Context: an optimization exercise on an open-source flow, tuned for small area, a short achievable clock period and few clock cycles per item. The choices shown serve that exercise and are no tape-out recipe.
The RTL was checked by simulation tests, not by an equivalence proof against the original design.
Some runs may be left out. An edit can pass the tests and still lose a function that they never use.
No driver is modelled on the clock port, so clocking that relies on it looks cheaper here than on a real chip.

File: flow/config.mk
export PLATFORM = sky130hd
export DESIGN_NAME = systolic_array
export DESIGN_NICKNAME = systolic_array
export VERILOG_FILES = /design/flow/design.v
export SDC_FILE = /design/flow/constraint.sdc
export NUM_CORES = 8
export LEC_CHECK = 0
export CAP_MARGIN = 20
export CORE_MARGIN = 2
export CORE_UTILIZATION = 40
export SLEW_MARGIN = 20
File: flow/constraint.sdc
create_clock -name core_clock -period 10.0 [get_ports {clk}]
set_input_delay 2.0000 -clock core_clock [delete_from_list [all_inputs] [get_ports {clk}]]
set_output_delay 2.0000 -clock core_clock [all_outputs]
set_load 0.01 [all_outputs]
File: flow/design.v
module systolic_array #(
    parameter N_SIZE = 5 ,
    parameter DATAWIDTH = 16
) (
    input logic clk,rst_n,valid_in,  
    input wire [N_SIZE*DATAWIDTH-1:0] matrix_a_in,  
    input wire [N_SIZE*DATAWIDTH-1:0] matrix_b_in,  
    output logic valid_out,
    output logic [N_SIZE*2*DATAWIDTH-1:0] matrix_c_out
);
logic [DATAWIDTH-1:0] matrix_a_delayed [0:N_SIZE-1][0:N_SIZE-1];  
logic [DATAWIDTH-1:0] matrix_b_delayed [0:N_SIZE-1][0:N_SIZE-1];  
logic [DATAWIDTH-1:0] a_interconnects [0:N_SIZE-1][0:N_SIZE];  
logic [DATAWIDTH-1:0] b_interconnects [0:N_SIZE-1][0:N_SIZE];  
logic [N_SIZE-1:0] valid_out_array [N_SIZE-1:0];
logic signed [2*DATAWIDTH-1:0] row_c_out [0:N_SIZE-1][0:N_SIZE-1];
genvar row_h, col_h;
genvar row_v, col_v;
generate
    for (row_h = 0; row_h < N_SIZE; row_h++) begin : GEN_ROW_H
        for (col_h = 0; col_h <= row_h; col_h++) begin : GEN_COL_H_A
            if (col_h == 0) begin
                assign matrix_a_delayed[row_h][col_h] = matrix_a_in[row_h*DATAWIDTH +: DATAWIDTH];
            end else begin
                D_ff #(.DATAWIDTH(DATAWIDTH)) dff_a (
                    .clk(clk),
                    .rst_n(rst_n),
                    .d_in(matrix_a_delayed[row_h][col_h-1]),
                    .d_out(matrix_a_delayed[row_h][col_h])
                );
            end
        end
    end
endgenerate
generate
    for (col_v = 0; col_v<N_SIZE ; col_v++ ) begin : GEN_COL_v
        for (row_v =0; row_v<=col_v ;row_v++ ) begin : GEN_ROW_V_B
            if (row_v == 0) begin
                assign matrix_b_delayed[col_v][row_v] = matrix_b_in[col_v*DATAWIDTH +: DATAWIDTH];
            end else begin
                D_ff #(.DATAWIDTH(DATAWIDTH)) dff_b (
                    .clk(clk),
                    .rst_n(rst_n),
                    .d_in(matrix_b_delayed[col_v][row_v-1]),
                    .d_out(matrix_b_delayed[col_v][row_v]));
            end
        end
    end
endgenerate
generate
    for (genvar row = 0 ; row<N_SIZE ;row++ ) begin :GEN_ROW_ASSIGN
        assign a_interconnects[row][0] = matrix_a_delayed[row][row];
    end
    for (genvar col = 0 ; col<N_SIZE ;col++ ) begin :GEN_COL_ASSIGN
        assign b_interconnects[col][0] = matrix_b_delayed[col][col];
    end
endgenerate
genvar row_PE, col_PE;
generate
    for (row_PE = 0; row_PE<N_SIZE ; row_PE++ ) begin :GEN_PE_R
        for (col_PE = 0; col_PE<N_SIZE ; col_PE++ ) begin :GEN_PE_C
                PE #(
                .N_SIZE(N_SIZE),
                .DATAWIDTH(DATAWIDTH),
                .x_id(row_PE),
                .y_id(col_PE)
                ) pe_inst (
                .clk(clk),
                .rst_n(rst_n),
                .valid_in(valid_in),
                .a_in(a_interconnects[row_PE][col_PE]),
                .b_in(b_interconnects[col_PE][row_PE]),
                .valid_out(valid_out_array[row_PE][col_PE]),
                .a_out_right(a_interconnects[row_PE][col_PE+1]),
                .b_out_down(b_interconnects[col_PE][row_PE+1]),
                .c_out(row_c_out[row_PE][col_PE]));
       end
    end
endgenerate
always_comb begin
    valid_out = 0;
    for (int row = 0; row < N_SIZE; row++) begin
        if (valid_out_array[row][N_SIZE-1]) begin
            valid_out = 1;
        end
    end
end
always_comb begin
    matrix_c_out = '0;
    for (int row = 0; row < N_SIZE; row++) begin
        if (valid_out_array[row][N_SIZE-1]) begin
            for (int col = 0; col < N_SIZE; col++) begin
                matrix_c_out[col*2*DATAWIDTH +: 2*DATAWIDTH] = row_c_out[row][col];
            end
        end
    end
end
endmodule
module PE #(
    parameter N_SIZE = 5,
    parameter DATAWIDTH = 16,
    parameter x_id = 0 ,
    parameter y_id = 0 
) (
    input logic clk,rst_n,valid_in,
    input logic signed [DATAWIDTH-1:0] a_in,b_in,
    output logic valid_out,
    output logic signed [(DATAWIDTH)-1:0]b_out_down,
    output logic signed [(DATAWIDTH)-1:0]a_out_right,
    output logic signed [(2*DATAWIDTH)-1:0]c_out
);
logic [N_SIZE:0] internal_counter;
logic signed [(2*DATAWIDTH)-1:0] sum;
logic valid_in_flag_holder;
    always @(posedge clk , negedge rst_n)begin
       if (!rst_n) begin
            internal_counter <= 0;
            sum <= 0;
            valid_in_flag_holder <=0;
            c_out<=0;
            valid_out<=0;
            a_out_right<=0;
            b_out_down<=0;
       end 
       else begin
        valid_out<=0;
        if (valid_in || valid_in_flag_holder) begin
            valid_in_flag_holder<=1;
            if (internal_counter < N_SIZE + x_id + y_id) begin
                internal_counter <= internal_counter + 1; 
                if (internal_counter >= x_id +y_id) begin
                    if (internal_counter == N_SIZE + x_id + y_id - 1) begin
                        valid_out <= 1;
                        valid_in_flag_holder <= 0;
                        internal_counter <= 0;
                        c_out <= sum + (a_in*b_in);
                        sum <= 0;
                    end
                    else begin
                        sum <= sum + (a_in*b_in);
                    end
                    a_out_right <= a_in;
                    b_out_down <= b_in;
                end
            end
            else begin
            end
        end   
       end 
    end
endmodule
module D_ff #(
    parameter DATAWIDTH = 16 
) (
    input logic clk,rst_n,
    input logic [DATAWIDTH-1:0] d_in,
    output logic [DATAWIDTH-1:0] d_out
);
always @(posedge clk , negedge rst_n) begin
    if(!rst_n) d_out <= 0;
    else d_out <= d_in;
end
endmodule
File: flow/run.sh
#!/bin/bash
# synth_recipe.tcl (not shown) runs the flow's synth.tcl, then flattens the netlist and writes it again
# the make line also repeats each setting of config.mk as NAME=value (left out here)
make -C /OpenROAD-flow-scripts/flow DESIGN_CONFIG=/design/flow/config.mk WORK_HOME=/design/flow/orfs CLKGATE_MAP_FILE= SYNTH_SCRIPT=/design/flow/synth_recipe.tcl finish
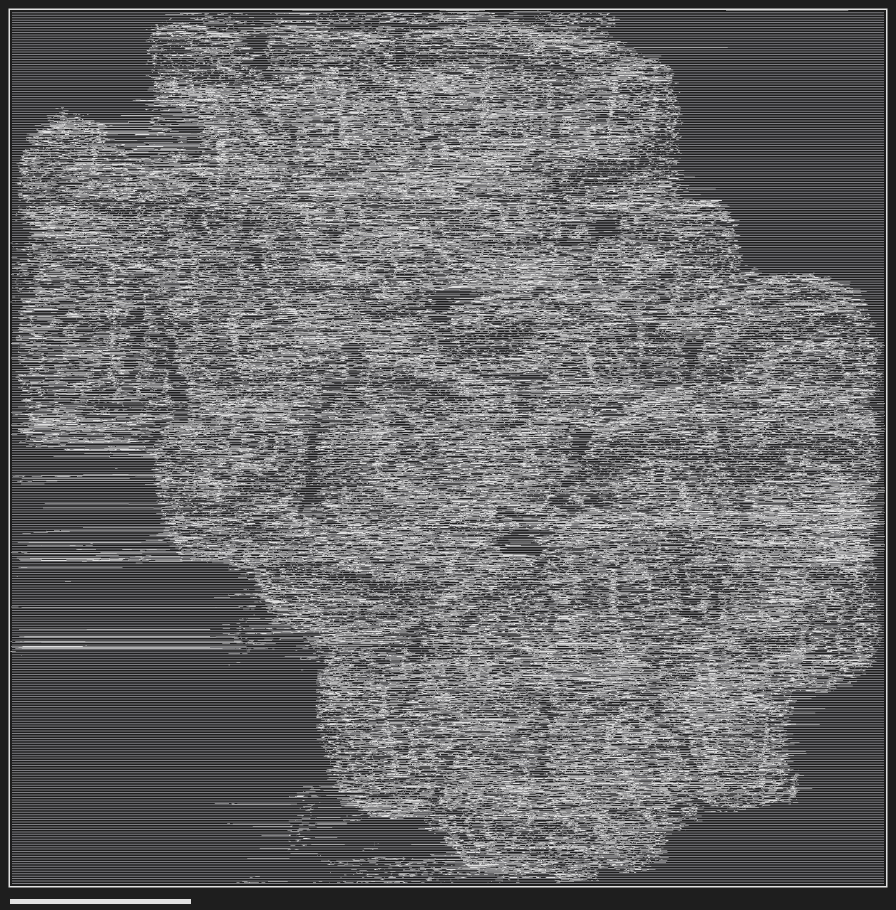
**Above:** run 1 (signal wires on met1).
Bar = 200 microns. Supply wires on this layer in grey.
nets with wire on the layer	44546
wire length on this layer	452 mm
share of all routed wire	43%
main direction	horizontal
longest straight run	248 microns
Global Route met1 Usage: 30.91%
count of vias placed by the detailed router: 256000
total routed wirelength: 1052 mm

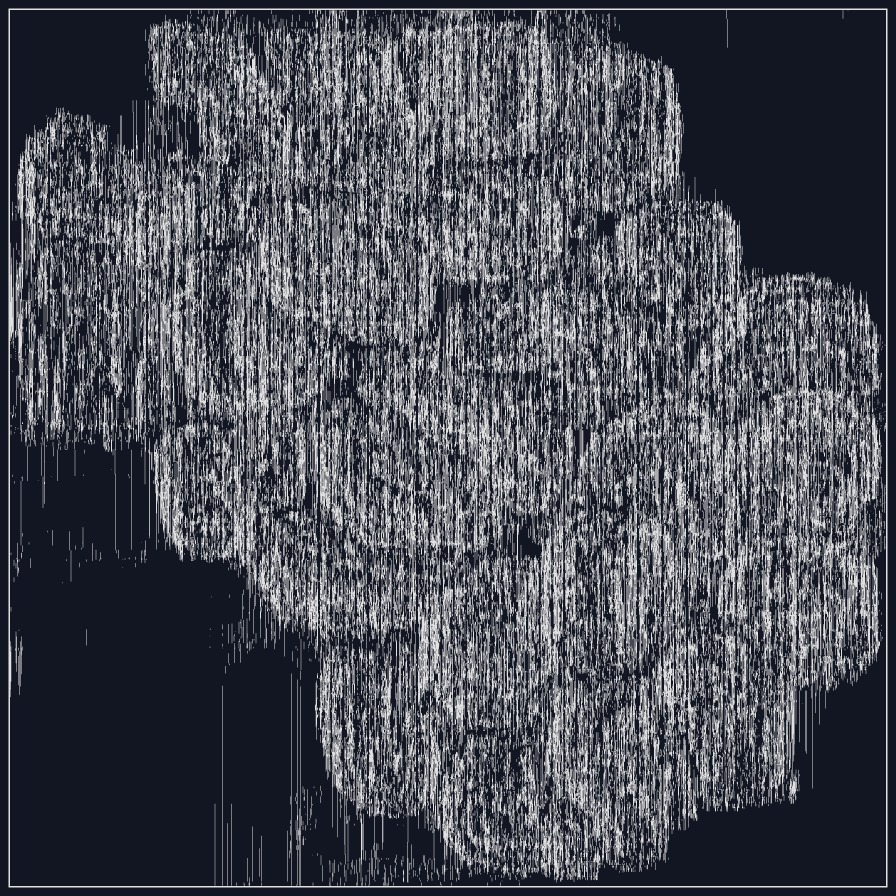
**Above:** run 1 (the metal 2 layer).
wire length on this layer	502 mm
main direction	vertical
met2 capacity usage during global routing: 38.01%

==> results_tabular.tex, run 1 <==
\begin{tabular}{lr}
\hline
Metric & Value \\
\hline
\multicolumn{2}{l}{\textbf{Status}} \\
\quad Run status & no timing/DRC/antenna violations \\
\multicolumn{2}{l}{\textbf{Synth}} \\
\quad Register bit total from synthesis & 2740 \\
\quad Share of the synthesized area in compound gates (AO/OA/AOI/OAI) & 6.175\% \\
\quad Post-synthesis mux area share & 2.350\% \\
\quad Post-synth EDFFs & 0 \\
\quad Synth Cell Area & 0.3722 sq mm \\
\quad Number of instances in the synthesized netlist & 38120 \\
\quad Synthesized area divided by synthesized cell count & 9.766 sq um \\
\quad Syn nets & 48080 \\
\quad Combinational family with the most area after synthesis & adder cells \\
\multicolumn{2}{l}{\textbf{Place}} \\
\quad Weighted congestion reported at the end of routability-driven placement & 0.9111 \\
\quad Area after detailed placement & 0.3887 sq mm \\
\quad Number of I/O port buffers & 323 \\
\quad Detailed Place HPWL & 830.7 mm \\
\quad DP Worst Slack & 0.7635 ns \\
\multicolumn{2}{l}{\textbf{Timing}} \\
\quad Worst-Margin Slew & 1.286 ns \\
\quad Clock Skews & 0.1211 ns \\
\quad Post-layout worst setup margin & 1.823 ns \\
\quad Setup Total Neg Slack & 0 ns \\
\quad Crit share post-route & 81.77\% \\
\quad Unrepaired setup endpoints after global routing & false \\
\quad Final number of hold-violating endpoints & 0 \\
\multicolumn{2}{l}{\textbf{Worst setup path}} \\
\quad Capture point of the worst reg-to-reg path & GEN\_PE\_R[3].GEN\_PE\_C[1].pe\_inst.c\_out[28] \\
\quad Max stage delay cell, worst path & sky130\_fd\_sc\_hd\_\_clkdlybuf4s50\_1 \\
\quad Worst setup path endpoint & GEN\_PE\_R[0].GEN\_PE\_C[0].pe\_inst.c\_out[30] \\
\quad Buffers \& Inverters on Critical Path & 5 \\
\quad Required arrival time at the worst endpoint & 10.90 ns \\
\quad Reg-to-reg setup timing slack & 2.36 ns \\
\quad Endpoint class of the critical path & flop \\
\quad Critical register-to-register path startpoint & GEN\_PE\_R[3].GEN\_PE\_C[0].pe\_inst.a\_out\_right[6] \\
\quad Crit path depth & 24 \\
\quad Type of element launching the critical path & input pin \\
\quad List of cells traversed by the critical path & clkdlybuf4s50\_1, and2\_1, fa\_1, inv\_1, fa\_1, fa\_1, fa\_1, inv\_1, fa\_1, inv\_1, fa\_1, inv\_1, ha\_1, a211o\_1, nor3\_1, o21a\_1, nor3\_1, a41o\_1, a21oi\_1, o21ai\_0, o31a\_1, a31oi\_1, mux2\_2, o21ai\_0 \\
\quad Critical path fanouts, max & 8 \\
\quad Cell seen most often among critical-path stages & sky130\_fd\_sc\_hd\_\_fa\_1 \\
\multicolumn{2}{l}{\textbf{Clock tree}} \\
\quad Cts repair resizes & 0 \\
\quad TritonCTS Buffers & 369 \\
\quad Number of clock sinks & 2740 \\
\quad TritonCTS clock tree & done \\
\quad CTS Buffer Depth & 5 \\
\quad Clock root cell & sky130\_fd\_sc\_hd\_\_clkbuf\_16 \\
\multicolumn{2}{l}{\textbf{Global routing}} \\
\quad Number of global-route vias before repair & 287100 \\
\quad Overall overflow remaining after global route & 0 \\
\quad Total global-route track usage & 22.86\% \\
\multicolumn{2}{l}{\textbf{Final layout}} \\
\quad Multi-input combinational cell area & 0.2665 sq mm \\
\quad Area taken by flip-flops and latches & 0.06858 sq mm \\
\quad Registers with the most flip-flops & GEN\_PE\_R.GEN\_PE\_C.pe\_inst.c\_out: 800 flops, GEN\_PE\_R.GEN\_PE\_C.pe\_inst.sum: 800 flops \\
\quad Final design utilization & 43.23\% \\
\quad \# nets final & 47660 \\
\quad Non-Filler Instances & 50280 \\
\quad Post-route standard cell area excluding fillers & 0.4013 sq mm \\
\multicolumn{2}{l}{\textbf{Route}} \\
\quad Routed wirelength normalized by instance count & 20.93 microns \\
\quad Detailed Route Iter0 Violations & 15400 \\
\quad Final antenna-violating net count & 0 \\
\multicolumn{2}{l}{\textbf{Min path}} \\
\quad Hold depth & 0 \\
\quad Startpoint of the worst hold path & GEN\_COL\_v[4].GEN\_ROW\_V\_B[2].genblk1.dff\_b.d\_out[1] \\
\multicolumn{2}{l}{\textbf{Run}} \\
\quad Max-cap viol count & 0 \\
\multicolumn{2}{l}{\textbf{Floorplan}} \\
\quad Row count & 354 \\
\quad Die area & 0.9383 sq mm \\
\hline
\end{tabular}
Testbench counts for the RTL of run 1, summed over its fixed seeds: cycles 3,328, matrices 256.
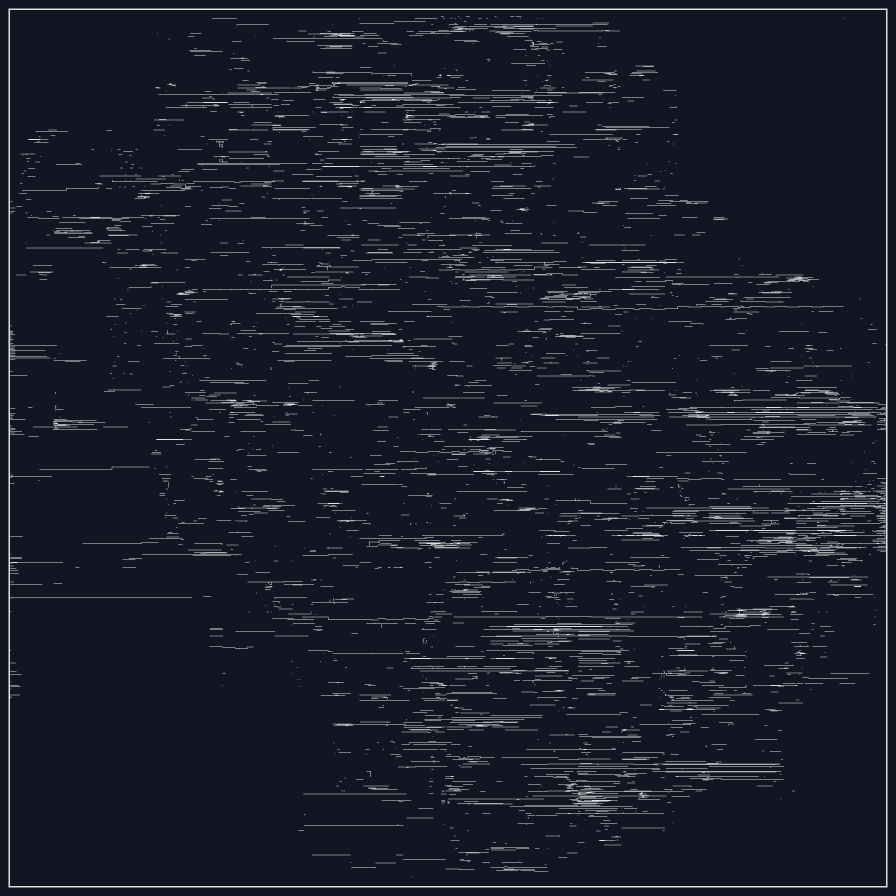
**Above:** run 1 (metal 3).
share of all routed wire	5.7%
wire length on this layer	59.8 mm
main direction	horizontal
nets with wire on the layer	2180
longest straight run	235 microns

-- run 1: area by class of cell --
type / count / area share [%]
flip-flops and latches: 2740 / 17.09
clock buffers: 478 / 2.554
diodes: 24 / 0.01497
multi-input cells: 25370 / 66.41
repair buffers: 703 / 1.593
clock inverters: 175 / 0.5506
well taps: 12280 / 3.829
inverters: 8508 / 7.958
-- run 1: synthesized netlist by cell type (all sizes together) (161+ instances only) --
cell type | n | share of area (%)
a21o | 311 | 0.63
a21oi | 888 | 1.2
a22o | 556 | 1.3
a22oi | 161 | 0.32
and2 | 3072 | 5.2
clkbuf | 1440 | 1.5
dfrtp | 2740 | 18
fa | 7300 | 39
ha | 2500 | 8.4
inv | 8505 | 8.6
mux2 | 772 | 2.3
nand2 | 5373 | 5.4
nand2b | 201 | 0.34
nor2 | 1033 | 1.0
o21ai | 927 | 1.2
xnor2 | 779 | 1.8
xor2 | 259 | 0.61
-- run 1: metal layers --
metal / global-route usage, % / vias to the layer above / wire (microns)
li1: - / 113200 / -
met1: 30.91 / 134400 / 451900
met2: 38.01 / 6753 / 501600
met3: 3.381 / 1584 / 59780
met4: 7.413 / 20 / 38780
met5: 0 / - / 143
==> run 2: a larger rewrite; changed files in full <==
removed: flow/run.sh
==> flow/design.v <==
module systolic_array #(
    parameter N_SIZE = 5 ,
    parameter DATAWIDTH = 16
) (
    input logic clk,rst_n,valid_in,
    input wire [N_SIZE*DATAWIDTH-1:0] matrix_a_in,
    input wire [N_SIZE*DATAWIDTH-1:0] matrix_b_in,
    output logic valid_out,
    output logic [N_SIZE*2*DATAWIDTH-1:0] matrix_c_out
);
  logic [4:0] cnt, cnt_nx;
  logic hold;       
  logic first;      
  logic first_n;    
  logic vo;
  always_comb begin
    if (valid_in) cnt_nx = 5'd1;
    else if (cnt == 5'd31) cnt_nx = 5'd31;
    else cnt_nx = cnt + 5'd1;
  end
  always_ff @(posedge clk or negedge rst_n) begin
    if (!rst_n) begin
      cnt   <= 5'd31;
      hold  <= 1'b0;
      first <= 1'b0;
      first_n <= 1'b1;
      vo    <= 1'b0;
    end else begin
      cnt   <= cnt_nx;
      hold  <= (cnt_nx >= 5'd5) && (cnt_nx <= 5'd24);
      first <= (cnt_nx == 5'd1) || (cnt_nx == 5'd6) || (cnt_nx == 5'd11) ||
               (cnt_nx == 5'd16) || (cnt_nx == 5'd21);
      first_n <= ~((cnt_nx == 5'd1) || (cnt_nx == 5'd6) || (cnt_nx == 5'd11) ||
                   (cnt_nx == 5'd16) || (cnt_nx == 5'd21));
      vo    <= (cnt_nx == 5'd7) || (cnt_nx == 5'd12) || (cnt_nx == 5'd17) ||
               (cnt_nx == 5'd22) || (cnt_nx == 5'd27);
    end
  end
  assign valid_out = vo;
  logic [63:0] aq [0:4];
  logic [79:0] bq [0:4];
  always_ff @(posedge clk) begin
    aq[0][47:0]  <= hold ? aq[4][63:16] : matrix_a_in[63:16];
    aq[0][63:48] <= matrix_a_in[79:64];
    bq[0] <= hold ? bq[4] : matrix_b_in;
    for (int n = 1; n < 5; n++) begin
      aq[n] <= aq[n-1];
      bq[n] <= bq[n-1];
    end
  end
  logic [15:0] aop;
  assign aop = hold ? aq[4][15:0] : matrix_a_in[15:0];
  logic [7:0] e_one, e_onen, e_two, e_twon, e_nz, e_nzn, e_neg, e_negn, e_negz, e_negzn;
  always_ff @(posedge clk) begin
    for (int i = 0; i < 8; i++) begin
      logic a2, a1, a0, one, two;
      a2 = aop[2*i+1];
      a1 = aop[2*i];
      a0 = (i > 0) ? aop[2*i-1] : 1'b0;
      one = a1 ^ a0;
      two = (a2 & ~a1 & ~a0) | (~a2 & a1 & a0);
      e_one[i]   <= one;
      e_onen[i]  <= ~one;
      e_two[i]   <= two;
      e_twon[i]  <= ~two;
      e_nz[i]    <= one | two;
      e_nzn[i]   <= ~(one | two);
      e_neg[i]   <= a2;
      e_negn[i]  <= ~a2;
      e_negz[i]  <= a2 & (one | two);
      e_negzn[i] <= ~(a2 & (one | two));
    end
  end
  localparam logic [31:0] K5 = 32'h55570000;
  genvar j;
  generate
    for (j = 0; j < 5; j++) begin : GEN_MAC
      logic [31:0] acc_s, acc_c, ns, nc, res, sum;
      cpa32 u_cpa (.a(acc_s), .b(acc_c), .y(sum));
      logic [16:0] bx;
      logic [16:0] pp [0:7];
      logic [7:0] ng;
      assign bx = {bq[0][16*j+15], bq[0][16*j +: 16]};
      always_comb begin
        for (int i = 0; i < 8; i++) begin
          for (int x = 0; x < 17; x++) begin
            logic b1, sel;
            b1 = (x > 0) ? bx[x-1] : 1'b0;
            case (j)
              0: sel = (e_one[i] & bx[x]) | (e_two[i] & b1);
              1: sel = (~e_onen[i] & bx[x]) | (~e_twon[i] & b1);
              2: sel = e_one[i] ? bx[x] : (e_nz[i] & b1);
              3: sel = ~e_onen[i] ? bx[x] : (~e_nzn[i] & b1);
              default: sel = ~e_nzn[i] & (~e_twon[i] ? b1 : bx[x]);
            endcase
            case (j)
              0, 4: pp[i][x] = sel ^ e_neg[i];
              1: pp[i][x] = sel ^ ~e_negn[i];
              2: pp[i][x] = sel ^ e_negz[i];
              default: pp[i][x] = sel ^ ~e_negzn[i];
            endcase
          end
          case (j)
            0, 4: ng[i] = e_neg[i];
            1: ng[i] = ~e_negn[i];
            2: ng[i] = e_negz[i];
            default: ng[i] = ~e_negzn[i];
          endcase
        end
      end
      mac_tree u_tree (
        .pp0(pp[0][15:0]), .pp1(pp[1][15:0]), .pp2(pp[2][15:0]), .pp3(pp[3][15:0]),
        .pp4(pp[4][15:0]), .pp5(pp[5][15:0]), .pp6(pp[6][15:0]), .pp7(pp[7][15:0]),
        .npp0(~pp[0][16]), .npp1(~pp[1][16]), .npp2(~pp[2][16]), .npp3(~pp[3][16]),
        .npp4(~pp[4][16]), .npp5(~pp[5][16]), .npp6(~pp[6][16]), .npp7(~pp[7][16]),
        .neg(ng),
        .as(first ? K5 : acc_s), .ac(first_n ? acc_c : 32'd0),
        .os(ns), .oc(nc)
      );
      always_ff @(posedge clk) begin
        acc_s <= ns;
        acc_c <= nc;
        res   <= sum;
      end
      assign matrix_c_out[32*j +: 32] = res;
    end
  endgenerate
endmodule
module mac_tree (
    input  logic [15:0] pp0, pp1, pp2, pp3, pp4, pp5, pp6, pp7,
    input  logic        npp0, npp1, npp2, npp3, npp4, npp5, npp6, npp7,
    input  logic [7:0]  neg,
    input  logic [31:0] as, ac,
    output logic [31:0] os, oc
);
  wire s0, k0;
  fa_cell u0 (.a(neg[0]), .b(pp0[0]), .c(as[0]), .s(s0), .co(k0));
  wire s1, k1;
  fa_cell u1 (.a(pp0[1]), .b(as[1]), .c(ac[1]), .s(s1), .co(k1));
  wire s2, k2;
  fa_cell u2 (.a(neg[1]), .b(pp0[2]), .c(pp1[0]), .s(s2), .co(k2));
  wire s3, k3;
  fa_cell u3 (.a(as[2]), .b(ac[2]), .c(s2), .s(s3), .co(k3));
  wire s4, k4;
  fa_cell u4 (.a(pp0[3]), .b(pp1[1]), .c(as[3]), .s(s4), .co(k4));
  wire s5, k5;
  fa_cell u5 (.a(ac[3]), .b(k2), .c(s4), .s(s5), .co(k5));
  wire s6, k6;
  fa_cell u6 (.a(neg[2]), .b(pp0[4]), .c(pp1[2]), .s(s6), .co(k6));
  wire s7, k7;
  fa_cell u7 (.a(pp2[0]), .b(as[4]), .c(ac[4]), .s(s7), .co(k7));
  wire s8, k8;
  fa_cell u8 (.a(s6), .b(k4), .c(s7), .s(s8), .co(k8));
  wire s9, k9;
  fa_cell u9 (.a(pp0[5]), .b(pp1[3]), .c(pp2[1]), .s(s9), .co(k9));
  wire s10, k10;
  fa_cell u10 (.a(as[5]), .b(ac[5]), .c(k6), .s(s10), .co(k10));
  wire s11, k11;
  fa_cell u11 (.a(s9), .b(k7), .c(s10), .s(s11), .co(k11));
  wire s12, k12;
  fa_cell u12 (.a(neg[3]), .b(pp0[6]), .c(pp1[4]), .s(s12), .co(k12));
  wire s13, k13;
  fa_cell u13 (.a(pp2[2]), .b(pp3[0]), .c(as[6]), .s(s13), .co(k13));
  wire s14, k14;
  fa_cell u14 (.a(ac[6]), .b(k9), .c(s12), .s(s14), .co(k14));
  wire s15, k15;
  fa_cell u15 (.a(s13), .b(k10), .c(s14), .s(s15), .co(k15));
  wire s16, k16;
  fa_cell u16 (.a(pp0[7]), .b(pp1[5]), .c(pp2[3]), .s(s16), .co(k16));
  wire s17, k17;
  fa_cell u17 (.a(pp3[1]), .b(as[7]), .c(ac[7]), .s(s17), .co(k17));
  wire s18, k18;
  fa_cell u18 (.a(k12), .b(s16), .c(k13), .s(s18), .co(k18));
  wire s19, k19;
  fa_cell u19 (.a(s17), .b(k14), .c(s18), .s(s19), .co(k19));
  wire s20, k20;
  fa_cell u20 (.a(neg[4]), .b(pp0[8]), .c(pp1[6]), .s(s20), .co(k20));
  wire s21, k21;
  fa_cell u21 (.a(pp2[4]), .b(pp3[2]), .c(pp4[0]), .s(s21), .co(k21));
  wire s22, k22;
  fa_cell u22 (.a(as[8]), .b(ac[8]), .c(k16), .s(s22), .co(k22));
  wire s23, k23;
  fa_cell u23 (.a(s20), .b(s21), .c(k17), .s(s23), .co(k23));
  wire s24, k24;
  fa_cell u24 (.a(s22), .b(k18), .c(s23), .s(s24), .co(k24));
  wire s25, k25;
  fa_cell u25 (.a(pp0[9]), .b(pp1[7]), .c(pp2[5]), .s(s25), .co(k25));
  wire s26, k26;
  fa_cell u26 (.a(pp3[3]), .b(pp4[1]), .c(as[9]), .s(s26), .co(k26));
  wire s27, k27;
  fa_cell u27 (.a(ac[9]), .b(k20), .c(k21), .s(s27), .co(k27));
  wire s28, k28;
  fa_cell u28 (.a(s25), .b(s26), .c(k22), .s(s28), .co(k28));
  wire s29, k29;
  fa_cell u29 (.a(s27), .b(k23), .c(s28), .s(s29), .co(k29));
  wire s30, k30;
  fa_cell u30 (.a(neg[5]), .b(pp0[10]), .c(pp1[8]), .s(s30), .co(k30));
  wire s31, k31;
  fa_cell u31 (.a(pp2[6]), .b(pp3[4]), .c(pp4[2]), .s(s31), .co(k31));
  wire s32, k32;
  fa_cell u32 (.a(pp5[0]), .b(as[10]), .c(ac[10]), .s(s32), .co(k32));
  wire s33, k33;
  fa_cell u33 (.a(k25), .b(s30), .c(s31), .s(s33), .co(k33));
  wire s34, k34;
  fa_cell u34 (.a(k26), .b(s32), .c(k27), .s(s34), .co(k34));
  wire s35, k35;
  fa_cell u35 (.a(s33), .b(k28), .c(s34), .s(s35), .co(k35));
  wire s36, k36;
  fa_cell u36 (.a(pp0[11]), .b(pp1[9]), .c(pp2[7]), .s(s36), .co(k36));
  wire s37, k37;
  fa_cell u37 (.a(pp3[5]), .b(pp4[3]), .c(pp5[1]), .s(s37), .co(k37));
  wire s38, k38;
  fa_cell u38 (.a(as[11]), .b(ac[11]), .c(k30), .s(s38), .co(k38));
  wire s39, k39;
  fa_cell u39 (.a(k31), .b(s36), .c(s37), .s(s39), .co(k39));
  wire s40, k40;
  fa_cell u40 (.a(k32), .b(s38), .c(k33), .s(s40), .co(k40));
  wire s41, k41;
  fa_cell u41 (.a(s39), .b(k34), .c(s40), .s(s41), .co(k41));
  wire s42, k42;
  fa_cell u42 (.a(neg[6]), .b(pp0[12]), .c(pp1[10]), .s(s42), .co(k42));
  wire s43, k43;
  fa_cell u43 (.a(pp2[8]), .b(pp3[6]), .c(pp4[4]), .s(s43), .co(k43));
  wire s44, k44;
  fa_cell u44 (.a(pp5[2]), .b(pp6[0]), .c(as[12]), .s(s44), .co(k44));
  wire s45, k45;
  fa_cell u45 (.a(ac[12]), .b(k36), .c(k37), .s(s45), .co(k45));
  wire s46, k46;
  fa_cell u46 (.a(s42), .b(s43), .c(s44), .s(s46), .co(k46));
  wire s47, k47;
  fa_cell u47 (.a(k38), .b(s45), .c(k39), .s(s47), .co(k47));
  wire s48, k48;
  fa_cell u48 (.a(s46), .b(k40), .c(s47), .s(s48), .co(k48));
  wire s49, k49;
  fa_cell u49 (.a(pp0[13]), .b(pp1[11]), .c(pp2[9]), .s(s49), .co(k49));
  wire s50, k50;
  fa_cell u50 (.a(pp3[7]), .b(pp4[5]), .c(pp5[3]), .s(s50), .co(k50));
  wire s51, k51;
  fa_cell u51 (.a(pp6[1]), .b(as[13]), .c(ac[13]), .s(s51), .co(k51));
  wire s52, k52;
  fa_cell u52 (.a(k42), .b(k43), .c(s49), .s(s52), .co(k52));
  wire s53, k53;
  fa_cell u53 (.a(s50), .b(k44), .c(s51), .s(s53), .co(k53));
  wire s54, k54;
  fa_cell u54 (.a(k45), .b(s52), .c(k46), .s(s54), .co(k54));
  wire s55, k55;
  fa_cell u55 (.a(s53), .b(k47), .c(s54), .s(s55), .co(k55));
  wire s56, k56;
  fa_cell u56 (.a(neg[7]), .b(pp0[14]), .c(pp1[12]), .s(s56), .co(k56));
  wire s57, k57;
  fa_cell u57 (.a(pp2[10]), .b(pp3[8]), .c(pp4[6]), .s(s57), .co(k57));
  wire s58, k58;
  fa_cell u58 (.a(pp5[4]), .b(pp6[2]), .c(pp7[0]), .s(s58), .co(k58));
  wire s59, k59;
  fa_cell u59 (.a(as[14]), .b(ac[14]), .c(k49), .s(s59), .co(k59));
  wire s60, k60;
  fa_cell u60 (.a(k50), .b(s56), .c(s57), .s(s60), .co(k60));
  wire s61, k61;
  fa_cell u61 (.a(s58), .b(k51), .c(s59), .s(s61), .co(k61));
  wire s62, k62;
  fa_cell u62 (.a(k52), .b(s60), .c(k53), .s(s62), .co(k62));
  wire s63, k63;
  fa_cell u63 (.a(s61), .b(k54), .c(s62), .s(s63), .co(k63));
  wire s64, k64;
  fa_cell u64 (.a(pp0[15]), .b(pp1[13]), .c(pp2[11]), .s(s64), .co(k64));
  wire s65, k65;
  fa_cell u65 (.a(pp3[9]), .b(pp4[7]), .c(pp5[5]), .s(s65), .co(k65));
  wire s66, k66;
  fa_cell u66 (.a(pp6[3]), .b(pp7[1]), .c(as[15]), .s(s66), .co(k66));
  wire s67, k67;
  fa_cell u67 (.a(ac[15]), .b(k56), .c(k57), .s(s67), .co(k67));
  wire s68, k68;
  fa_cell u68 (.a(k58), .b(s64), .c(s65), .s(s68), .co(k68));
  wire s69, k69;
  fa_cell u69 (.a(s66), .b(k59), .c(s67), .s(s69), .co(k69));
  wire s70, k70;
  fa_cell u70 (.a(k60), .b(s68), .c(k61), .s(s70), .co(k70));
  wire s71, k71;
  fa_cell u71 (.a(s69), .b(k62), .c(s70), .s(s71), .co(k71));
  wire s72, k72;
  fa_cell u72 (.a(npp0), .b(pp1[14]), .c(pp2[12]), .s(s72), .co(k72));
  wire s73, k73;
  fa_cell u73 (.a(pp3[10]), .b(pp4[8]), .c(pp5[6]), .s(s73), .co(k73));
  wire s74, k74;
  fa_cell u74 (.a(pp6[4]), .b(pp7[2]), .c(as[16]), .s(s74), .co(k74));
  wire s75, k75;
  fa_cell u75 (.a(ac[16]), .b(k64), .c(k65), .s(s75), .co(k75));
  wire s76, k76;
  fa_cell u76 (.a(s72), .b(s73), .c(k66), .s(s76), .co(k76));
  wire s77, k77;
  fa_cell u77 (.a(s74), .b(k67), .c(s75), .s(s77), .co(k77));
  wire s78, k78;
  fa_cell u78 (.a(k68), .b(s76), .c(k69), .s(s78), .co(k78));
  wire s79, k79;
  fa_cell u79 (.a(s77), .b(k70), .c(s78), .s(s79), .co(k79));
  wire s80, k80;
  fa_cell u80 (.a(pp1[15]), .b(pp2[13]), .c(pp3[11]), .s(s80), .co(k80));
  wire s81, k81;
  fa_cell u81 (.a(pp4[9]), .b(pp5[7]), .c(pp6[5]), .s(s81), .co(k81));
  wire s82, k82;
  fa_cell u82 (.a(pp7[3]), .b(as[17]), .c(ac[17]), .s(s82), .co(k82));
  wire s83, k83;
  fa_cell u83 (.a(k72), .b(k73), .c(s80), .s(s83), .co(k83));
  wire s84, k84;
  fa_cell u84 (.a(s81), .b(k74), .c(s82), .s(s84), .co(k84));
  wire s85, k85;
  fa_cell u85 (.a(k75), .b(k76), .c(s83), .s(s85), .co(k85));
  wire s86, k86;
  fa_cell u86 (.a(s84), .b(k77), .c(s85), .s(s86), .co(k86));
  wire s87, k87;
  ha_cell u87 (.a(k78), .b(s86), .s(s87), .c(k87));
  wire s88, k88;
  fa_cell u88 (.a(npp1), .b(pp2[14]), .c(pp3[12]), .s(s88), .co(k88));
  wire s89, k89;
  fa_cell u89 (.a(pp4[10]), .b(pp5[8]), .c(pp6[6]), .s(s89), .co(k89));
  wire s90, k90;
  fa_cell u90 (.a(pp7[4]), .b(as[18]), .c(ac[18]), .s(s90), .co(k90));
  wire s91, k91;
  fa_cell u91 (.a(k80), .b(k81), .c(s88), .s(s91), .co(k91));
  wire s92, k92;
  fa_cell u92 (.a(s89), .b(k82), .c(s90), .s(s92), .co(k92));
  wire s93, k93;
  fa_cell u93 (.a(k83), .b(s91), .c(k84), .s(s93), .co(k93));
  wire s94, k94;
  fa_cell u94 (.a(s92), .b(k85), .c(s93), .s(s94), .co(k94));
  wire s95, k95;
  ha_cell u95 (.a(k86), .b(s94), .s(s95), .c(k95));
  wire s96, k96;
  fa_cell u96 (.a(pp2[15]), .b(pp3[13]), .c(pp4[11]), .s(s96), .co(k96));
  wire s97, k97;
  fa_cell u97 (.a(pp5[9]), .b(pp6[7]), .c(pp7[5]), .s(s97), .co(k97));
  wire s98, k98;
  fa_cell u98 (.a(as[19]), .b(ac[19]), .c(k88), .s(s98), .co(k98));
  wire s99, k99;
  fa_cell u99 (.a(k89), .b(s96), .c(s97), .s(s99), .co(k99));
  wire s100, k100;
  fa_cell u100 (.a(k90), .b(s98), .c(k91), .s(s100), .co(k100));
  wire s101, k101;
  fa_cell u101 (.a(s99), .b(k92), .c(s100), .s(s101), .co(k101));
  wire s102, k102;
  fa_cell u102 (.a(k93), .b(s101), .c(k94), .s(s102), .co(k102));
  wire s103, k103;
  fa_cell u103 (.a(npp2), .b(pp3[14]), .c(pp4[12]), .s(s103), .co(k103));
  wire s104, k104;
  fa_cell u104 (.a(pp5[10]), .b(pp6[8]), .c(pp7[6]), .s(s104), .co(k104));
  wire s105, k105;
  fa_cell u105 (.a(as[20]), .b(ac[20]), .c(k96), .s(s105), .co(k105));
  wire s106, k106;
  fa_cell u106 (.a(k97), .b(s103), .c(s104), .s(s106), .co(k106));
  wire s107, k107;
  fa_cell u107 (.a(k98), .b(s105), .c(k99), .s(s107), .co(k107));
  wire s108, k108;
  fa_cell u108 (.a(s106), .b(k100), .c(s107), .s(s108), .co(k108));
  wire s109, k109;
  ha_cell u109 (.a(k101), .b(s108), .s(s109), .c(k109));
  wire s110, k110;
  fa_cell u110 (.a(pp3[15]), .b(pp4[13]), .c(pp5[11]), .s(s110), .co(k110));
  wire s111, k111;
  fa_cell u111 (.a(pp6[9]), .b(pp7[7]), .c(as[21]), .s(s111), .co(k111));
  wire s112, k112;
  fa_cell u112 (.a(ac[21]), .b(k103), .c(k104), .s(s112), .co(k112));
  wire s113, k113;
  fa_cell u113 (.a(s110), .b(s111), .c(k105), .s(s113), .co(k113));
  wire s114, k114;
  fa_cell u114 (.a(s112), .b(k106), .c(k107), .s(s114), .co(k114));
  wire s115, k115;
  fa_cell u115 (.a(s113), .b(k108), .c(s114), .s(s115), .co(k115));
  wire s116, k116;
  fa_cell u116 (.a(npp3), .b(pp4[14]), .c(pp5[12]), .s(s116), .co(k116));
  wire s117, k117;
  fa_cell u117 (.a(pp6[10]), .b(pp7[8]), .c(as[22]), .s(s117), .co(k117));
  wire s118, k118;
  fa_cell u118 (.a(ac[22]), .b(k110), .c(s116), .s(s118), .co(k118));
  wire s119, k119;
  fa_cell u119 (.a(k111), .b(s117), .c(k112), .s(s119), .co(k119));
  wire s120, k120;
  fa_cell u120 (.a(s118), .b(k113), .c(s119), .s(s120), .co(k120));
  wire s121, k121;
  ha_cell u121 (.a(k114), .b(s120), .s(s121), .c(k121));
  wire s122, k122;
  fa_cell u122 (.a(pp4[15]), .b(pp5[13]), .c(pp6[11]), .s(s122), .co(k122));
  wire s123, k123;
  fa_cell u123 (.a(pp7[9]), .b(as[23]), .c(ac[23]), .s(s123), .co(k123));
  wire s124, k124;
  fa_cell u124 (.a(k116), .b(s122), .c(k117), .s(s124), .co(k124));
  wire s125, k125;
  fa_cell u125 (.a(s123), .b(k118), .c(s124), .s(s125), .co(k125));
  wire s126, k126;
  fa_cell u126 (.a(k119), .b(s125), .c(k120), .s(s126), .co(k126));
  wire s127, k127;
  fa_cell u127 (.a(npp4), .b(pp5[14]), .c(pp6[12]), .s(s127), .co(k127));
  wire s128, k128;
  fa_cell u128 (.a(pp7[10]), .b(as[24]), .c(ac[24]), .s(s128), .co(k128));
  wire s129, k129;
  fa_cell u129 (.a(k122), .b(s127), .c(k123), .s(s129), .co(k129));
  wire s130, k130;
  fa_cell u130 (.a(s128), .b(k124), .c(s129), .s(s130), .co(k130));
  wire s131, k131;
  ha_cell u131 (.a(k125), .b(s130), .s(s131), .c(k131));
  wire s132, k132;
  fa_cell u132 (.a(pp5[15]), .b(pp6[13]), .c(pp7[11]), .s(s132), .co(k132));
  wire s133, k133;
  fa_cell u133 (.a(as[25]), .b(ac[25]), .c(k127), .s(s133), .co(k133));
  wire s134, k134;
  fa_cell u134 (.a(s132), .b(k128), .c(s133), .s(s134), .co(k134));
  wire s135, k135;
  fa_cell u135 (.a(k129), .b(s134), .c(k130), .s(s135), .co(k135));
  wire s136, k136;
  fa_cell u136 (.a(npp5), .b(pp6[14]), .c(pp7[12]), .s(s136), .co(k136));
  wire s137, k137;
  fa_cell u137 (.a(as[26]), .b(ac[26]), .c(k132), .s(s137), .co(k137));
  wire s138, k138;
  fa_cell u138 (.a(s136), .b(k133), .c(s137), .s(s138), .co(k138));
  wire s139, k139;
  ha_cell u139 (.a(k134), .b(s138), .s(s139), .c(k139));
  wire s140, k140;
  fa_cell u140 (.a(pp6[15]), .b(pp7[13]), .c(as[27]), .s(s140), .co(k140));
  wire s141, k141;
  fa_cell u141 (.a(ac[27]), .b(k136), .c(s140), .s(s141), .co(k141));
  wire s142, k142;
  fa_cell u142 (.a(k137), .b(s141), .c(k138), .s(s142), .co(k142));
  wire s143, k143;
  fa_cell u143 (.a(npp6), .b(pp7[14]), .c(as[28]), .s(s143), .co(k143));
  wire s144, k144;
  fa_cell u144 (.a(ac[28]), .b(k140), .c(s143), .s(s144), .co(k144));
  wire s145, k145;
  ha_cell u145 (.a(k141), .b(s144), .s(s145), .c(k145));
  wire s146, k146;
  fa_cell u146 (.a(pp7[15]), .b(as[29]), .c(ac[29]), .s(s146), .co(k146));
  wire s147, k147;
  fa_cell u147 (.a(k143), .b(s146), .c(k144), .s(s147), .co(k147));
  wire s148, k148;
  fa_cell u148 (.a(npp7), .b(as[30]), .c(ac[30]), .s(s148), .co(k148));
  wire s149, k149;
  ha_cell u149 (.a(k146), .b(s148), .s(s149), .c(k149));
  wire s150, k150;
  fa_cell u150 (.a(as[31]), .b(ac[31]), .c(k148), .s(s150), .co(k150));
  assign os[0] = ac[0];
  assign oc[0] = s0;
  assign os[1] = k0;
  assign oc[1] = s1;
  assign os[2] = k1;
  assign oc[2] = s3;
  assign os[3] = k3;
  assign oc[3] = s5;
  assign os[4] = k5;
  assign oc[4] = s8;
  assign os[5] = k8;
  assign oc[5] = s11;
  assign os[6] = k11;
  assign oc[6] = s15;
  assign os[7] = k15;
  assign oc[7] = s19;
  assign os[8] = k19;
  assign oc[8] = s24;
  assign os[9] = k24;
  assign oc[9] = s29;
  assign os[10] = k29;
  assign oc[10] = s35;
  assign os[11] = k35;
  assign oc[11] = s41;
  assign os[12] = k41;
  assign oc[12] = s48;
  assign os[13] = k48;
  assign oc[13] = s55;
  assign os[14] = k55;
  assign oc[14] = s63;
  assign os[15] = k63;
  assign oc[15] = s71;
  assign os[16] = k71;
  assign oc[16] = s79;
  assign os[17] = k79;
  assign oc[17] = s87;
  assign os[18] = k87;
  assign oc[18] = s95;
  assign os[19] = k95;
  assign oc[19] = s102;
  assign os[20] = k102;
  assign oc[20] = s109;
  assign os[21] = k109;
  assign oc[21] = s115;
  assign os[22] = k115;
  assign oc[22] = s121;
  assign os[23] = k121;
  assign oc[23] = s126;
  assign os[24] = k126;
  assign oc[24] = s131;
  assign os[25] = k131;
  assign oc[25] = s135;
  assign os[26] = k135;
  assign oc[26] = s139;
  assign os[27] = k139;
  assign oc[27] = s142;
  assign os[28] = k142;
  assign oc[28] = s145;
  assign os[29] = k145;
  assign oc[29] = s147;
  assign os[30] = k147;
  assign oc[30] = s149;
  assign os[31] = k149;
  assign oc[31] = s150;
endmodule
module cpa32 (input logic [31:0] a, b, output logic [31:0] y);
  logic [31:0] g, p;
  assign g = a & b;
  assign p = a ^ b;
  wire G0 = g[1] | (p[1] & g[0]);
  wire G1 = g[3] | (p[3] & g[2]);
  wire P1 = p[3] & p[2];
  wire G2 = g[5] | (p[5] & g[4]);
  wire P2 = p[5] & p[4];
  wire G3 = g[7] | (p[7] & g[6]);
  wire P3 = p[7] & p[6];
  wire G4 = g[9] | (p[9] & g[8]);
  wire P4 = p[9] & p[8];
  wire G5 = g[11] | (p[11] & g[10]);
  wire P5 = p[11] & p[10];
  wire G6 = g[13] | (p[13] & g[12]);
  wire P6 = p[13] & p[12];
  wire G7 = g[15] | (p[15] & g[14]);
  wire P7 = p[15] & p[14];
  wire G8 = g[17] | (p[17] & g[16]);
  wire P8 = p[17] & p[16];
  wire G9 = g[19] | (p[19] & g[18]);
  wire P9 = p[19] & p[18];
  wire G10 = g[21] | (p[21] & g[20]);
  wire P10 = p[21] & p[20];
  wire G11 = g[23] | (p[23] & g[22]);
  wire P11 = p[23] & p[22];
  wire G12 = g[25] | (p[25] & g[24]);
  wire P12 = p[25] & p[24];
  wire G13 = g[27] | (p[27] & g[26]);
  wire P13 = p[27] & p[26];
  wire G14 = g[29] | (p[29] & g[28]);
  wire P14 = p[29] & p[28];
  wire G15 = g[31] | (p[31] & g[30]);
  wire P15 = p[31] & p[30];
  wire G16 = G1 | (P1 & G0);
  wire G17 = G3 | (P3 & G2);
  wire P17 = P3 & P2;
  wire G18 = G5 | (P5 & G4);
  wire P18 = P5 & P4;
  wire G19 = G7 | (P7 & G6);
  wire P19 = P7 & P6;
  wire G20 = G9 | (P9 & G8);
  wire P20 = P9 & P8;
  wire G21 = G11 | (P11 & G10);
  wire P21 = P11 & P10;
  wire G22 = G13 | (P13 & G12);
  wire P22 = P13 & P12;
  wire G23 = G15 | (P15 & G14);
  wire P23 = P15 & P14;
  wire G24 = G17 | (P17 & G16);
  wire G25 = G19 | (P19 & G18);
  wire P25 = P19 & P18;
  wire G26 = G21 | (P21 & G20);
  wire P26 = P21 & P20;
  wire G27 = G23 | (P23 & G22);
  wire P27 = P23 & P22;
  wire G28 = G25 | (P25 & G24);
  wire G29 = G27 | (P27 & G26);
  wire P29 = P27 & P26;
  wire G30 = G29 | (P29 & G28);
  wire G31 = G26 | (P26 & G28);
  wire G32 = G18 | (P18 & G24);
  wire G33 = G20 | (P20 & G28);
  wire G34 = G22 | (P22 & G31);
  wire G35 = G2 | (P2 & G16);
  wire G36 = G4 | (P4 & G24);
  wire G37 = G6 | (P6 & G32);
  wire G38 = G8 | (P8 & G28);
  wire G39 = G10 | (P10 & G33);
  wire G40 = G12 | (P12 & G31);
  wire G41 = G14 | (P14 & G34);
  wire G42 = g[2] | (p[2] & G0);
  wire G43 = g[4] | (p[4] & G16);
  wire G44 = g[6] | (p[6] & G35);
  wire G45 = g[8] | (p[8] & G24);
  wire G46 = g[10] | (p[10] & G36);
  wire G47 = g[12] | (p[12] & G32);
  wire G48 = g[14] | (p[14] & G37);
  wire G49 = g[16] | (p[16] & G28);
  wire G50 = g[18] | (p[18] & G38);
  wire G51 = g[20] | (p[20] & G33);
  wire G52 = g[22] | (p[22] & G39);
  wire G53 = g[24] | (p[24] & G31);
  wire G54 = g[26] | (p[26] & G40);
  wire G55 = g[28] | (p[28] & G34);
  wire G56 = g[30] | (p[30] & G41);
  assign y[0] = p[0];
  assign y[1] = p[1] ^ g[0];
  assign y[2] = p[2] ^ G0;
  assign y[3] = p[3] ^ G42;
  assign y[4] = p[4] ^ G16;
  assign y[5] = p[5] ^ G43;
  assign y[6] = p[6] ^ G35;
  assign y[7] = p[7] ^ G44;
  assign y[8] = p[8] ^ G24;
  assign y[9] = p[9] ^ G45;
  assign y[10] = p[10] ^ G36;
  assign y[11] = p[11] ^ G46;
  assign y[12] = p[12] ^ G32;
  assign y[13] = p[13] ^ G47;
  assign y[14] = p[14] ^ G37;
  assign y[15] = p[15] ^ G48;
  assign y[16] = p[16] ^ G28;
  assign y[17] = p[17] ^ G49;
  assign y[18] = p[18] ^ G38;
  assign y[19] = p[19] ^ G50;
  assign y[20] = p[20] ^ G33;
  assign y[21] = p[21] ^ G51;
  assign y[22] = p[22] ^ G39;
  assign y[23] = p[23] ^ G52;
  assign y[24] = p[24] ^ G31;
  assign y[25] = p[25] ^ G53;
  assign y[26] = p[26] ^ G40;
  assign y[27] = p[27] ^ G54;
  assign y[28] = p[28] ^ G34;
  assign y[29] = p[29] ^ G55;
  assign y[30] = p[30] ^ G41;
  assign y[31] = p[31] ^ G56;
endmodule
module fa_cell (input logic a, b, c, output logic s, co);
  assign s  = a ^ b ^ c;
  assign co = (a & b) | (a & c) | (b & c);
endmodule
module ha_cell (input logic a, b, output logic s, c);
  assign s = a ^ b;
  assign c = a & b;
endmodule
==> flow/flow/run.sh <==
#!/bin/bash
# Layout flow: the standard ORFS flow (standard.sh, unchanged synthesis and
# steps), with the timing repair asked to keep more setup slack than the clock
# period needs, so that it also works on paths that already meet 10 ns.
set -euo pipefail
MARGIN=${REPAIR_MARGIN:-6.5}
bash standard.sh SETUP_SLACK_MARGIN=$MARGIN finish > flow_make.log 2>&1
==> flow/standard.sh <==
#!/bin/bash
# synth_recipe.tcl (not shown) runs the flow's synth.tcl, then flattens the netlist and writes it again
# the make line also repeats each setting of config.mk as NAME=value (left out here)
make -C /OpenROAD-flow-scripts/flow DESIGN_CONFIG=/design/flow/config.mk WORK_HOME=/design/flow/orfs CLKGATE_MAP_FILE= SYNTH_SCRIPT=/design/flow/synth_recipe.tcl "${@:-finish}"
==> flow/config.mk <==
export PLATFORM = sky130hd
export DESIGN_NAME = systolic_array
export DESIGN_NICKNAME = systolic_array
export VERILOG_FILES = /design/flow/design.v
export SDC_FILE = /design/flow/constraint.sdc
export NUM_CORES = 8
export LEC_CHECK = 0
export CAP_MARGIN = 20
export CORE_MARGIN = 2
export CORE_UTILIZATION = 40
export SLEW_MARGIN = 20
export SYNTH_HIERARCHICAL = 1
export SYNTH_MINIMUM_KEEP_SIZE = 0
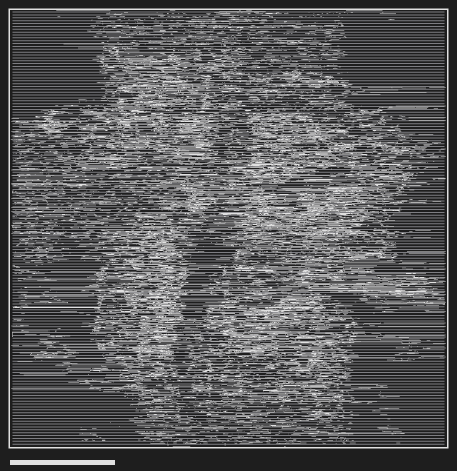
**Above:** run 2 (signal wires on met1).
Bar = 100 microns. Supply wires on this layer in grey.
nets with wire on the layer	6299
longest straight run	89.7 microns
count of vias placed by the detailed router: 40470
total routed wirelength: 176.8 mm

==> results_tabular.tex, run 2 <==
\begin{tabular}{lr}
\hline
Metric & Value \\
\hline
\multicolumn{2}{l}{\textbf{Final layout}} \\
\quad \# nets final & 6890 (-86\%) \\
\quad Most common cell after layout, fill and taps aside & sky130\_fd\_sc\_hd\_\_dfxtp\_1 \\
\quad Register with the most flip-flops & bq \\
\quad Final design utilization & 46.75\% (+3.5 points) \\
\quad Registers with the most flip-flops & bq: 400 flops, aq: 320 flops \\
\quad Leading cell types in the layout, fill and taps excluded & sky130\_fd\_sc\_hd\_\_dfxtp\_1 (1166), sky130\_fd\_sc\_hd\_\_fa\_1 (756), sky130\_fd\_sc\_hd\_\_xnor2\_1 (584), sky130\_fd\_sc\_hd\_\_nor2b\_1 (252), sky130\_fd\_sc\_hd\_\_a22oi\_1 (236) \\
\quad Number of flip-flops under the largest register name & 400 \\
\quad Area growth syn-to-layout & 16.49\% \\
\quad Number of fill cells in the layout & 15080 \\
\quad Share of final-layout standard cells stronger than drive strength 1 & 17.33\% \\
\multicolumn{2}{l}{\textbf{Worst setup path}} \\
\quad CP top delay family & adder cells \\
\quad Delay contributed by the slowest stage of the critical path & 0.60 ns \\
\quad Crit Path Class & reg -> reg \\
\quad Critical path fanouts, max & 11 (+3) \\
\quad Critical path arrival & 4.18 ns \\
\quad Critical register-to-register path startpoint & first \\
\quad Reg-to-reg setup timing slack & 6.49 ns (+4.13 ns) \\
\quad Cell seen most often among critical-path stages & sky130\_fd\_sc\_hd\_\_fa\_1 \\
\quad Required arrival time at the worst endpoint & 10.66 ns (-0.24 ns) \\
\quad Worst setup path endpoint & GEN\_MAC[3].acc\_c[19] \\
\quad Worst setup path start & first \\
\quad List of cells traversed by the critical path & buf\_16, or2\_2, fa\_1, fa\_1, fa\_1, fa\_1, fa\_1 \\
\quad Crit path depth & 7 (-71\%) \\
\quad Endpoint class of the critical path & flop \\
\quad Type of element launching the critical path & flop \\
\quad Max stage delay cell, worst path & sky130\_fd\_sc\_hd\_\_dfrtp\_4 \\
\quad Capture point of the worst reg-to-reg path & GEN\_MAC[3].acc\_c[19] \\
\quad Number of cells on the worst reg-to-reg path & 7 \\
\quad Buffers \& Inverters on Critical Path & 1 (-4) \\
\multicolumn{2}{l}{\textbf{Global routing}} \\
\quad First-pass GRT wire length & 267.1 mm \\
\quad Overall overflow remaining after global route & 0 (unchanged) \\
\quad Most heavily used metal layer in global routing & met2 \\
\quad Global Route met1 Usage & 26.32\% (-4.6 points) \\
\quad Met3 GRT Util & 4.305\% (+0.92 points) \\
\quad Number of global-route vias before repair & 43360 (-85\%) \\
\quad Largest net degree at the start of global routing & 112 \\
\quad Met2 capacity usage during global routing & 32.33\% (-5.7 points) \\
\quad Antenna violations before repair & 18 \\
\quad Total global-route track usage & 20.30\% (-2.6 points) \\
\multicolumn{2}{l}{\textbf{Clock tree}} \\
\quad TritonCTS clock tree & done \\
\quad Setup fix buffers added after clock tree synthesis & 107 \\
\quad H-tree levels & 4 \\
\quad Clock Latency Late Sink & 0.82 ns \\
\quad CTS Buffer Depth & 3 (-2) \\
\quad TritonCTS Buffers & 141 (-62\%) \\
\quad CTS Hold Bufs & 0 \\
\quad Clock root cell & sky130\_fd\_sc\_hd\_\_clkbuf\_16 \\
\quad Number of clock sinks & 1289 (-53\%) \\
\quad Cts repair resizes & 463 (+463) \\
\quad CTS clock-pin slew for the worst setup and hold paths & 0.06 ns \\
\multicolumn{2}{l}{\textbf{Synth}} \\
\quad Post-synthesis mux area share & 4.366\% (+2.0 points) \\
\quad Share of synthesized cell area in full adder, half adder and majority cells & 26.94\% \\
\quad Simple-gate share of the synthesized area & 6.689\% \\
\quad Share of synthesized area occupied by flip-flops and latches & 38.18\% \\
\quad Cell taking the most area after synthesis & sky130\_fd\_sc\_hd\_\_dfxtp\_1 \\
\quad Synth warnings & 21 \\
\quad Combinational family with the most area after synthesis & adder cells \\
\quad Synth Cell Area & 0.06772 sq mm (-82\%) \\
\quad Leading cell types by count after synthesis & sky130\_fd\_sc\_hd\_\_dfxtp\_1 (1280), sky130\_fd\_sc\_hd\_\_fa\_1 (795), sky130\_fd\_sc\_hd\_\_xnor2\_1 (587) \\
\quad Xor/xnor cell area share of the yosys netlist & 9.970\% \\
\quad Share of synthesized flip-flops with an asynchronous set or reset & 0.6982\% \\
\quad Register bit total from synthesis & 1289 (-53\%) \\
\quad Syn nets & 6822 (-86\%) \\
\quad Share of the synthesized area in compound gates (AO/OA/AOI/OAI) & 7.132\% (+0.96 points) \\
\quad Number of instances in the synthesized netlist & 5678 (-85\%) \\
\quad Distinct cell type count of the synthesized netlist & 60 \\
\quad Post-synth EDFFs & 0 (unchanged) \\
\quad Library cell with the highest instance count after synthesis & sky130\_fd\_sc\_hd\_\_dfxtp\_1 \\
\quad Synthesized area divided by synthesized cell count & 11.93 sq um (+22\%) \\
\quad Cell types occupying the most area after synthesis & sky130\_fd\_sc\_hd\_\_dfxtp\_1 (38\%), sky130\_fd\_sc\_hd\_\_fa\_1 (24\%), sky130\_fd\_sc\_hd\_\_xnor2\_1 (7.6\%) \\
\quad Area share of the largest cell type after synthesis & 37.84\% (-1.4 points) \\
\quad Most instantiated flip-flop cell in the synthesis netlist & sky130\_fd\_sc\_hd\_\_dfxtp\_1 \\
\multicolumn{2}{l}{\textbf{Timing}} \\
\quad Setup Viol. Count Final & 0 \\
\quad Setup Total Neg Slack & 0 ns (unchanged) \\
\quad Peak clock frequency supported by timing & 284.6 MHz \\
\quad Final number of hold-violating endpoints & 0 (unchanged) \\
\quad Final Critical Period & 3.514 ns \\
\quad Worst-Margin Slew & 0.9353 ns (-0.3507 ns) \\
\quad Slew margin rel. & 37.65\% \\
\quad Crit share post-route & 35.14\% (-47 points) \\
\quad Clock Skews & 0.06483 ns (-0.05629 ns) \\
\quad Unrepaired setup endpoints after global routing & true \\
\quad Total count of max-transition violations in the final report & 0 \\
\multicolumn{2}{l}{\textbf{Floorplan}} \\
\quad Count of boundary I/O pins & 324 \\
\quad Die height & 415.5 microns \\
\quad Die area & 0.1726 sq mm (-82\%) \\
\quad Core region area & 0.1687 sq mm \\
\quad Effective utilization at floorplan & 40.14\% \\
\quad Row count & 151 (-57\%) \\
\quad Die X-Extent & 415.5 microns \\
\multicolumn{2}{l}{\textbf{Route}} \\
\quad Routed wirelength normalized by instance count & 21.87 microns (+4.5\%) \\
\quad Final antenna-violating net count & 0 (unchanged) \\
\quad Detailed Route Iter0 Violations & 3214 (-79\%) \\
\quad Number of DRC violations after detailed routing & 0 \\
\quad Per-cell via count in the routed design & 5.007 \\
\quad Number of detailed-route iterations in the first pass & 6 \\
\multicolumn{2}{l}{\textbf{Min path}} \\
\quad Startpoint of the worst hold path & bq[2][72] \\
\quad Path class of the lowest-slack min-delay path & reg -> reg \\
\quad Hold depth & 0 (unchanged) \\
\quad Hold worst-path end & bq[3][72] \\
\multicolumn{2}{l}{\textbf{Run}} \\
\quad Max-cap viol count & 0 (unchanged) \\
\multicolumn{2}{l}{\textbf{Status}} \\
\quad Run status & no timing/DRC/antenna violations \\
\multicolumn{2}{l}{\textbf{Place}} \\
\quad Detailed Place HPWL & 117.6 mm (-86\%) \\
\quad Number of I/O port buffers & 323 (unchanged) \\
\quad Weighted congestion reported at the end of routability-driven placement & 0.8615 (-5.4\%) \\
\hline
\end{tabular}
Testbench counts for the RTL of run 2, summed over its fixed seeds: cycles 6,912, matrices 256.
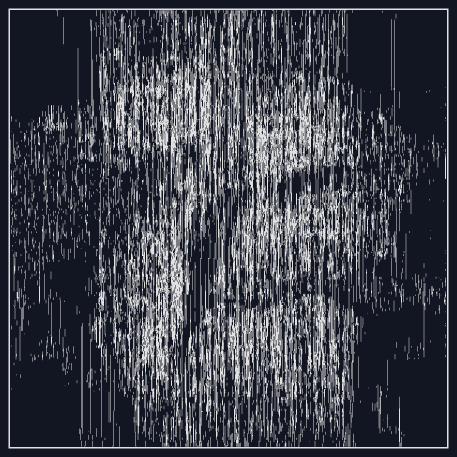
**Above:** run 2 (the metal 2 layer).
nets with wire on the layer	5860
share of all routed wire	46%
main direction	vertical
longest straight run	139 microns
wire length on this layer	81.7 mm

==> run 2: through the flow <==
| step | cells | setup WS, ns | cell area (sq um) | hold slack [ns] |
|---|---|---|---|---|
| after floorplan | 5678 | 6.472 | 67920 | 0.3096 |
| after global placement | 7610 | 5.504 | 70420 | 0.3095 |
| after detailed placement | 7610 | 5.481 | 70420 | 0.3121 |
| after CTS | 7996 | 6.418 | 77560 | 0.2699 |
| after global routing | 8080 | 6.432 | 78870 | 0.2787 |
| final | 8082 | 6.486 | 78880 | 0.2737 |
==> run 2: per-layer routing <==
metal  share of wire (%)  wire [microns]  vias to the layer above
met5               0.084             148                        -
met4                 5.1            8932                       24
met3                 6.5           11410                      400
met2                  46           81720                     1469
met1                  42           74560                    20350
li1                    -               -                    18220
==> run 2: cell type report <==
class / count / area (sq um) / share of cell area [%]
diodes: 3 / 7.507 / 0.009517
clock buffers: 184 / 3951 / 5.009
clock inverters: 74 / 1190 / 1.508
inverters: 168 / 683.2 / 0.8661
multi-input cells: 3541 / 37640 / 47.71
flip-flops and latches: 1289 / 26150 / 33.15
well taps: 2218 / 2775 / 3.518
repair buffers: 601 / 6460 / 8.190
repair inverters: 4 / 30.03 / 0.03807
==> inputs of run 3 (changes only) <==
--- a/flow/design.v
+++ b/flow/design.v
@@ -74,2 +74,3 @@
   localparam logic [31:0] K5 = 32'h55570000;
+  localparam int NVAR = 1;
   genvar j;
@@ -82,2 +83,3 @@
       logic [7:0] ng;
+      localparam int VSEL = (NVAR == 1) ? 0 : j;
       assign bx = {bq[0][16*j+15], bq[0][16*j +: 16]};
@@ -88,3 +90,3 @@
             b1 = (x > 0) ? bx[x-1] : 1'b0;
-            case (j)
+            case (VSEL)
               0: sel = (e_one[i] & bx[x]) | (e_two[i] & b1);
@@ -95,3 +97,3 @@
             endcase
-            case (j)
+            case (VSEL)
               0, 4: pp[i][x] = sel ^ e_neg[i];
@@ -102,3 +104,3 @@
           end
-          case (j)
+          case (VSEL)
             0, 4: ng[i] = e_neg[i];
==> flow/flow/run.sh (replaced) <==
#!/bin/bash
# Layout flow: the standard ORFS flow (standard.sh: unchanged synthesis and
# steps) with two changes in how the layout is made:
#  - the timing repair is asked to keep more setup slack than the 10 ns clock
#    needs, so that it also shortens paths that already meet it;
#  - the port buffers that the flow inserts on every input and output are
#    buf_2 cells instead of the flow's default delay-buffer cells.
set -euo pipefail
MARGIN=${REPAIR_MARGIN:-6.5}
bash standard.sh SETUP_SLACK_MARGIN=$MARGIN \
  "BUFFER_PORTS_ARGS=-buffer_cell sky130_fd_sc_hd__buf_2" finish > flow_make.log 2>&1
--- a/flow/config.mk
+++ b/flow/config.mk
@@ -9,3 +9,5 @@
 export CORE_MARGIN = 2
-export CORE_UTILIZATION = 40
+export CORE_UTILIZATION = 60
+export CTS_CLUSTER_DIAMETER = 60
+export CTS_CLUSTER_SIZE = 30
 export SLEW_MARGIN = 20
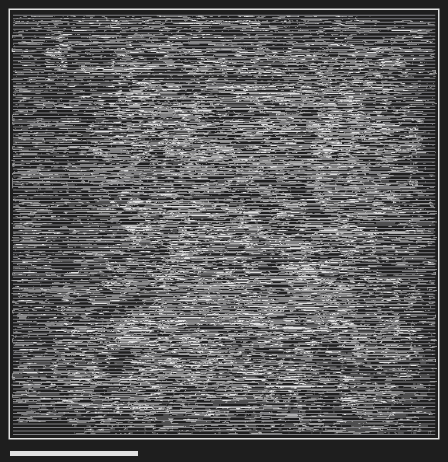
**Above:** run 3 (signal wires on met1).
Bar = 100 microns. Supply wires on this layer in grey.
share of all routed wire	43%
main direction	horizontal
wire length on this layer	70.5 mm
longest straight run	96.1 microns
nets with wire on the layer	5708
count of vias placed by the detailed router: 38720
Global Route met1 Usage: 41.39%
total routed wirelength: 165.9 mm

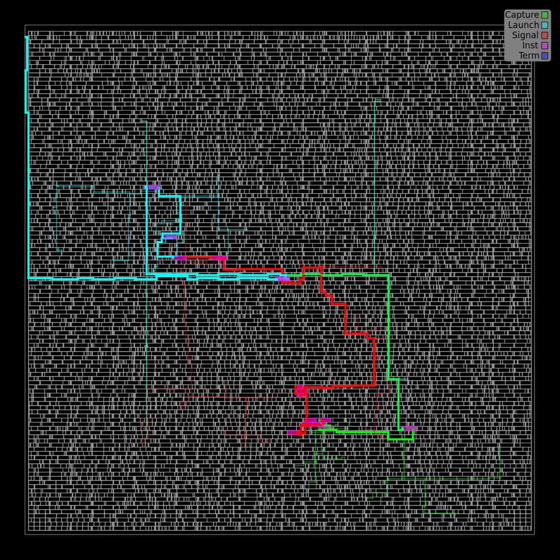
**Above:** run 3 (worst path highlighted).
Setup Total Neg Slack: 0 ns
post-layout worst setup margin: 6.521 ns

==> results_tabular.tex, run 3 <==
\begin{tabular}{lr}
\hline
Metric & Value \\
\hline
\multicolumn{2}{l}{\textbf{Clock tree}} \\
\quad CTS clock-pin slew for the worst setup and hold paths & 0.09 ns (+0.03 ns) \\
\quad TritonCTS Buffers & 93 (-34\%) \\
\quad Clock Latency Late Sink & 0.71 ns (-0.11 ns) \\
\quad CTS Hold Bufs & 0 (unchanged) \\
\quad H-tree levels & 3 (-1) \\
\quad TritonCTS clock tree & done \\
\quad Clock root cell & sky130\_fd\_sc\_hd\_\_clkbuf\_16 \\
\multicolumn{2}{l}{\textbf{Worst setup path}} \\
\quad Endpoint class of the critical path & flop \\
\quad Critical register-to-register path startpoint & e\_two[5] \\
\quad Required arrival time at the worst endpoint & 10.57 ns (-0.09 ns) \\
\quad Number of cells on the worst reg-to-reg path & 8 (+1) \\
\quad Worst setup path endpoint & GEN\_MAC[1].acc\_c[19] \\
\quad Delay contributed by the slowest stage of the critical path & 0.49 ns (-0.11 ns) \\
\quad Critical path arrival & 4.05 ns (-0.13 ns) \\
\quad Type of element launching the critical path & flop \\
\quad Critical path fanouts, max & 48 (+37) \\
\quad List of cells traversed by the critical path & buf\_16, a22oi\_1, xnor2\_1, fa\_1, fa\_1, fa\_1, fa\_1, fa\_1 \\
\quad Buffers \& Inverters on Critical Path & 1 (unchanged) \\
\quad Worst setup path start & e\_two[5] \\
\multicolumn{2}{l}{\textbf{Synth}} \\
\quad Simple-gate share of the synthesized area & 4.394\% (-2.3 points) \\
\quad Xor/xnor cell area share of the yosys netlist & 10.37\% (+0.40 points) \\
\quad Synth Cell Area & 0.06504 sq mm (-3.9\%) \\
\quad Cell types occupying the most area after synthesis & sky130\_fd\_sc\_hd\_\_dfxtp\_1 (38\%), sky130\_fd\_sc\_hd\_\_fa\_1 (24\%), sky130\_fd\_sc\_hd\_\_xnor2\_1 (9.2\%) \\
\quad Synthesized area divided by synthesized cell count & 12.14 sq um (+1.8\%) \\
\quad Synth warnings & 21 (unchanged) \\
\quad Register bit total from synthesis & 1233 (-4.3\%) \\
\quad Most instantiated flip-flop cell in the synthesis netlist & sky130\_fd\_sc\_hd\_\_dfxtp\_1 \\
\quad Syn nets & 6504 (-4.7\%) \\
\quad Share of synthesized cell area in full adder, half adder and majority cells & 28.05\% (+1.1 points) \\
\quad Library cell with the highest instance count after synthesis & sky130\_fd\_sc\_hd\_\_dfxtp\_1 \\
\quad Combinational family with the most area after synthesis & adder cells \\
\quad Area share of the largest cell type after synthesis & 37.67\% (-0.17 points) \\
\quad Post-synth EDFFs & 0 (unchanged) \\
\quad Number of instances in the synthesized netlist & 5360 (-5.6\%) \\
\multicolumn{2}{l}{\textbf{Route}} \\
\quad Routed wirelength normalized by instance count & 24.86 microns (+14\%) \\
\quad Detailed-route wire length on metal 1 & 70.52 mm (-5.4\%) \\
\quad Per-cell via count in the routed design & 5.804 (+16\%) \\
\quad Routed wl met3 & 16.12 mm (+41\%) \\
\quad Length of routed met2 wiring & 72.66 mm (-11\%) \\
\quad Number of detailed-route iterations in the first pass & 6 (unchanged) \\
\multicolumn{2}{l}{\textbf{Final layout}} \\
\quad FFs \& Latches & 1233 (-4.3\%) \\
\quad Cell class with the largest area share & multi-input gates \\
\quad Number of fill cells in the layout & 8111 (-46\%) \\
\quad Share of final-layout standard cells stronger than drive strength 1 & 18.54\% (+1.2 points) \\
\quad Multi-input combinational cell area & 0.03581 sq mm (-4.9\%) \\
\quad Area taken by flip-flops and latches & 0.02500 sq mm (-4.4\%) \\
\quad Most common cell after layout, fill and taps aside & sky130\_fd\_sc\_hd\_\_dfxtp\_1 \\
\quad Area growth syn-to-layout & 9.187\% \\
\quad Register with the most flip-flops & bq \\
\quad Share of final layout cell area taken by non-clock buffers & 6.048\% (-2.1 points) \\
\quad Leading cell types in the layout, fill and taps excluded & sky130\_fd\_sc\_hd\_\_dfxtp\_1 (1134), sky130\_fd\_sc\_hd\_\_fa\_1 (791), sky130\_fd\_sc\_hd\_\_xnor2\_1 (683), sky130\_fd\_sc\_hd\_\_a22oi\_1 (595), sky130\_fd\_sc\_hd\_\_buf\_2 (323) \\
\quad Share of cell area taken by multi-input logic gates & 50.42\% (+2.7 points) \\
\multicolumn{2}{l}{\textbf{Global routing}} \\
\quad Antenna violations before repair & 25 (+7) \\
\quad Number of global-route vias before repair & 41270 (-4.8\%) \\
\quad Met3 GRT Util & 8.123\% (+3.8 points) \\
\quad Largest net degree at the start of global routing & 60 (-46\%) \\
\quad Met2 capacity usage during global routing & 44.71\% (+12 points) \\
\quad First-pass GRT wire length & 251.5 mm (-5.8\%) \\
\quad Total global-route track usage & 29.76\% (+9.5 points) \\
\multicolumn{2}{l}{\textbf{Place}} \\
\quad Detailed Place HPWL & 100.0 mm (-15\%) \\
\quad Weighted congestion reported at the end of routability-driven placement & 0.8359 (-3.0\%) \\
\multicolumn{2}{l}{\textbf{Min path}} \\
\quad Startpoint of the worst hold path & bq[1][32] \\
\quad Hold depth & 0 (unchanged) \\
\quad Path class of the lowest-slack min-delay path & reg -> reg \\
\multicolumn{2}{l}{\textbf{Timing}} \\
\quad Peak clock frequency supported by timing & 287.4 MHz (+0.99\%) \\
\quad Setup Viol. Count Final & 0 (unchanged) \\
\quad Clock Skews & 0.03775 ns (-0.02708 ns) \\
\quad Final number of hold-violating endpoints & 0 (unchanged) \\
\quad Slew margin rel. & 51.64\% (+14 points) \\
\quad Unrepaired setup endpoints after global routing & true \\
\quad Worst-Margin Slew & 0.7053 ns (-0.2301 ns) \\
\quad Final Critical Period & 3.479 ns (-0.03455 ns) \\
\multicolumn{2}{l}{\textbf{Floorplan}} \\
\quad Effective utilization at floorplan & 60.59\% (+20 points) \\
\quad Count of boundary I/O pins & 324 (unchanged) \\
\quad Die area & 0.1111 sq mm (-36\%) \\
\multicolumn{2}{l}{\textbf{Status}} \\
\quad Run status & no timing/DRC/antenna violations \\
\hline
\end{tabular}
Testbench counts for the RTL of run 3, summed over its fixed seeds: cycles 6,912, matrices 256.
==> run 3: cell count changes in the layout (fill, tap and decap cells not counted), moves of 99 or more <==
cell                              change
sky130_fd_sc_hd__buf_4              -125
sky130_fd_sc_hd__a22oi_1            +359
sky130_fd_sc_hd__clkdlybuf4s50_1    -162
sky130_fd_sc_hd__mux2i_1            -110
sky130_fd_sc_hd__nor2_1             -129
sky130_fd_sc_hd__o22ai_1            -118
sky130_fd_sc_hd__buf_2              +322
sky130_fd_sc_hd__nor2b_1            -135
sky130_fd_sc_hd__dlygate4sd2_1      -117
sky130_fd_sc_hd__xnor2_1             +99
==> run 3: per-stage QoR <==
step	instance area, sq um	std cells	hold slack [ns]
floorplan	65370	5360	0.3096
global placement	64790	6382	0.3095
detailed placement	64790	6382	0.3121
CTS	70520	6653	0.3150
global route	71010	6670	0.3201
finish	71020	6672	0.3149
==> run 3: what timing repair did <==
item,in CTS,in global routing
setup endpoints to repair,197,36
pin swaps,0,8
buffers inserted,86,7
cloned,10,8
gates resized for setup,162,75
==> inputs of run 4 (changes only) <==
--- a/flow/design.v
+++ b/flow/design.v
@@ -79,3 +79,6 @@
       logic [31:0] acc_s, acc_c, ns, nc, res, sum;
-      cpa32 u_cpa (.a(acc_s), .b(acc_c), .y(sum));
+      logic [31:5] acc_ch;    
+      assign acc_c = {acc_ch, 5'd0};
+      cpa32 u_cpa (.a(acc_s[31:5]), .b(acc_ch), .y(sum[31:5]));
+      assign sum[5-1:0] = acc_s[5-1:0];
       logic [16:0] bx;
@@ -123,3 +126,3 @@
         acc_s <= ns;
-        acc_c <= nc;
+        acc_ch <= nc[31:5];
         res   <= sum;
@@ -140,3 +143,3 @@
   wire s1, k1;
-  fa_cell u1 (.a(pp0[1]), .b(as[1]), .c(ac[1]), .s(s1), .co(k1));
+  fa_cell u1 (.a(pp0[1]), .b(as[1]), .c(k0), .s(s1), .co(k1));
   wire s2, k2;
@@ -144,3 +147,3 @@
   wire s3, k3;
-  fa_cell u3 (.a(as[2]), .b(ac[2]), .c(s2), .s(s3), .co(k3));
+  fa_cell u3 (.a(as[2]), .b(s2), .c(k1), .s(s3), .co(k3));
   wire s4, k4;
@@ -148,3 +151,3 @@
   wire s5, k5;
-  fa_cell u5 (.a(ac[3]), .b(k2), .c(s4), .s(s5), .co(k5));
+  fa_cell u5 (.a(k2), .b(s4), .c(k3), .s(s5), .co(k5));
   wire s6, k6;
@@ -152,5 +155,5 @@
   wire s7, k7;
-  fa_cell u7 (.a(pp2[0]), .b(as[4]), .c(ac[4]), .s(s7), .co(k7));
+  fa_cell u7 (.a(pp2[0]), .b(as[4]), .c(s6), .s(s7), .co(k7));
   wire s8, k8;
-  fa_cell u8 (.a(s6), .b(k4), .c(s7), .s(s8), .co(k8));
+  fa_cell u8 (.a(k4), .b(s7), .c(k5), .s(s8), .co(k8));
   wire s9, k9;
@@ -160,3 +163,3 @@
   wire s11, k11;
-  fa_cell u11 (.a(s9), .b(k7), .c(s10), .s(s11), .co(k11));
+  fa_cell u11 (.a(s9), .b(s10), .c(k7), .s(s11), .co(k11));
   wire s12, k12;
@@ -439,12 +442,12 @@
   fa_cell u150 (.a(as[31]), .b(ac[31]), .c(k148), .s(s150), .co(k150));
-  assign os[0] = ac[0];
-  assign oc[0] = s0;
-  assign os[1] = k0;
-  assign oc[1] = s1;
-  assign os[2] = k1;
-  assign oc[2] = s3;
-  assign os[3] = k3;
-  assign oc[3] = s5;
-  assign os[4] = k5;
-  assign oc[4] = s8;
+  assign os[0] = s0;
+  assign oc[0] = 1'b0;
+  assign os[1] = s1;
+  assign oc[1] = 1'b0;
+  assign os[2] = s3;
+  assign oc[2] = 1'b0;
+  assign os[3] = s5;
+  assign oc[3] = 1'b0;
+  assign os[4] = s8;
+  assign oc[4] = 1'b0;
   assign os[5] = k8;
@@ -504,4 +507,4 @@
 endmodule
-module cpa32 (input logic [31:0] a, b, output logic [31:0] y);
-  logic [31:0] g, p;
+module cpa32 (input logic [26:0] a, b, output logic [26:0] y);
+  logic [26:0] g, p;
   assign g = a & b;
@@ -533,60 +536,41 @@
   wire P12 = p[25] & p[24];
-  wire G13 = g[27] | (p[27] & g[26]);
-  wire P13 = p[27] & p[26];
-  wire G14 = g[29] | (p[29] & g[28]);
-  wire P14 = p[29] & p[28];
-  wire G15 = g[31] | (p[31] & g[30]);
-  wire P15 = p[31] & p[30];
-  wire G16 = G1 | (P1 & G0);
-  wire G17 = G3 | (P3 & G2);
-  wire P17 = P3 & P2;
-  wire G18 = G5 | (P5 & G4);
-  wire P18 = P5 & P4;
-  wire G19 = G7 | (P7 & G6);
-  wire P19 = P7 & P6;
-  wire G20 = G9 | (P9 & G8);
-  wire P20 = P9 & P8;
-  wire G21 = G11 | (P11 & G10);
-  wire P21 = P11 & P10;
-  wire G22 = G13 | (P13 & G12);
-  wire P22 = P13 & P12;
-  wire G23 = G15 | (P15 & G14);
-  wire P23 = P15 & P14;
-  wire G24 = G17 | (P17 & G16);
-  wire G25 = G19 | (P19 & G18);
-  wire P25 = P19 & P18;
-  wire G26 = G21 | (P21 & G20);
-  wire P26 = P21 & P20;
-  wire G27 = G23 | (P23 & G22);
-  wire P27 = P23 & P22;
-  wire G28 = G25 | (P25 & G24);
-  wire G29 = G27 | (P27 & G26);
-  wire P29 = P27 & P26;
-  wire G30 = G29 | (P29 & G28);
-  wire G31 = G26 | (P26 & G28);
-  wire G32 = G18 | (P18 & G24);
-  wire G33 = G20 | (P20 & G28);
-  wire G34 = G22 | (P22 & G31);
-  wire G35 = G2 | (P2 & G16);
-  wire G36 = G4 | (P4 & G24);
-  wire G37 = G6 | (P6 & G32);
-  wire G38 = G8 | (P8 & G28);
-  wire G39 = G10 | (P10 & G33);
-  wire G40 = G12 | (P12 & G31);
-  wire G41 = G14 | (P14 & G34);
-  wire G42 = g[2] | (p[2] & G0);
-  wire G43 = g[4] | (p[4] & G16);
-  wire G44 = g[6] | (p[6] & G35);
-  wire G45 = g[8] | (p[8] & G24);
-  wire G46 = g[10] | (p[10] & G36);
-  wire G47 = g[12] | (p[12] & G32);
-  wire G48 = g[14] | (p[14] & G37);
-  wire G49 = g[16] | (p[16] & G28);
-  wire G50 = g[18] | (p[18] & G38);
-  wire G51 = g[20] | (p[20] & G33);
-  wire G52 = g[22] | (p[22] & G39);
-  wire G53 = g[24] | (p[24] & G31);
-  wire G54 = g[26] | (p[26] & G40);
-  wire G55 = g[28] | (p[28] & G34);
-  wire G56 = g[30] | (p[30] & G41);
+  wire G13 = G1 | (P1 & G0);
+  wire G14 = G3 | (P3 & G2);
+  wire P14 = P3 & P2;
+  wire G15 = G5 | (P5 & G4);
+  wire P15 = P5 & P4;
+  wire G16 = G7 | (P7 & G6);
+  wire P16 = P7 & P6;
+  wire G17 = G9 | (P9 & G8);
+  wire P17 = P9 & P8;
+  wire G18 = G11 | (P11 & G10);
+  wire P18 = P11 & P10;
+  wire G19 = G14 | (P14 & G13);
+  wire G20 = G16 | (P16 & G15);
+  wire P20 = P16 & P15;
+  wire G21 = G18 | (P18 & G17);
+  wire P21 = P18 & P17;
+  wire G22 = G20 | (P20 & G19);
+  wire G23 = G21 | (P21 & G22);
+  wire G24 = G15 | (P15 & G19);
+  wire G25 = G17 | (P17 & G22);
+  wire G26 = G2 | (P2 & G13);
+  wire G27 = G4 | (P4 & G19);
+  wire G28 = G6 | (P6 & G24);
+  wire G29 = G8 | (P8 & G22);
+  wire G30 = G10 | (P10 & G25);
+  wire G31 = G12 | (P12 & G23);
+  wire G32 = g[2] | (p[2] & G0);
+  wire G33 = g[4] | (p[4] & G13);
+  wire G34 = g[6] | (p[6] & G26);
+  wire G35 = g[8] | (p[8] & G19);
+  wire G36 = g[10] | (p[10] & G27);
+  wire G37 = g[12] | (p[12] & G24);
+  wire G38 = g[14] | (p[14] & G28);
+  wire G39 = g[16] | (p[16] & G22);
+  wire G40 = g[18] | (p[18] & G29);
+  wire G41 = g[20] | (p[20] & G25);
+  wire G42 = g[22] | (p[22] & G30);
+  wire G43 = g[24] | (p[24] & G23);
+  wire G44 = g[26] | (p[26] & G31);
   assign y[0] = p[0];
@@ -594,31 +578,26 @@
   assign y[2] = p[2] ^ G0;
-  assign y[3] = p[3] ^ G42;
-  assign y[4] = p[4] ^ G16;
-  assign y[5] = p[5] ^ G43;
-  assign y[6] = p[6] ^ G35;
-  assign y[7] = p[7] ^ G44;
-  assign y[8] = p[8] ^ G24;
-  assign y[9] = p[9] ^ G45;
-  assign y[10] = p[10] ^ G36;
-  assign y[11] = p[11] ^ G46;
-  assign y[12] = p[12] ^ G32;
-  assign y[13] = p[13] ^ G47;
-  assign y[14] = p[14] ^ G37;
-  assign y[15] = p[15] ^ G48;
-  assign y[16] = p[16] ^ G28;
-  assign y[17] = p[17] ^ G49;
-  assign y[18] = p[18] ^ G38;
-  assign y[19] = p[19] ^ G50;
-  assign y[20] = p[20] ^ G33;
-  assign y[21] = p[21] ^ G51;
-  assign y[22] = p[22] ^ G39;
-  assign y[23] = p[23] ^ G52;
-  assign y[24] = p[24] ^ G31;
-  assign y[25] = p[25] ^ G53;
-  assign y[26] = p[26] ^ G40;
-  assign y[27] = p[27] ^ G54;
-  assign y[28] = p[28] ^ G34;
-  assign y[29] = p[29] ^ G55;
-  assign y[30] = p[30] ^ G41;
-  assign y[31] = p[31] ^ G56;
+  assign y[3] = p[3] ^ G32;
+  assign y[4] = p[4] ^ G13;
+  assign y[5] = p[5] ^ G33;
+  assign y[6] = p[6] ^ G26;
+  assign y[7] = p[7] ^ G34;
+  assign y[8] = p[8] ^ G19;
+  assign y[9] = p[9] ^ G35;
+  assign y[10] = p[10] ^ G27;
+  assign y[11] = p[11] ^ G36;
+  assign y[12] = p[12] ^ G24;
+  assign y[13] = p[13] ^ G37;
+  assign y[14] = p[14] ^ G28;
+  assign y[15] = p[15] ^ G38;
+  assign y[16] = p[16] ^ G22;
+  assign y[17] = p[17] ^ G39;
+  assign y[18] = p[18] ^ G29;
+  assign y[19] = p[19] ^ G40;
+  assign y[20] = p[20] ^ G25;
+  assign y[21] = p[21] ^ G41;
+  assign y[22] = p[22] ^ G30;
+  assign y[23] = p[23] ^ G42;
+  assign y[24] = p[24] ^ G23;
+  assign y[25] = p[25] ^ G43;
+  assign y[26] = p[26] ^ G31;
 endmodule
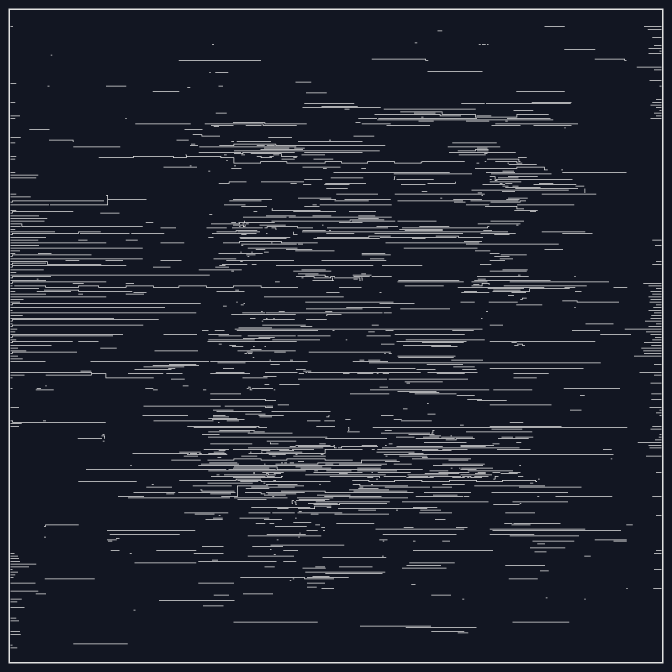
**Above:** run 4 (metal 3).
main direction	horizontal
share of all routed wire	10%
longest straight run	128 microns
count of vias placed by the detailed router: 37870
total routed wirelength: 162.5 mm
met3 GRT Util: 7.260%

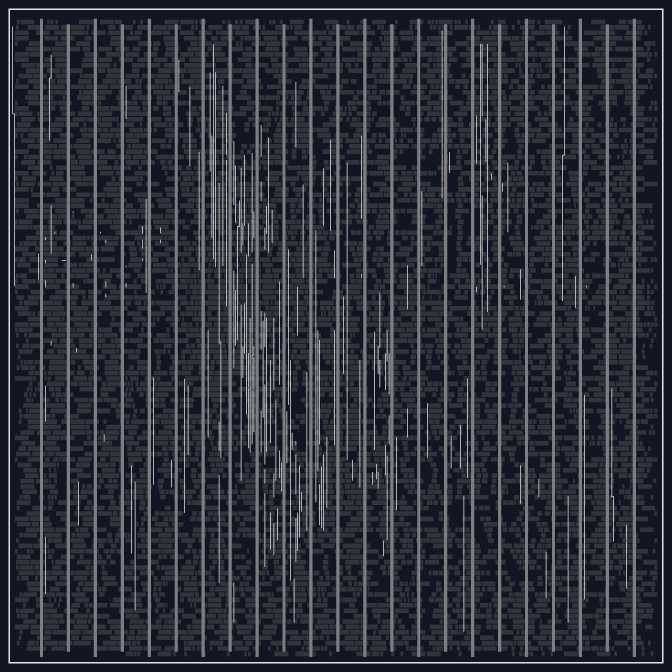
**Above:** run 4 (met4 routing).
Supply wires on this layer in grey.
nets with wire on the layer	124
share of all routed wire	3.7%

==> results_tabular.tex, run 4 <==
\begin{tabular}{lr}
\hline
Metric & Value \\
\hline
\multicolumn{2}{l}{\textbf{Final layout}} \\
\quad \# nets final & 6169 \\
\quad Share of cell area taken by multi-input logic gates & 50.02\% (-0.41 points) \\
\quad FFs \& Latches & 1208 (-2.0\%) \\
\quad Number of antenna repair diodes & 5 \\
\quad Cell class with the largest area share & multi-input gates \\
\quad Share of final layout cell area taken by non-clock buffers & 6.656\% (+0.61 points) \\
\quad Non-clock buffer count & 507 \\
\quad Number of fill cells in the layout & 7828 (-3.5\%) \\
\quad Area growth syn-to-layout & 9.996\% \\
\quad Leading cell types in the layout, fill and taps excluded & sky130\_fd\_sc\_hd\_\_dfxtp\_1 (1114), sky130\_fd\_sc\_hd\_\_fa\_1 (772), sky130\_fd\_sc\_hd\_\_xnor2\_1 (675), sky130\_fd\_sc\_hd\_\_a22oi\_1 (592), sky130\_fd\_sc\_hd\_\_buf\_2 (323) \\
\quad Non-Filler Instances & 6518 (-2.3\%) \\
\quad Multi-input combinational cell area & 0.03473 sq mm (-3.0\%) \\
\quad Area taken by flip-flops and latches & 0.02449 sq mm (-2.0\%) \\
\quad Share of final-layout standard cells stronger than drive strength 1 & 19.40\% (+0.87 points) \\
\multicolumn{2}{l}{\textbf{Floorplan}} \\
\quad Effective utilization at floorplan & 60.73\% (+0.14 points) \\
\quad Die area & 0.1078 sq mm (-2.9\%) \\
\multicolumn{2}{l}{\textbf{Worst setup path}} \\
\quad Critical path fanouts, max & 24 (-50\%) \\
\quad Buffers \& Inverters on Critical Path & 1 (unchanged) \\
\quad Worst setup path start & e\_two[5] \\
\quad Delay contributed by the slowest stage of the critical path & 0.50 ns (about the same) \\
\quad Type of element launching the critical path & flop \\
\quad Number of cells on the worst reg-to-reg path & 8 (unchanged) \\
\quad Reg-to-reg setup timing slack & 6.50 ns \\
\quad Crit Path Class & reg -> reg \\
\quad List of cells traversed by the critical path & buf\_16, a22oi\_1, xnor2\_1, fa\_1, fa\_1, fa\_1, fa\_1, fa\_1 \\
\quad Endpoint class of the critical path & flop \\
\quad Critical register-to-register path startpoint & e\_two[5] \\
\quad Worst setup path endpoint & GEN\_MAC[1].acc\_ch[19] \\
\multicolumn{2}{l}{\textbf{Global routing}} \\
\quad First-pass GRT wire length & 244.3 mm (-2.9\%) \\
\quad Number of global-route vias before repair & 39930 (-3.3\%) \\
\quad Total global-route track usage & 29.87\% (+0.11 points) \\
\quad Antenna violations before repair & 25 (unchanged) \\
\multicolumn{2}{l}{\textbf{Timing}} \\
\quad Total count of max-transition violations in the final report & 0 \\
\quad Setup Viol. Count Final & 0 (unchanged) \\
\quad Clock Skews & 0.05854 ns (+0.02079 ns) \\
\quad Unrepaired setup endpoints after global routing & true \\
\quad Worst hold slack & 0.3143 ns (-0.0005910 ns) \\
\quad Final Critical Period & 3.502 ns (+0.02307 ns) \\
\quad Slew margin rel. & 53.21\% (+1.6 points) \\
\quad Final number of hold-violating endpoints & 0 (unchanged) \\
\quad Setup Total Neg Slack & 0 ns (unchanged) \\
\quad Worst-Margin Slew & 0.6824 ns (-0.02289 ns) \\
\multicolumn{2}{l}{\textbf{Route}} \\
\quad Per-cell via count in the routed design & 5.811 (+0.12\%) \\
\quad Number of detailed-route iterations in the first pass & 7 (+1) \\
\multicolumn{2}{l}{\textbf{Min path}} \\
\quad Path class of the lowest-slack min-delay path & reg -> reg \\
\multicolumn{2}{l}{\textbf{Place}} \\
\quad Placed instance count & 6223 (-2.5\%) \\
\quad Weighted congestion reported at the end of routability-driven placement & 0.8298 (-0.73\%) \\
\quad Area after detailed placement & 0.06312 sq mm (-2.6\%) \\
\quad Detailed Place HPWL & 97.62 mm (-2.4\%) \\
\multicolumn{2}{l}{\textbf{Clock tree}} \\
\quad Clock root cell & sky130\_fd\_sc\_hd\_\_clkbuf\_16 \\
\quad TritonCTS clock tree & done \\
\quad CTS clock-pin slew for the worst setup and hold paths & 0.10 ns (about the same) \\
\quad H-tree levels & 3 (unchanged) \\
\quad Clock Latency Late Sink & 0.74 ns (+0.03 ns) \\
\multicolumn{2}{l}{\textbf{Synth}} \\
\quad Synthesized area divided by synthesized cell count & 12.17 sq um (+0.27\%) \\
\quad Synth warnings & 21 (unchanged) \\
\quad Synth Cell Area & 0.06313 sq mm (-2.9\%) \\
\multicolumn{2}{l}{\textbf{Status}} \\
\quad Run status & no timing/DRC/antenna violations \\
\hline
\end{tabular}
Testbench counts for the RTL of run 4, summed over its fixed seeds: cycles 6,912, matrices 256.
==> run 4: per-layer routing <==
layer | share of wire (%) | vias up | GRT usage (%)
met5 | 0.14 | - | 0
met4 | 3.7 | 38 | 9.708
met3 | 10 | 391 | 7.260
met2 | 44 | 1862 | 45.52
met1 | 41 | 19100 | 42.13
li1 | - | 16480 | -
==> run 4: worst min-delay path by stage <==
| stage | start | end | cells past startpoint | slack [ns] |
|---|---|---|---|---|
| detailed placement | bq[3][2] | bq[4][2] | 0 | 0.31 |
| global route | bq[3][28] | bq[4][28] | 0 | 0.32 |
| CTS | bq[1][27] | bq[2][27] | 0 | 0.32 |
| finish | aq[3][16] | aq[4][16] | 0 | 0.31 |
| floorplan | aq[0][0] | aq[1][0] | 0 | 0.31 |
| global placement | bq[1][42] | bq[2][42] | 0 | 0.31 |
==> run 4: repair_timing <==
action | 4_1_cts | 5_1_grt
resized for setup | 186 | 86
hold buffers | 0 | 0
pin swaps | 1 | 7
buffers inserted | 92 | 13
setup endpoints to repair | 234 | 40
cloned | 9 | 14
==> inputs of run 5 (changes only) <==
--- a/flow/design.v
+++ b/flow/design.v
@@ -23,5 +23,2 @@
       cnt   <= 5'd31;
-      hold  <= 1'b0;
-      first <= 1'b0;
-      first_n <= 1'b1;
       vo    <= 1'b0;
@@ -29,7 +26,2 @@
       cnt   <= cnt_nx;
-      hold  <= (cnt_nx >= 5'd5) && (cnt_nx <= 5'd24);
-      first <= (cnt_nx == 5'd1) || (cnt_nx == 5'd6) || (cnt_nx == 5'd11) ||
-               (cnt_nx == 5'd16) || (cnt_nx == 5'd21);
-      first_n <= ~((cnt_nx == 5'd1) || (cnt_nx == 5'd6) || (cnt_nx == 5'd11) ||
-                   (cnt_nx == 5'd16) || (cnt_nx == 5'd21));
       vo    <= (cnt_nx == 5'd7) || (cnt_nx == 5'd12) || (cnt_nx == 5'd17) ||
@@ -38,2 +30,9 @@
   end
+  always_ff @(posedge clk) begin
+    hold  <= (cnt_nx >= 5'd5) && (cnt_nx <= 5'd24);
+    first <= (cnt_nx == 5'd1) || (cnt_nx == 5'd6) || (cnt_nx == 5'd11) ||
+             (cnt_nx == 5'd16) || (cnt_nx == 5'd21);
+    first_n <= ~((cnt_nx == 5'd1) || (cnt_nx == 5'd6) || (cnt_nx == 5'd11) ||
+                 (cnt_nx == 5'd16) || (cnt_nx == 5'd21));
+  end
   assign valid_out = vo;
==> flow/flow/run.sh (replaced) <==
#!/bin/bash
# Layout flow: the standard ORFS flow (standard.sh: unchanged synthesis and
# steps) with three changes in how the layout is made:
#  - the timing repair is asked to keep more setup slack than the 10 ns clock
#    needs, so that it also shortens paths that already meet it;
#  - the port buffers that the flow inserts on every input and output are
#    buf_2 cells instead of the flow's default delay-buffer cells;
#  - clock tree synthesis runs without dummy loads (same clustering as
#    CTS_CLUSTER_SIZE / CTS_CLUSTER_DIAMETER in config.mk).
set -euo pipefail
MARGIN=${REPAIR_MARGIN:-6.5}
bash standard.sh SETUP_SLACK_MARGIN=$MARGIN \
  "BUFFER_PORTS_ARGS=-buffer_cell sky130_fd_sc_hd__buf_2" \
  "CTS_ARGS=-sink_clustering_enable -repair_clock_nets -sink_clustering_size 30 -sink_clustering_max_diameter 60 -dont_use_dummy_load" \
  finish > flow_make.log 2>&1
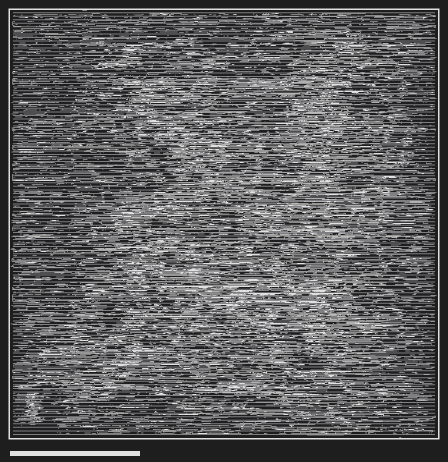
**Above:** run 5 (signal wires on met1).
Bar = 100 microns. Supply wires on this layer in grey.
main direction	horizontal
wire length on this layer	71.0 mm
nets with wire on the layer	5572
share of all routed wire	42%
longest straight run	114 microns
Global Route met1 Usage: 43.70%
count of vias placed by the detailed router: 38180
total routed wirelength: 168.5 mm

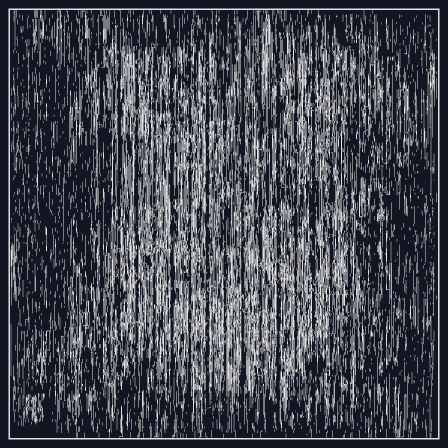
**Above:** run 5 (the metal 2 layer).
share of all routed wire	43%
wire length on this layer	72.6 mm

==> results_tabular.tex, run 5 <==
\begin{tabular}{lr}
\hline
Metric & Value \\
\hline
\multicolumn{2}{l}{\textbf{Status}} \\
\quad Run status & no timing/DRC/antenna violations \\
\multicolumn{2}{l}{\textbf{Worst setup path}} \\
\quad Worst setup path start & e\_two[6] \\
\quad Delay contributed by the slowest stage of the critical path & 0.57 ns (+0.07 ns) \\
\quad Endpoint class of the critical path & flop \\
\quad Reg-to-reg setup timing slack & 6.47 ns (-0.03 ns) \\
\quad Critical register-to-register path startpoint & e\_two[6] \\
\quad Number of cells on the worst reg-to-reg path & 8 (unchanged) \\
\quad Worst setup path endpoint & GEN\_MAC[1].acc\_ch[19] \\
\quad Type of element launching the critical path & flop \\
\quad Capture point of the worst reg-to-reg path & GEN\_MAC[1].acc\_ch[19] \\
\quad Buffers \& Inverters on Critical Path & 1 (unchanged) \\
\quad Crit Path Class & reg -> reg \\
\quad Max stage delay cell, worst path & sky130\_fd\_sc\_hd\_\_fa\_1 \\
\quad List of cells traversed by the critical path & buf\_16, a22oi\_1, xnor2\_1, fa\_1, fa\_1, fa\_1, fa\_1, fa\_1 \\
\quad Critical path fanouts, max & 24 (unchanged) \\
\multicolumn{2}{l}{\textbf{Timing}} \\
\quad Final number of hold-violating endpoints & 0 (unchanged) \\
\quad Unrepaired setup endpoints after global routing & true \\
\quad Total count of max-transition violations in the final report & 0 (unchanged) \\
\quad Crit share post-route & 35.31\% \\
\quad Setup Viol. Count Final & 0 (unchanged) \\
\quad Setup Total Neg Slack & 0 ns (unchanged) \\
\quad Worst hold slack & 0.2899 ns (-0.02438 ns) \\
\quad Final Critical Period & 3.531 ns (+0.02912 ns) \\
\quad Worst-Margin Slew & 0.8402 ns (+0.1578 ns) \\
\quad Clock Skews & 0.07195 ns (+0.01342 ns) \\
\quad Slew margin rel. & 43.99\% (-9.2 points) \\
\multicolumn{2}{l}{\textbf{Synth}} \\
\quad Synth Cell Area & 0.06316 sq mm (about the same) \\
\quad Synthesized area divided by synthesized cell count & 12.18 sq um (about the same) \\
\quad Number of instances in the synthesized netlist & 5187 \\
\quad Synth warnings & 21 (unchanged) \\
\multicolumn{2}{l}{\textbf{Clock tree}} \\
\quad TritonCTS clock tree & done \\
\quad H-tree levels & 3 (unchanged) \\
\quad Clock root cell & sky130\_fd\_sc\_hd\_\_clkbuf\_16 \\
\quad CTS Hold Bufs & 0 (unchanged) \\
\quad CTS clock-pin slew for the worst setup and hold paths & 0.09 ns (about the same) \\
\quad Clock Latency Late Sink & 0.72 ns (-0.02 ns) \\
\multicolumn{2}{l}{\textbf{Route}} \\
\quad Number of detailed-route iterations in the first pass & 6 (-1) \\
\quad Number of DRC violations after detailed routing & 0 \\
\quad Per-cell via count in the routed design & 5.909 (+1.7\%) \\
\quad Final antenna-violating net count & 0 \\
\multicolumn{2}{l}{\textbf{Run}} \\
\quad Max-cap viol count & 0 \\
\multicolumn{2}{l}{\textbf{Floorplan}} \\
\quad Die area & 0.1079 sq mm (about the same) \\
\quad Die height & 328.4 microns \\
\quad Effective utilization at floorplan & 60.25\% (-0.48 points) \\
\quad Die X-Extent & 328.4 microns \\
\multicolumn{2}{l}{\textbf{Place}} \\
\quad Detailed Place HPWL & 98.14 mm (+0.54\%) \\
\quad Area after detailed placement & 0.06312 sq mm (about the same) \\
\quad DP Worst Slack & 5.418 ns \\
\quad Placed instance count & 6230 (+0.11\%) \\
\quad Weighted congestion reported at the end of routability-driven placement & 0.8539 (+2.9\%) \\
\multicolumn{2}{l}{\textbf{Final layout}} \\
\quad Non-Filler Instances & 6461 (-0.87\%) \\
\quad Number of fill cells in the layout & 7937 (+1.4\%) \\
\quad Number of flip-flops under the largest register name & 400 \\
\quad Leading cell types in the layout, fill and taps excluded & sky130\_fd\_sc\_hd\_\_dfxtp\_1 (1112), sky130\_fd\_sc\_hd\_\_fa\_1 (753), sky130\_fd\_sc\_hd\_\_xnor2\_1 (674), sky130\_fd\_sc\_hd\_\_a22oi\_1 (577), sky130\_fd\_sc\_hd\_\_buf\_2 (323) \\
\quad Share of final-layout standard cells stronger than drive strength 1 & 15.83\% (-3.6 points) \\
\quad \# nets final & 6177 (+0.13\%) \\
\quad Area growth syn-to-layout & 8.862\% \\
\multicolumn{2}{l}{\textbf{Global routing}} \\
\quad Total global-route track usage & 30.57\% (+0.70 points) \\
\quad Antenna violations before repair & 26 (+4.0\%) \\
\quad Number of global-route vias before repair & 39580 (-0.87\%) \\
\quad First-pass GRT wire length & 247.8 mm (+1.4\%) \\
\multicolumn{2}{l}{\textbf{Min path}} \\
\quad Startpoint of the worst hold path & bq[1][45] \\
\quad Hold worst-path end & bq[2][45] \\
\quad Hold depth & 0 (unchanged) \\
\quad Path class of the lowest-slack min-delay path & reg -> reg \\
\hline
\end{tabular}
Testbench counts for the RTL of run 5, summed over its fixed seeds: cycles 6,912, matrices 256.
run 5: repair_timing:
action                                  CTS  global route
gates resized for setup                 181           121
gates cloned                             20            20
pin swaps                                 1            36
endpoints found under the setup margin  227            43
buffers inserted                         77            20
run 5: metal layers:
metal / GRT usage [%] / up-vias / wire length (microns)
li1: - / 16440 / -
met1: 43.70 / 19330 / 70990
met5: 0 / - / 207
met3: 7.725 / 409 / 17990
met4: 9.966 / 36 / 6797
met2: 45.69 / 1969 / 72560
run 5: area by class of cell:
class                   count  area (sq um)  share of cell area (%)
repair buffers            512          4992                   7.261
multi-input cells        3148         34880                   50.73
flip-flops and latches   1208         24470                   35.60
well taps                1391          1740                   2.531
diodes                      4         10.01                 0.01456
clock buffers              90          2252                   3.276
inverters                 108         405.4                  0.5896
==> inputs of run 6 (changes only) <==
==> flow/flow/run.sh (replaced) <==
#!/bin/bash
# Layout flow: the standard ORFS flow (standard.sh: unchanged synthesis and
# steps) with these changes in how the layout is made:
#  - the timing repair is asked to keep more setup slack than the 10 ns clock
#    needs, so that it also shortens paths that already meet it;
#  - the port buffers that the flow inserts on every input and output are
#    buf_2 cells instead of the flow's default delay-buffer cells;
#  - clock tree synthesis runs without dummy loads (same clustering as
#    CTS_CLUSTER_SIZE / CTS_CLUSTER_DIAMETER in config.mk);
#  - after clock tree synthesis, the accumulator registers (internal only:
#    fed by the Booth/operand registers, feeding themselves and the result
#    registers) get their clock through two more buffers (useful skew for the
#    multiply-accumulate paths). No port-facing register is touched.
set -euo pipefail
MARGIN=${REPAIR_MARGIN:-6.5}
KNOBS=(SETUP_SLACK_MARGIN=$MARGIN
  "BUFFER_PORTS_ARGS=-buffer_cell sky130_fd_sc_hd__buf_2"
  "CTS_ARGS=-sink_clustering_enable -repair_clock_nets -sink_clustering_size 30 -sink_clustering_max_diameter 60 -dont_use_dummy_load")
bash standard.sh "${KNOBS[@]}" cts > flow_make_cts.log 2>&1
PLATFORM_DIR=$FLOW_HOME/platforms/$FLOW_PLATFORM \
ECO_DB=orfs/results/$FLOW_PLATFORM/systolic_array/base/4_cts.odb \
SKEW_TCL=flow/skew.tcl \
SKEW_CELL="sky130_fd_sc_hd__clkbuf_2 sky130_fd_sc_hd__clkbuf_8" \
SKEW_PATTERN='GEN_MAC.*acc_' \
  openroad -no_init -exit flow/eco.tcl > flow_skew.log 2>&1
bash standard.sh "${KNOBS[@]}" finish > flow_make.log 2>&1
==> flow/flow/eco.tcl (new file) <==
# Loads the post-CTS database, applies skew.tcl, writes it back.
set plat $::env(PLATFORM_DIR)
read_lef $plat/lef/sky130_fd_sc_hd.tlef
read_lef $plat/lef/sky130_fd_sc_hd_merged.lef
read_liberty $plat/lib/sky130_fd_sc_hd__tt_025C_1v80.lib
read_db $::env(ECO_DB)
source $::env(SKEW_TCL)
write_db $::env(ECO_DB)
==> flow/flow/skew.tcl (new file) <==
# Useful skew for the accumulator registers: the clock pins of the registers
# whose names match SKEW_PATTERN are moved behind a chain of clock buffers
# (SKEW_CELL) per leaf clock net, so they capture later than the Booth and
# operand registers that feed them. Accumulators drive no port and no port drives them.
set db [ord::get_db]
set block [ord::get_db_block]
set cell $::env(SKEW_CELL)
set pattern $::env(SKEW_PATTERN)
set chain {}
foreach c $cell { lappend chain [$db findMaster $c] }
set maxg [expr {[info exists ::env(SKEW_MAXG)] ? $::env(SKEW_MAXG) : 1000}]
set groups [dict create]
foreach inst [$block getInsts] {
  set name [$inst getName]
  if {![regexp $pattern $name]} continue
  set it [$inst findITerm CLK]
  if {$it eq "NULL" || $it eq ""} continue
  set net [$it getNet]
  set key [$net getName]
  set j 0
  while {[dict exists $groups "$key/$j"] && [llength [dict get $groups "$key/$j"]] >= $maxg} { incr j }
  dict lappend groups "$key/$j" $it
}
set n 0
dict for {netname iterms} $groups {
  set leaf [$block findNet [lindex [split $netname /] 0]]
  set src $leaf
  set insts {}
  set m 0
  foreach master $chain {
    set inst [odb::dbInst_create $block $master "skewbuf_${n}_$m"]
    set newnet [odb::dbNet_create $block "skewnet_${n}_$m"]
    $newnet setSigType CLOCK
    [$inst findITerm A] connect $src
    [$inst findITerm X] connect $newnet
    set src $newnet
    lappend insts $inst
    incr m
  }
  set sx 0; set sy 0
  foreach it $iterms {
    $it disconnect
    $it connect $newnet
    set loc [[$it getInst] getLocation]
    set sx [expr {$sx + [lindex $loc 0]}]; set sy [expr {$sy + [lindex $loc 1]}]
  }
  set k [llength $iterms]
  foreach inst $insts {
    $inst setLocation [expr {int($sx / $k)}] [expr {int($sy / $k)}]
    $inst setPlacementStatus PLACED
  }
  incr n
}
puts "skew: inserted $n $cell buffers"
global_connect
detailed_placement
check_placement
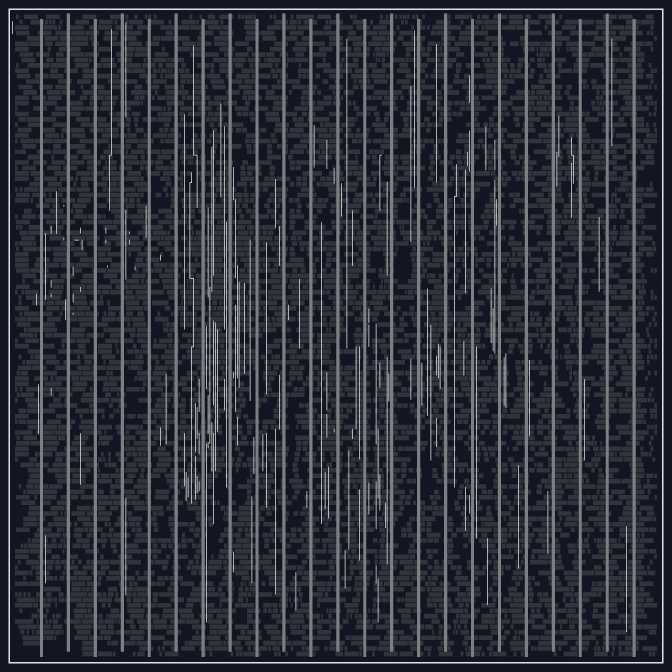
**Above:** run 6 (met4 routing).
Supply wires on this layer in grey.
share of all routed wire	3.3%
nets with wire on the layer	92
longest straight run	156 microns

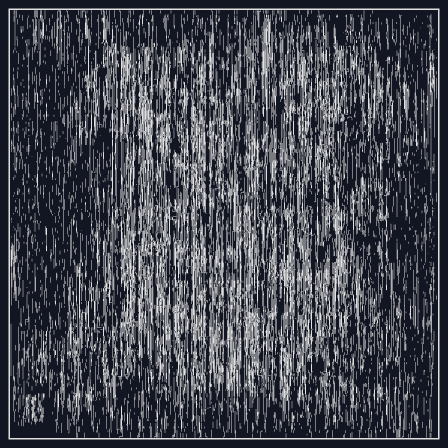
**Above:** run 6 (the metal 2 layer).
wire length on this layer	71.3 mm
nets with wire on the layer	5299
share of all routed wire	44%
main direction	vertical

==> results_tabular.tex, run 6 <==
\begin{tabular}{lr}
\hline
Metric & Value \\
\hline
\multicolumn{2}{l}{\textbf{Final layout}} \\
\quad Non-clock buffer count & 584 (+14\%) \\
\quad Final design utilization & 65.52\% \\
\quad FFs \& Latches & 1208 (unchanged) \\
\quad Non-Filler Instances & 6533 (+1.1\%) \\
\quad Share of final layout cell area taken by non-clock buffers & 7.620\% (+0.36 points) \\
\quad Leading cell types in the layout, fill and taps excluded & sky130\_fd\_sc\_hd\_\_dfxtp\_1 (1113), sky130\_fd\_sc\_hd\_\_fa\_1 (780), sky130\_fd\_sc\_hd\_\_xnor2\_1 (680), sky130\_fd\_sc\_hd\_\_a22oi\_1 (600), sky130\_fd\_sc\_hd\_\_buf\_2 (323) \\
\quad Number of antenna repair diodes & 4 (unchanged) \\
\quad Number of fill cells in the layout & 8004 (+0.84\%) \\
\quad Registers with the most flip-flops & bq: 400 flops, aq: 320 flops \\
\quad Most common cell after layout, fill and taps aside & sky130\_fd\_sc\_hd\_\_dfxtp\_1 \\
\quad Multi-input comb cells & 3148 (unchanged) \\
\quad Post-route standard cell area excluding fillers & 0.06868 sq mm \\
\quad Number of clock buffers in the layout & 90 (unchanged) \\
\quad Share of final-layout standard cells stronger than drive strength 1 & 15.86\% (+0.031 points) \\
\quad Clock buffers and inverters, area share & 3.279\% (+0.0033 points) \\
\quad Multi-input combinational cell area & 0.03463 sq mm (-0.70\%) \\
\quad Share of cell area taken by multi-input logic gates & 50.43\% (-0.30 points) \\
\quad Number of flip-flops under the largest register name & 400 (unchanged) \\
\quad Sequential share of cell area & 35.53\% (-0.064 points) \\
\quad Cell class with the largest area share & multi-input gates \\
\quad Register with the most flip-flops & bq \\
\quad Area growth syn-to-layout & 8.751\% \\
\quad \# nets final & 6249 (+1.2\%) \\
\quad Non-clock inverter count in the final layout & 108 (unchanged) \\
\quad Area taken by flip-flops and latches & 0.02441 sq mm (-0.28\%) \\
\multicolumn{2}{l}{\textbf{Global routing}} \\
\quad Overall overflow remaining after global route & 0 \\
\quad First-pass GRT wire length & 250.2 mm (+1.0\%) \\
\quad Largest net degree at the start of global routing & 52 \\
\quad Total global-route track usage & 30.84\% (+0.27 points) \\
\quad Antenna violations before repair & 25 (-3.8\%) \\
\quad Number of global-route vias before repair & 40680 (+2.8\%) \\
\multicolumn{2}{l}{\textbf{Place}} \\
\quad DP Worst Slack & 5.418 ns (unchanged) \\
\quad Weighted congestion reported at the end of routability-driven placement & 0.8539 (unchanged) \\
\quad Number of I/O port buffers & 323 \\
\quad Placed instance count & 6230 (unchanged) \\
\quad Area after detailed placement & 0.06312 sq mm (unchanged) \\
\quad Detailed Place HPWL & 98.14 mm (unchanged) \\
\multicolumn{2}{l}{\textbf{Timing}} \\
\quad Worst hold slack & 0.2588 ns (-0.03113 ns) \\
\quad Final number of hold-violating endpoints & 0 (unchanged) \\
\quad Final Critical Period & 3.299 ns (-0.2327 ns) \\
\quad Setup Viol. Count Final & 0 (unchanged) \\
\quad Post-layout worst setup margin & 6.701 ns \\
\quad Unrepaired setup endpoints after global routing & false \\
\quad Total count of max-transition violations in the final report & 0 (unchanged) \\
\quad Clock Skews & 0.2970 ns (+0.2250 ns) \\
\quad Worst-Margin Slew & 0.8441 ns (+0.003964 ns) \\
\quad Peak clock frequency supported by timing & 303.2 MHz \\
\quad Crit share post-route & 32.99\% (-2.3 points) \\
\quad Slew margin rel. & 43.73\% (-0.26 points) \\
\quad Setup Total Neg Slack & 0 ns (unchanged) \\
\multicolumn{2}{l}{\textbf{Clock tree}} \\
\quad CTS clock-pin slew for the worst setup and hold paths & 0.09 ns (about the same) \\
\quad CTS Hold Bufs & 0 (unchanged) \\
\quad TritonCTS Buffers & 90 \\
\quad TritonCTS clock tree & done \\
\quad Number of clock sinks & 1208 \\
\quad Cts repair resizes & 181 (unchanged) \\
\quad H-tree levels & 3 (unchanged) \\
\quad Setup fix buffers added after clock tree synthesis & 77 (unchanged) \\
\quad CTS Buffer Depth & 3 \\
\quad Clock Latency Late Sink & 0.95 ns (+0.23 ns) \\
\quad Clock root cell & sky130\_fd\_sc\_hd\_\_clkbuf\_16 \\
\multicolumn{2}{l}{\textbf{Worst setup path}} \\
\quad Type of element launching the critical path & flop \\
\quad Buffers \& Inverters on Critical Path & 2 (+1) \\
\quad Cell seen most often among critical-path stages & sky130\_fd\_sc\_hd\_\_fa\_1 \\
\quad Crit Path Class & reg -> reg \\
\quad List of cells traversed by the critical path & buf\_4, buf\_6, a22oi\_1, xnor2\_1, fa\_1, fa\_1, fa\_1, fa\_1, fa\_1 \\
\quad Max stage delay cell, worst path & sky130\_fd\_sc\_hd\_\_fa\_1 \\
\quad Delay contributed by the slowest stage of the critical path & 0.51 ns (-0.06 ns) \\
\quad Critical path fanouts, max & 10 (-58\%) \\
\quad CP top delay family & adder cells \\
\quad Endpoint class of the critical path & flop \\
\quad Critical path arrival & 4.05 ns \\
\quad Required arrival time at the worst endpoint & 10.75 ns \\
\multicolumn{2}{l}{\textbf{Floorplan}} \\
\quad Num tapcells & 1391 (unchanged) \\
\quad Core region area & 0.1048 sq mm \\
\quad Die X-Extent & 328.4 microns (unchanged) \\
\quad Die area & 0.1079 sq mm (unchanged) \\
\quad Row count & 119 \\
\quad Count of boundary I/O pins & 324 \\
\quad Effective utilization at floorplan & 60.25\% (unchanged) \\
\quad Die height & 328.4 microns (unchanged) \\
\multicolumn{2}{l}{\textbf{Synth}} \\
\quad Synth Cell Area & 0.06316 sq mm (unchanged) \\
\quad Number of instances in the synthesized netlist & 5187 (unchanged) \\
\quad Synth warnings & 21 (unchanged) \\
\quad Syn nets & 6296 \\
\quad Synthesized area divided by synthesized cell count & 12.18 sq um (unchanged) \\
\multicolumn{2}{l}{\textbf{Run}} \\
\quad Max-cap viol count & 0 (unchanged) \\
\multicolumn{2}{l}{\textbf{Route}} \\
\quad Count of vias placed by the detailed router & 37950 (-0.61\%) \\
\quad Routed wirelength normalized by instance count & 24.82 microns \\
\quad Number of DRC violations after detailed routing & 0 (unchanged) \\
\quad Final antenna-violating net count & 0 (unchanged) \\
\quad Number of detailed-route iterations in the first pass & 8 (+2) \\
\quad Total routed wirelength & 162.2 mm (-3.8\%) \\
\quad Detailed Route Iter0 Violations & 3392 \\
\quad Per-cell via count in the routed design & 5.808 (-1.7\%) \\
\multicolumn{2}{l}{\textbf{Min path}} \\
\quad Path class of the lowest-slack min-delay path & reg -> reg \\
\multicolumn{2}{l}{\textbf{Status}} \\
\quad Run status & no timing/DRC/antenna violations \\
\hline
\end{tabular}
==> run 6: changes by cell type in the layout (fill, tap and decap cells not counted), moves of 26 or more <==
cell / previous run / this run
sky130_fd_sc_hd__fa_1: 753 / 780
sky130_fd_sc_hd__dfxtp_4: 57 / 30
sky130_fd_sc_hd__fa_2: 27 / 0
sky130_fd_sc_hd__clkbuf_2: 0 / 56
sky130_fd_sc_hd__clkbuf_8: 0 / 56
sky130_fd_sc_hd__dfxtp_2: 33 / 59
==> run 6: path summary, 6_finish.rpt <==
check                           slack [ns]  cells past startpoint                    end      start
max in group asynchronous             8.67                      1                 cnt[4]      rst_n
worst max register to register        6.70                      9  GEN_MAC[3].acc_ch[16]   e_two[2]
min in group asynchronous             1.12                      1                     vo      rst_n
worst min register to register        0.26                      0              bq[2][73]  bq[1][73]
worst min-delay path                  0.26                      0              bq[2][73]  bq[1][73]
worst max-delay path                  6.70                      9  GEN_MAC[3].acc_ch[16]   e_two[2]
==> run 6: layer usage <==
layer  global-route usage (%)  up-vias  share of wire (%)
met2                    46.12     1655                 44
met1                    43.74    19330                 43
met4                    10.84       36                3.3
met5                        0        -               0.13
met3                    7.821      350                9.2
li1                         -    16580                  -
==> inputs of run 7 (changes only) <==
==> flow/flow/run.sh (replaced) <==
#!/bin/bash
# Layout flow: the standard ORFS flow (standard.sh: unchanged synthesis and
# steps) with these changes in how the layout is made:
#  - the timing repair is asked to keep more setup slack than the 10 ns clock
#    needs (6.0 ns up to clock tree synthesis, 6.8 ns after it), so that it
#    also shortens paths that already meet 10 ns;
#  - the port buffers that the flow inserts on every input and output are
#    buf_2 cells instead of the flow's default delay-buffer cells;
#  - clock tree synthesis runs without dummy loads (same clustering as
#    CTS_CLUSTER_SIZE / CTS_CLUSTER_DIAMETER in config.mk);
#  - after clock tree synthesis, the accumulator registers (internal only:
#    fed by the Booth/operand registers, feeding themselves and the result
#    registers) get their clock through a short chain of extra clock buffers
#    (useful skew for the multiply-accumulate paths). No register that a port
#    feeds or that feeds a port is touched.
set -euo pipefail
COMMON=("BUFFER_PORTS_ARGS=-buffer_cell sky130_fd_sc_hd__buf_2"
  "CTS_ARGS=-sink_clustering_enable -repair_clock_nets -sink_clustering_size 30 -sink_clustering_max_diameter 60 -dont_use_dummy_load")
bash standard.sh SETUP_SLACK_MARGIN=6.0 "${COMMON[@]}" cts > flow_make_cts.log 2>&1
B=sky130_fd_sc_hd__clkbuf_2
PLATFORM_DIR=$FLOW_HOME/platforms/$FLOW_PLATFORM \
ECO_DB=orfs/results/$FLOW_PLATFORM/systolic_array/base/4_cts.odb \
SKEW_TCL=flow/skew.tcl \
SKEW_CELL="$B $B $B sky130_fd_sc_hd__clkbuf_8" \
SKEW_PATTERN='GEN_MAC.*acc_' \
  openroad -no_init -exit flow/eco.tcl > flow_skew.log 2>&1
bash standard.sh SETUP_SLACK_MARGIN=6.8 "${COMMON[@]}" finish > flow_make.log 2>&1
--- a/flow/flow/skew.tcl
+++ b/flow/flow/skew.tcl
@@ -54,2 +54,14 @@
 puts "skew: inserted $n $cell buffers"
+# Optional resizing: SKEW_SWAPS = "regex=cell;regex=cell" (same function, other drive strength)
+if {[info exists ::env(SKEW_SWAPS)] && $::env(SKEW_SWAPS) ne ""} {
+  foreach item [split $::env(SKEW_SWAPS) ";"] {
+    lassign [split $item "="] re cname
+    set m [$db findMaster $cname]
+    set k 0
+    foreach inst [$block getInsts] {
+      if {[regexp $re [$inst getName]]} { $inst swapMaster $m; incr k }
+    }
+    puts "skew: $k instances matching $re are now $cname"
+  }
+}
 global_connect
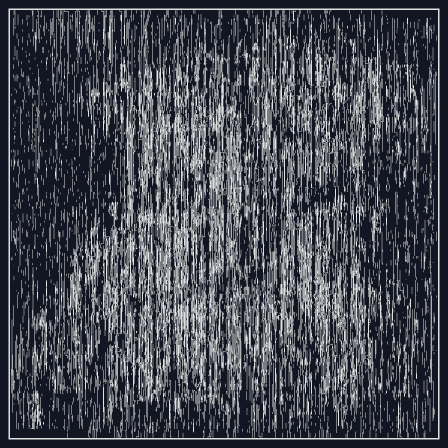
**Above:** run 7 (the metal 2 layer).
wire length on this layer	72.9 mm
share of all routed wire	45%

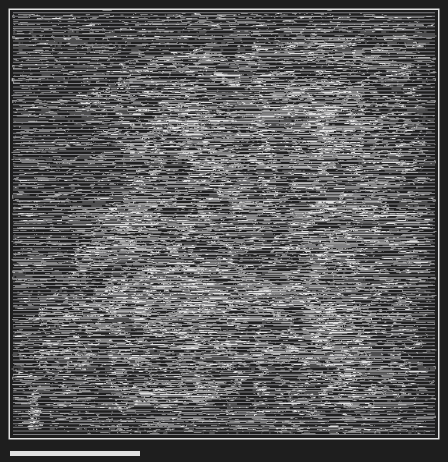
**Above:** run 7 (signal wires on met1).
Bar = 100 microns. Supply wires on this layer in grey.
share of all routed wire	42%
main direction	horizontal
wire length on this layer	67.8 mm
nets with wire on the layer	5738

==> results_tabular.tex, run 7 <==
\begin{tabular}{lr}
\hline
Metric & Value \\
\hline
\multicolumn{2}{l}{\textbf{Worst setup path}} \\
\quad List of cells traversed by the critical path & buf\_2 \\
\quad Max stage delay cell, worst path & sky130\_fd\_sc\_hd\_\_dfxtp\_1 \\
\quad Crit Path Class & reg -> out \\
\quad Critical path fanouts, max & 1 (-9) \\
\quad CP top delay family & flip-flops \\
\quad Required arrival time at the worst endpoint & 8.00 ns (-2.75 ns) \\
\quad Critical path arrival & 1.18 ns (-2.87 ns) \\
\quad Type of element launching the critical path & flop \\
\quad Delay contributed by the slowest stage of the critical path & 0.40 ns (-0.11 ns) \\
\multicolumn{2}{l}{\textbf{Global routing}} \\
\quad Antenna violations before repair & 24 (-4.0\%) \\
\quad Met3 GRT Util & 6.911\% (-0.91 points) \\
\quad Total global-route track usage & 28.19\% (-2.7 points) \\
\quad Global Route met1 Usage & 38.96\% (-4.8 points) \\
\quad Number of global-route vias before repair & 40900 (+0.55\%) \\
\quad Largest net degree at the start of global routing & 112 (+120\%) \\
\quad Overall overflow remaining after global route & 0 (unchanged) \\
\quad Most heavily used metal layer in global routing & met2 \\
\multicolumn{2}{l}{\textbf{Final layout}} \\
\quad Non-Filler Instances & 6654 (+1.9\%) \\
\quad Register with the most flip-flops & bq \\
\quad Most common cell after layout, fill and taps aside & sky130\_fd\_sc\_hd\_\_dfxtp\_1 \\
\quad Number of flip-flops under the largest register name & 400 (unchanged) \\
\quad \# nets final & 6369 (+1.9\%) \\
\quad Leading cell types in the layout, fill and taps excluded & sky130\_fd\_sc\_hd\_\_dfxtp\_1 (1095), sky130\_fd\_sc\_hd\_\_fa\_1 (777), sky130\_fd\_sc\_hd\_\_xnor2\_1 (679), sky130\_fd\_sc\_hd\_\_a22oi\_1 (601), sky130\_fd\_sc\_hd\_\_buf\_2 (308) \\
\quad Post-route standard cell area excluding fillers & 0.06937 sq mm (+0.99\%) \\
\multicolumn{2}{l}{\textbf{Clock tree}} \\
\quad TritonCTS clock tree & done \\
\quad Number of clock sinks & 1208 (unchanged) \\
\quad TritonCTS Buffers & 92 (+2.2\%) \\
\quad CTS clock-pin slew for the worst setup and hold paths & 0.08 ns (about the same) \\
\quad Cts repair resizes & 37 (-80\%) \\
\quad CTS Hold Bufs & 0 (unchanged) \\
\quad Clock root cell & sky130\_fd\_sc\_hd\_\_clkbuf\_16 \\
\quad CTS Buffer Depth & 3 (unchanged) \\
\quad Clock Latency Late Sink & 1.12 ns (+0.17 ns) \\
\quad H-tree levels & 3 (unchanged) \\
\multicolumn{2}{l}{\textbf{Floorplan}} \\
\quad Die height & 328.4 microns (unchanged) \\
\quad Core region area & 0.1048 sq mm (unchanged) \\
\quad Die X-Extent & 328.4 microns (unchanged) \\
\quad Count of boundary I/O pins & 324 (unchanged) \\
\quad Die area & 0.1079 sq mm (unchanged) \\
\quad Row count & 119 (unchanged) \\
\multicolumn{2}{l}{\textbf{Min path}} \\
\quad Path class of the lowest-slack min-delay path & reg -> reg \\
\multicolumn{2}{l}{\textbf{Synth}} \\
\quad Synth warnings & 21 (unchanged) \\
\quad Synth Cell Area & 0.06316 sq mm (unchanged) \\
\quad Syn nets & 6296 (unchanged) \\
\quad Number of instances in the synthesized netlist & 5187 (unchanged) \\
\quad Synthesized area divided by synthesized cell count & 12.18 sq um (unchanged) \\
\multicolumn{2}{l}{\textbf{Timing}} \\
\quad Crit share post-route & 31.85\% (-1.1 points) \\
\quad Final Critical Period & 3.185 ns (-0.1137 ns) \\
\quad Unrepaired setup endpoints after global routing & true \\
\quad Peak clock frequency supported by timing & 314.0 MHz (+3.6\%) \\
\quad Total count of max-transition violations in the final report & 0 (unchanged) \\
\quad Slew margin rel. & 45.87\% (+2.1 points) \\
\quad Setup Total Neg Slack & 0 ns (unchanged) \\
\quad Setup Viol. Count Final & 0 (unchanged) \\
\quad Clock Skews & 0.4961 ns (+0.1991 ns) \\
\quad Final number of hold-violating endpoints & 0 (unchanged) \\
\quad Worst hold slack & 0.2766 ns (+0.01784 ns) \\
\quad Post-layout worst setup margin & 6.815 ns (+0.1137 ns) \\
\multicolumn{2}{l}{\textbf{Route}} \\
\quad Number of DRC violations after detailed routing & 0 (unchanged) \\
\quad Routed wirelength normalized by instance count & 24.41 microns (-1.7\%) \\
\quad Total routed wirelength & 162.4 mm (+0.14\%) \\
\quad Length of routed met2 wiring & 72.90 mm (+2.3\%) \\
\quad Count of vias placed by the detailed router & 38530 (+1.5\%) \\
\quad Uppermost layer routed & met5 \\
\quad Routed wl met3 & 15.69 mm (+5.4\%) \\
\quad Final antenna-violating net count & 0 (unchanged) \\
\quad Detailed Route Iter0 Violations & 3346 (-1.4\%) \\
\quad Detailed-route wire length on metal 1 & 67.81 mm (-3.7\%) \\
\multicolumn{2}{l}{\textbf{Place}} \\
\quad Number of I/O port buffers & 323 (unchanged) \\
\quad Area after detailed placement & 0.06313 sq mm (about the same) \\
\quad Detailed Place HPWL & 96.35 mm (-1.8\%) \\
\quad Placed instance count & 6230 (unchanged) \\
\quad DP Worst Slack & 5.437 ns (+0.01923 ns) \\
\multicolumn{2}{l}{\textbf{Run}} \\
\quad Max-cap viol count & 0 (unchanged) \\
\multicolumn{2}{l}{\textbf{Status}} \\
\quad Run status & no timing/DRC/antenna violations \\
\hline
\end{tabular}
-- run 7: cell type report --
cell class	count	area (sq um)
tap	1391	1740
fill	7979	35460
multi-input combinational	3148	34760
sequential	1208	24430
clock buffer	92	2302
inverter	108	405.4
antenna	5	12.51
buffer	232	1669
timing repair buffer	470	4048
-- run 7: worst paths after layout --
| kind | to | slack [ns] | cells past startpoint | startpoint |
|---|---|---|---|---|
| worst max-delay path | matrix_c_out[136] | 6.82 | 1 | GEN_MAC[4].res[8] |
| worst min register to register | bq[2][29] | 0.28 | 0 | bq[1][29] |
| min in group asynchronous | vo | 1.13 | 1 | rst_n |
| worst min-delay path | bq[2][29] | 0.28 | 0 | bq[1][29] |
| worst max register to register | GEN_MAC[0].acc_ch[21] | 6.84 | 7 | e_neg[3] |
| max in group asynchronous | cnt[1] | 8.64 | 1 | rst_n |
-- run 7: stage by stage --
| stage | util (%) |
|---|---|
| 2_1_floorplan | - |
| 3_3_place_gp | 60.22 |
| 3_5_place_dp | 60.22 |
| 4_1_cts | 62.72 |
| 5_1_grt | 66.17 |
| 6_report | 66.18 |

## static timing again, ports no longer ideal
No port has a modelled driver above. Below, the same layouts with a new extraction and two added sets of constraints.
Step 1: set_driving_cell puts a clkbuf_16 on clk and a buf_2 on each other input, an assumption about the parent block.
Step 2, shift: input delay + t, output delay - t, t = (earliest + latest rising clock arrival at the registers) / 2. This alone moves slack from input paths to output paths.
Slacks: no drivers / after step 1 / after step 2; pairs: no drivers / after step 1.
run | t (ns) | slack for setup (ns) | clock arrival spread, ns | slew at the worst register clock pin (ns) | worst slew at a driven data input, ns | cell pins on the clock port's net
run 1 | 1.196 | 1.823 / 1.884 / 0.745 | 0.124 / 0.123 | 0.08 / 0.08 | 0.14 | 1
run 2 | 0.875 | 6.486 / 6.483 / 6.089 | 0.077 / 0.077 | 0.07 / 0.07 | 0.10 | 1
run 3 | 0.770 | 6.521 / 6.521 / 6.521 | 0.041 / 0.041 | 0.10 / 0.10 | 0.11 | 1
run 4 | 0.787 | 6.498 / 6.498 / 6.498 | 0.062 / 0.062 | 0.10 / 0.10 | 0.09 | 1
run 5 | 0.766 | 6.469 / 6.469 / 6.469 | 0.081 / 0.082 | 0.10 / 0.10 | 0.11 | 1
run 6 | 0.875 | 6.701 / 6.682 / 6.701 | 0.308 / 0.307 | 0.10 / 0.10 | 0.11 | 1
run 7 | 0.943 | 6.815 / 6.737 / 6.766 | 0.514 / 0.515 | 0.11 / 0.11 | 0.10 | 1
Clock arrivals are far apart in run 6 and run 7, so t is only a midpoint there and step 2 fits no single register. For run 1, which loses most, drivers alone change the setup slack by +0.061 ns; drivers and shift together by -1.078 ns.
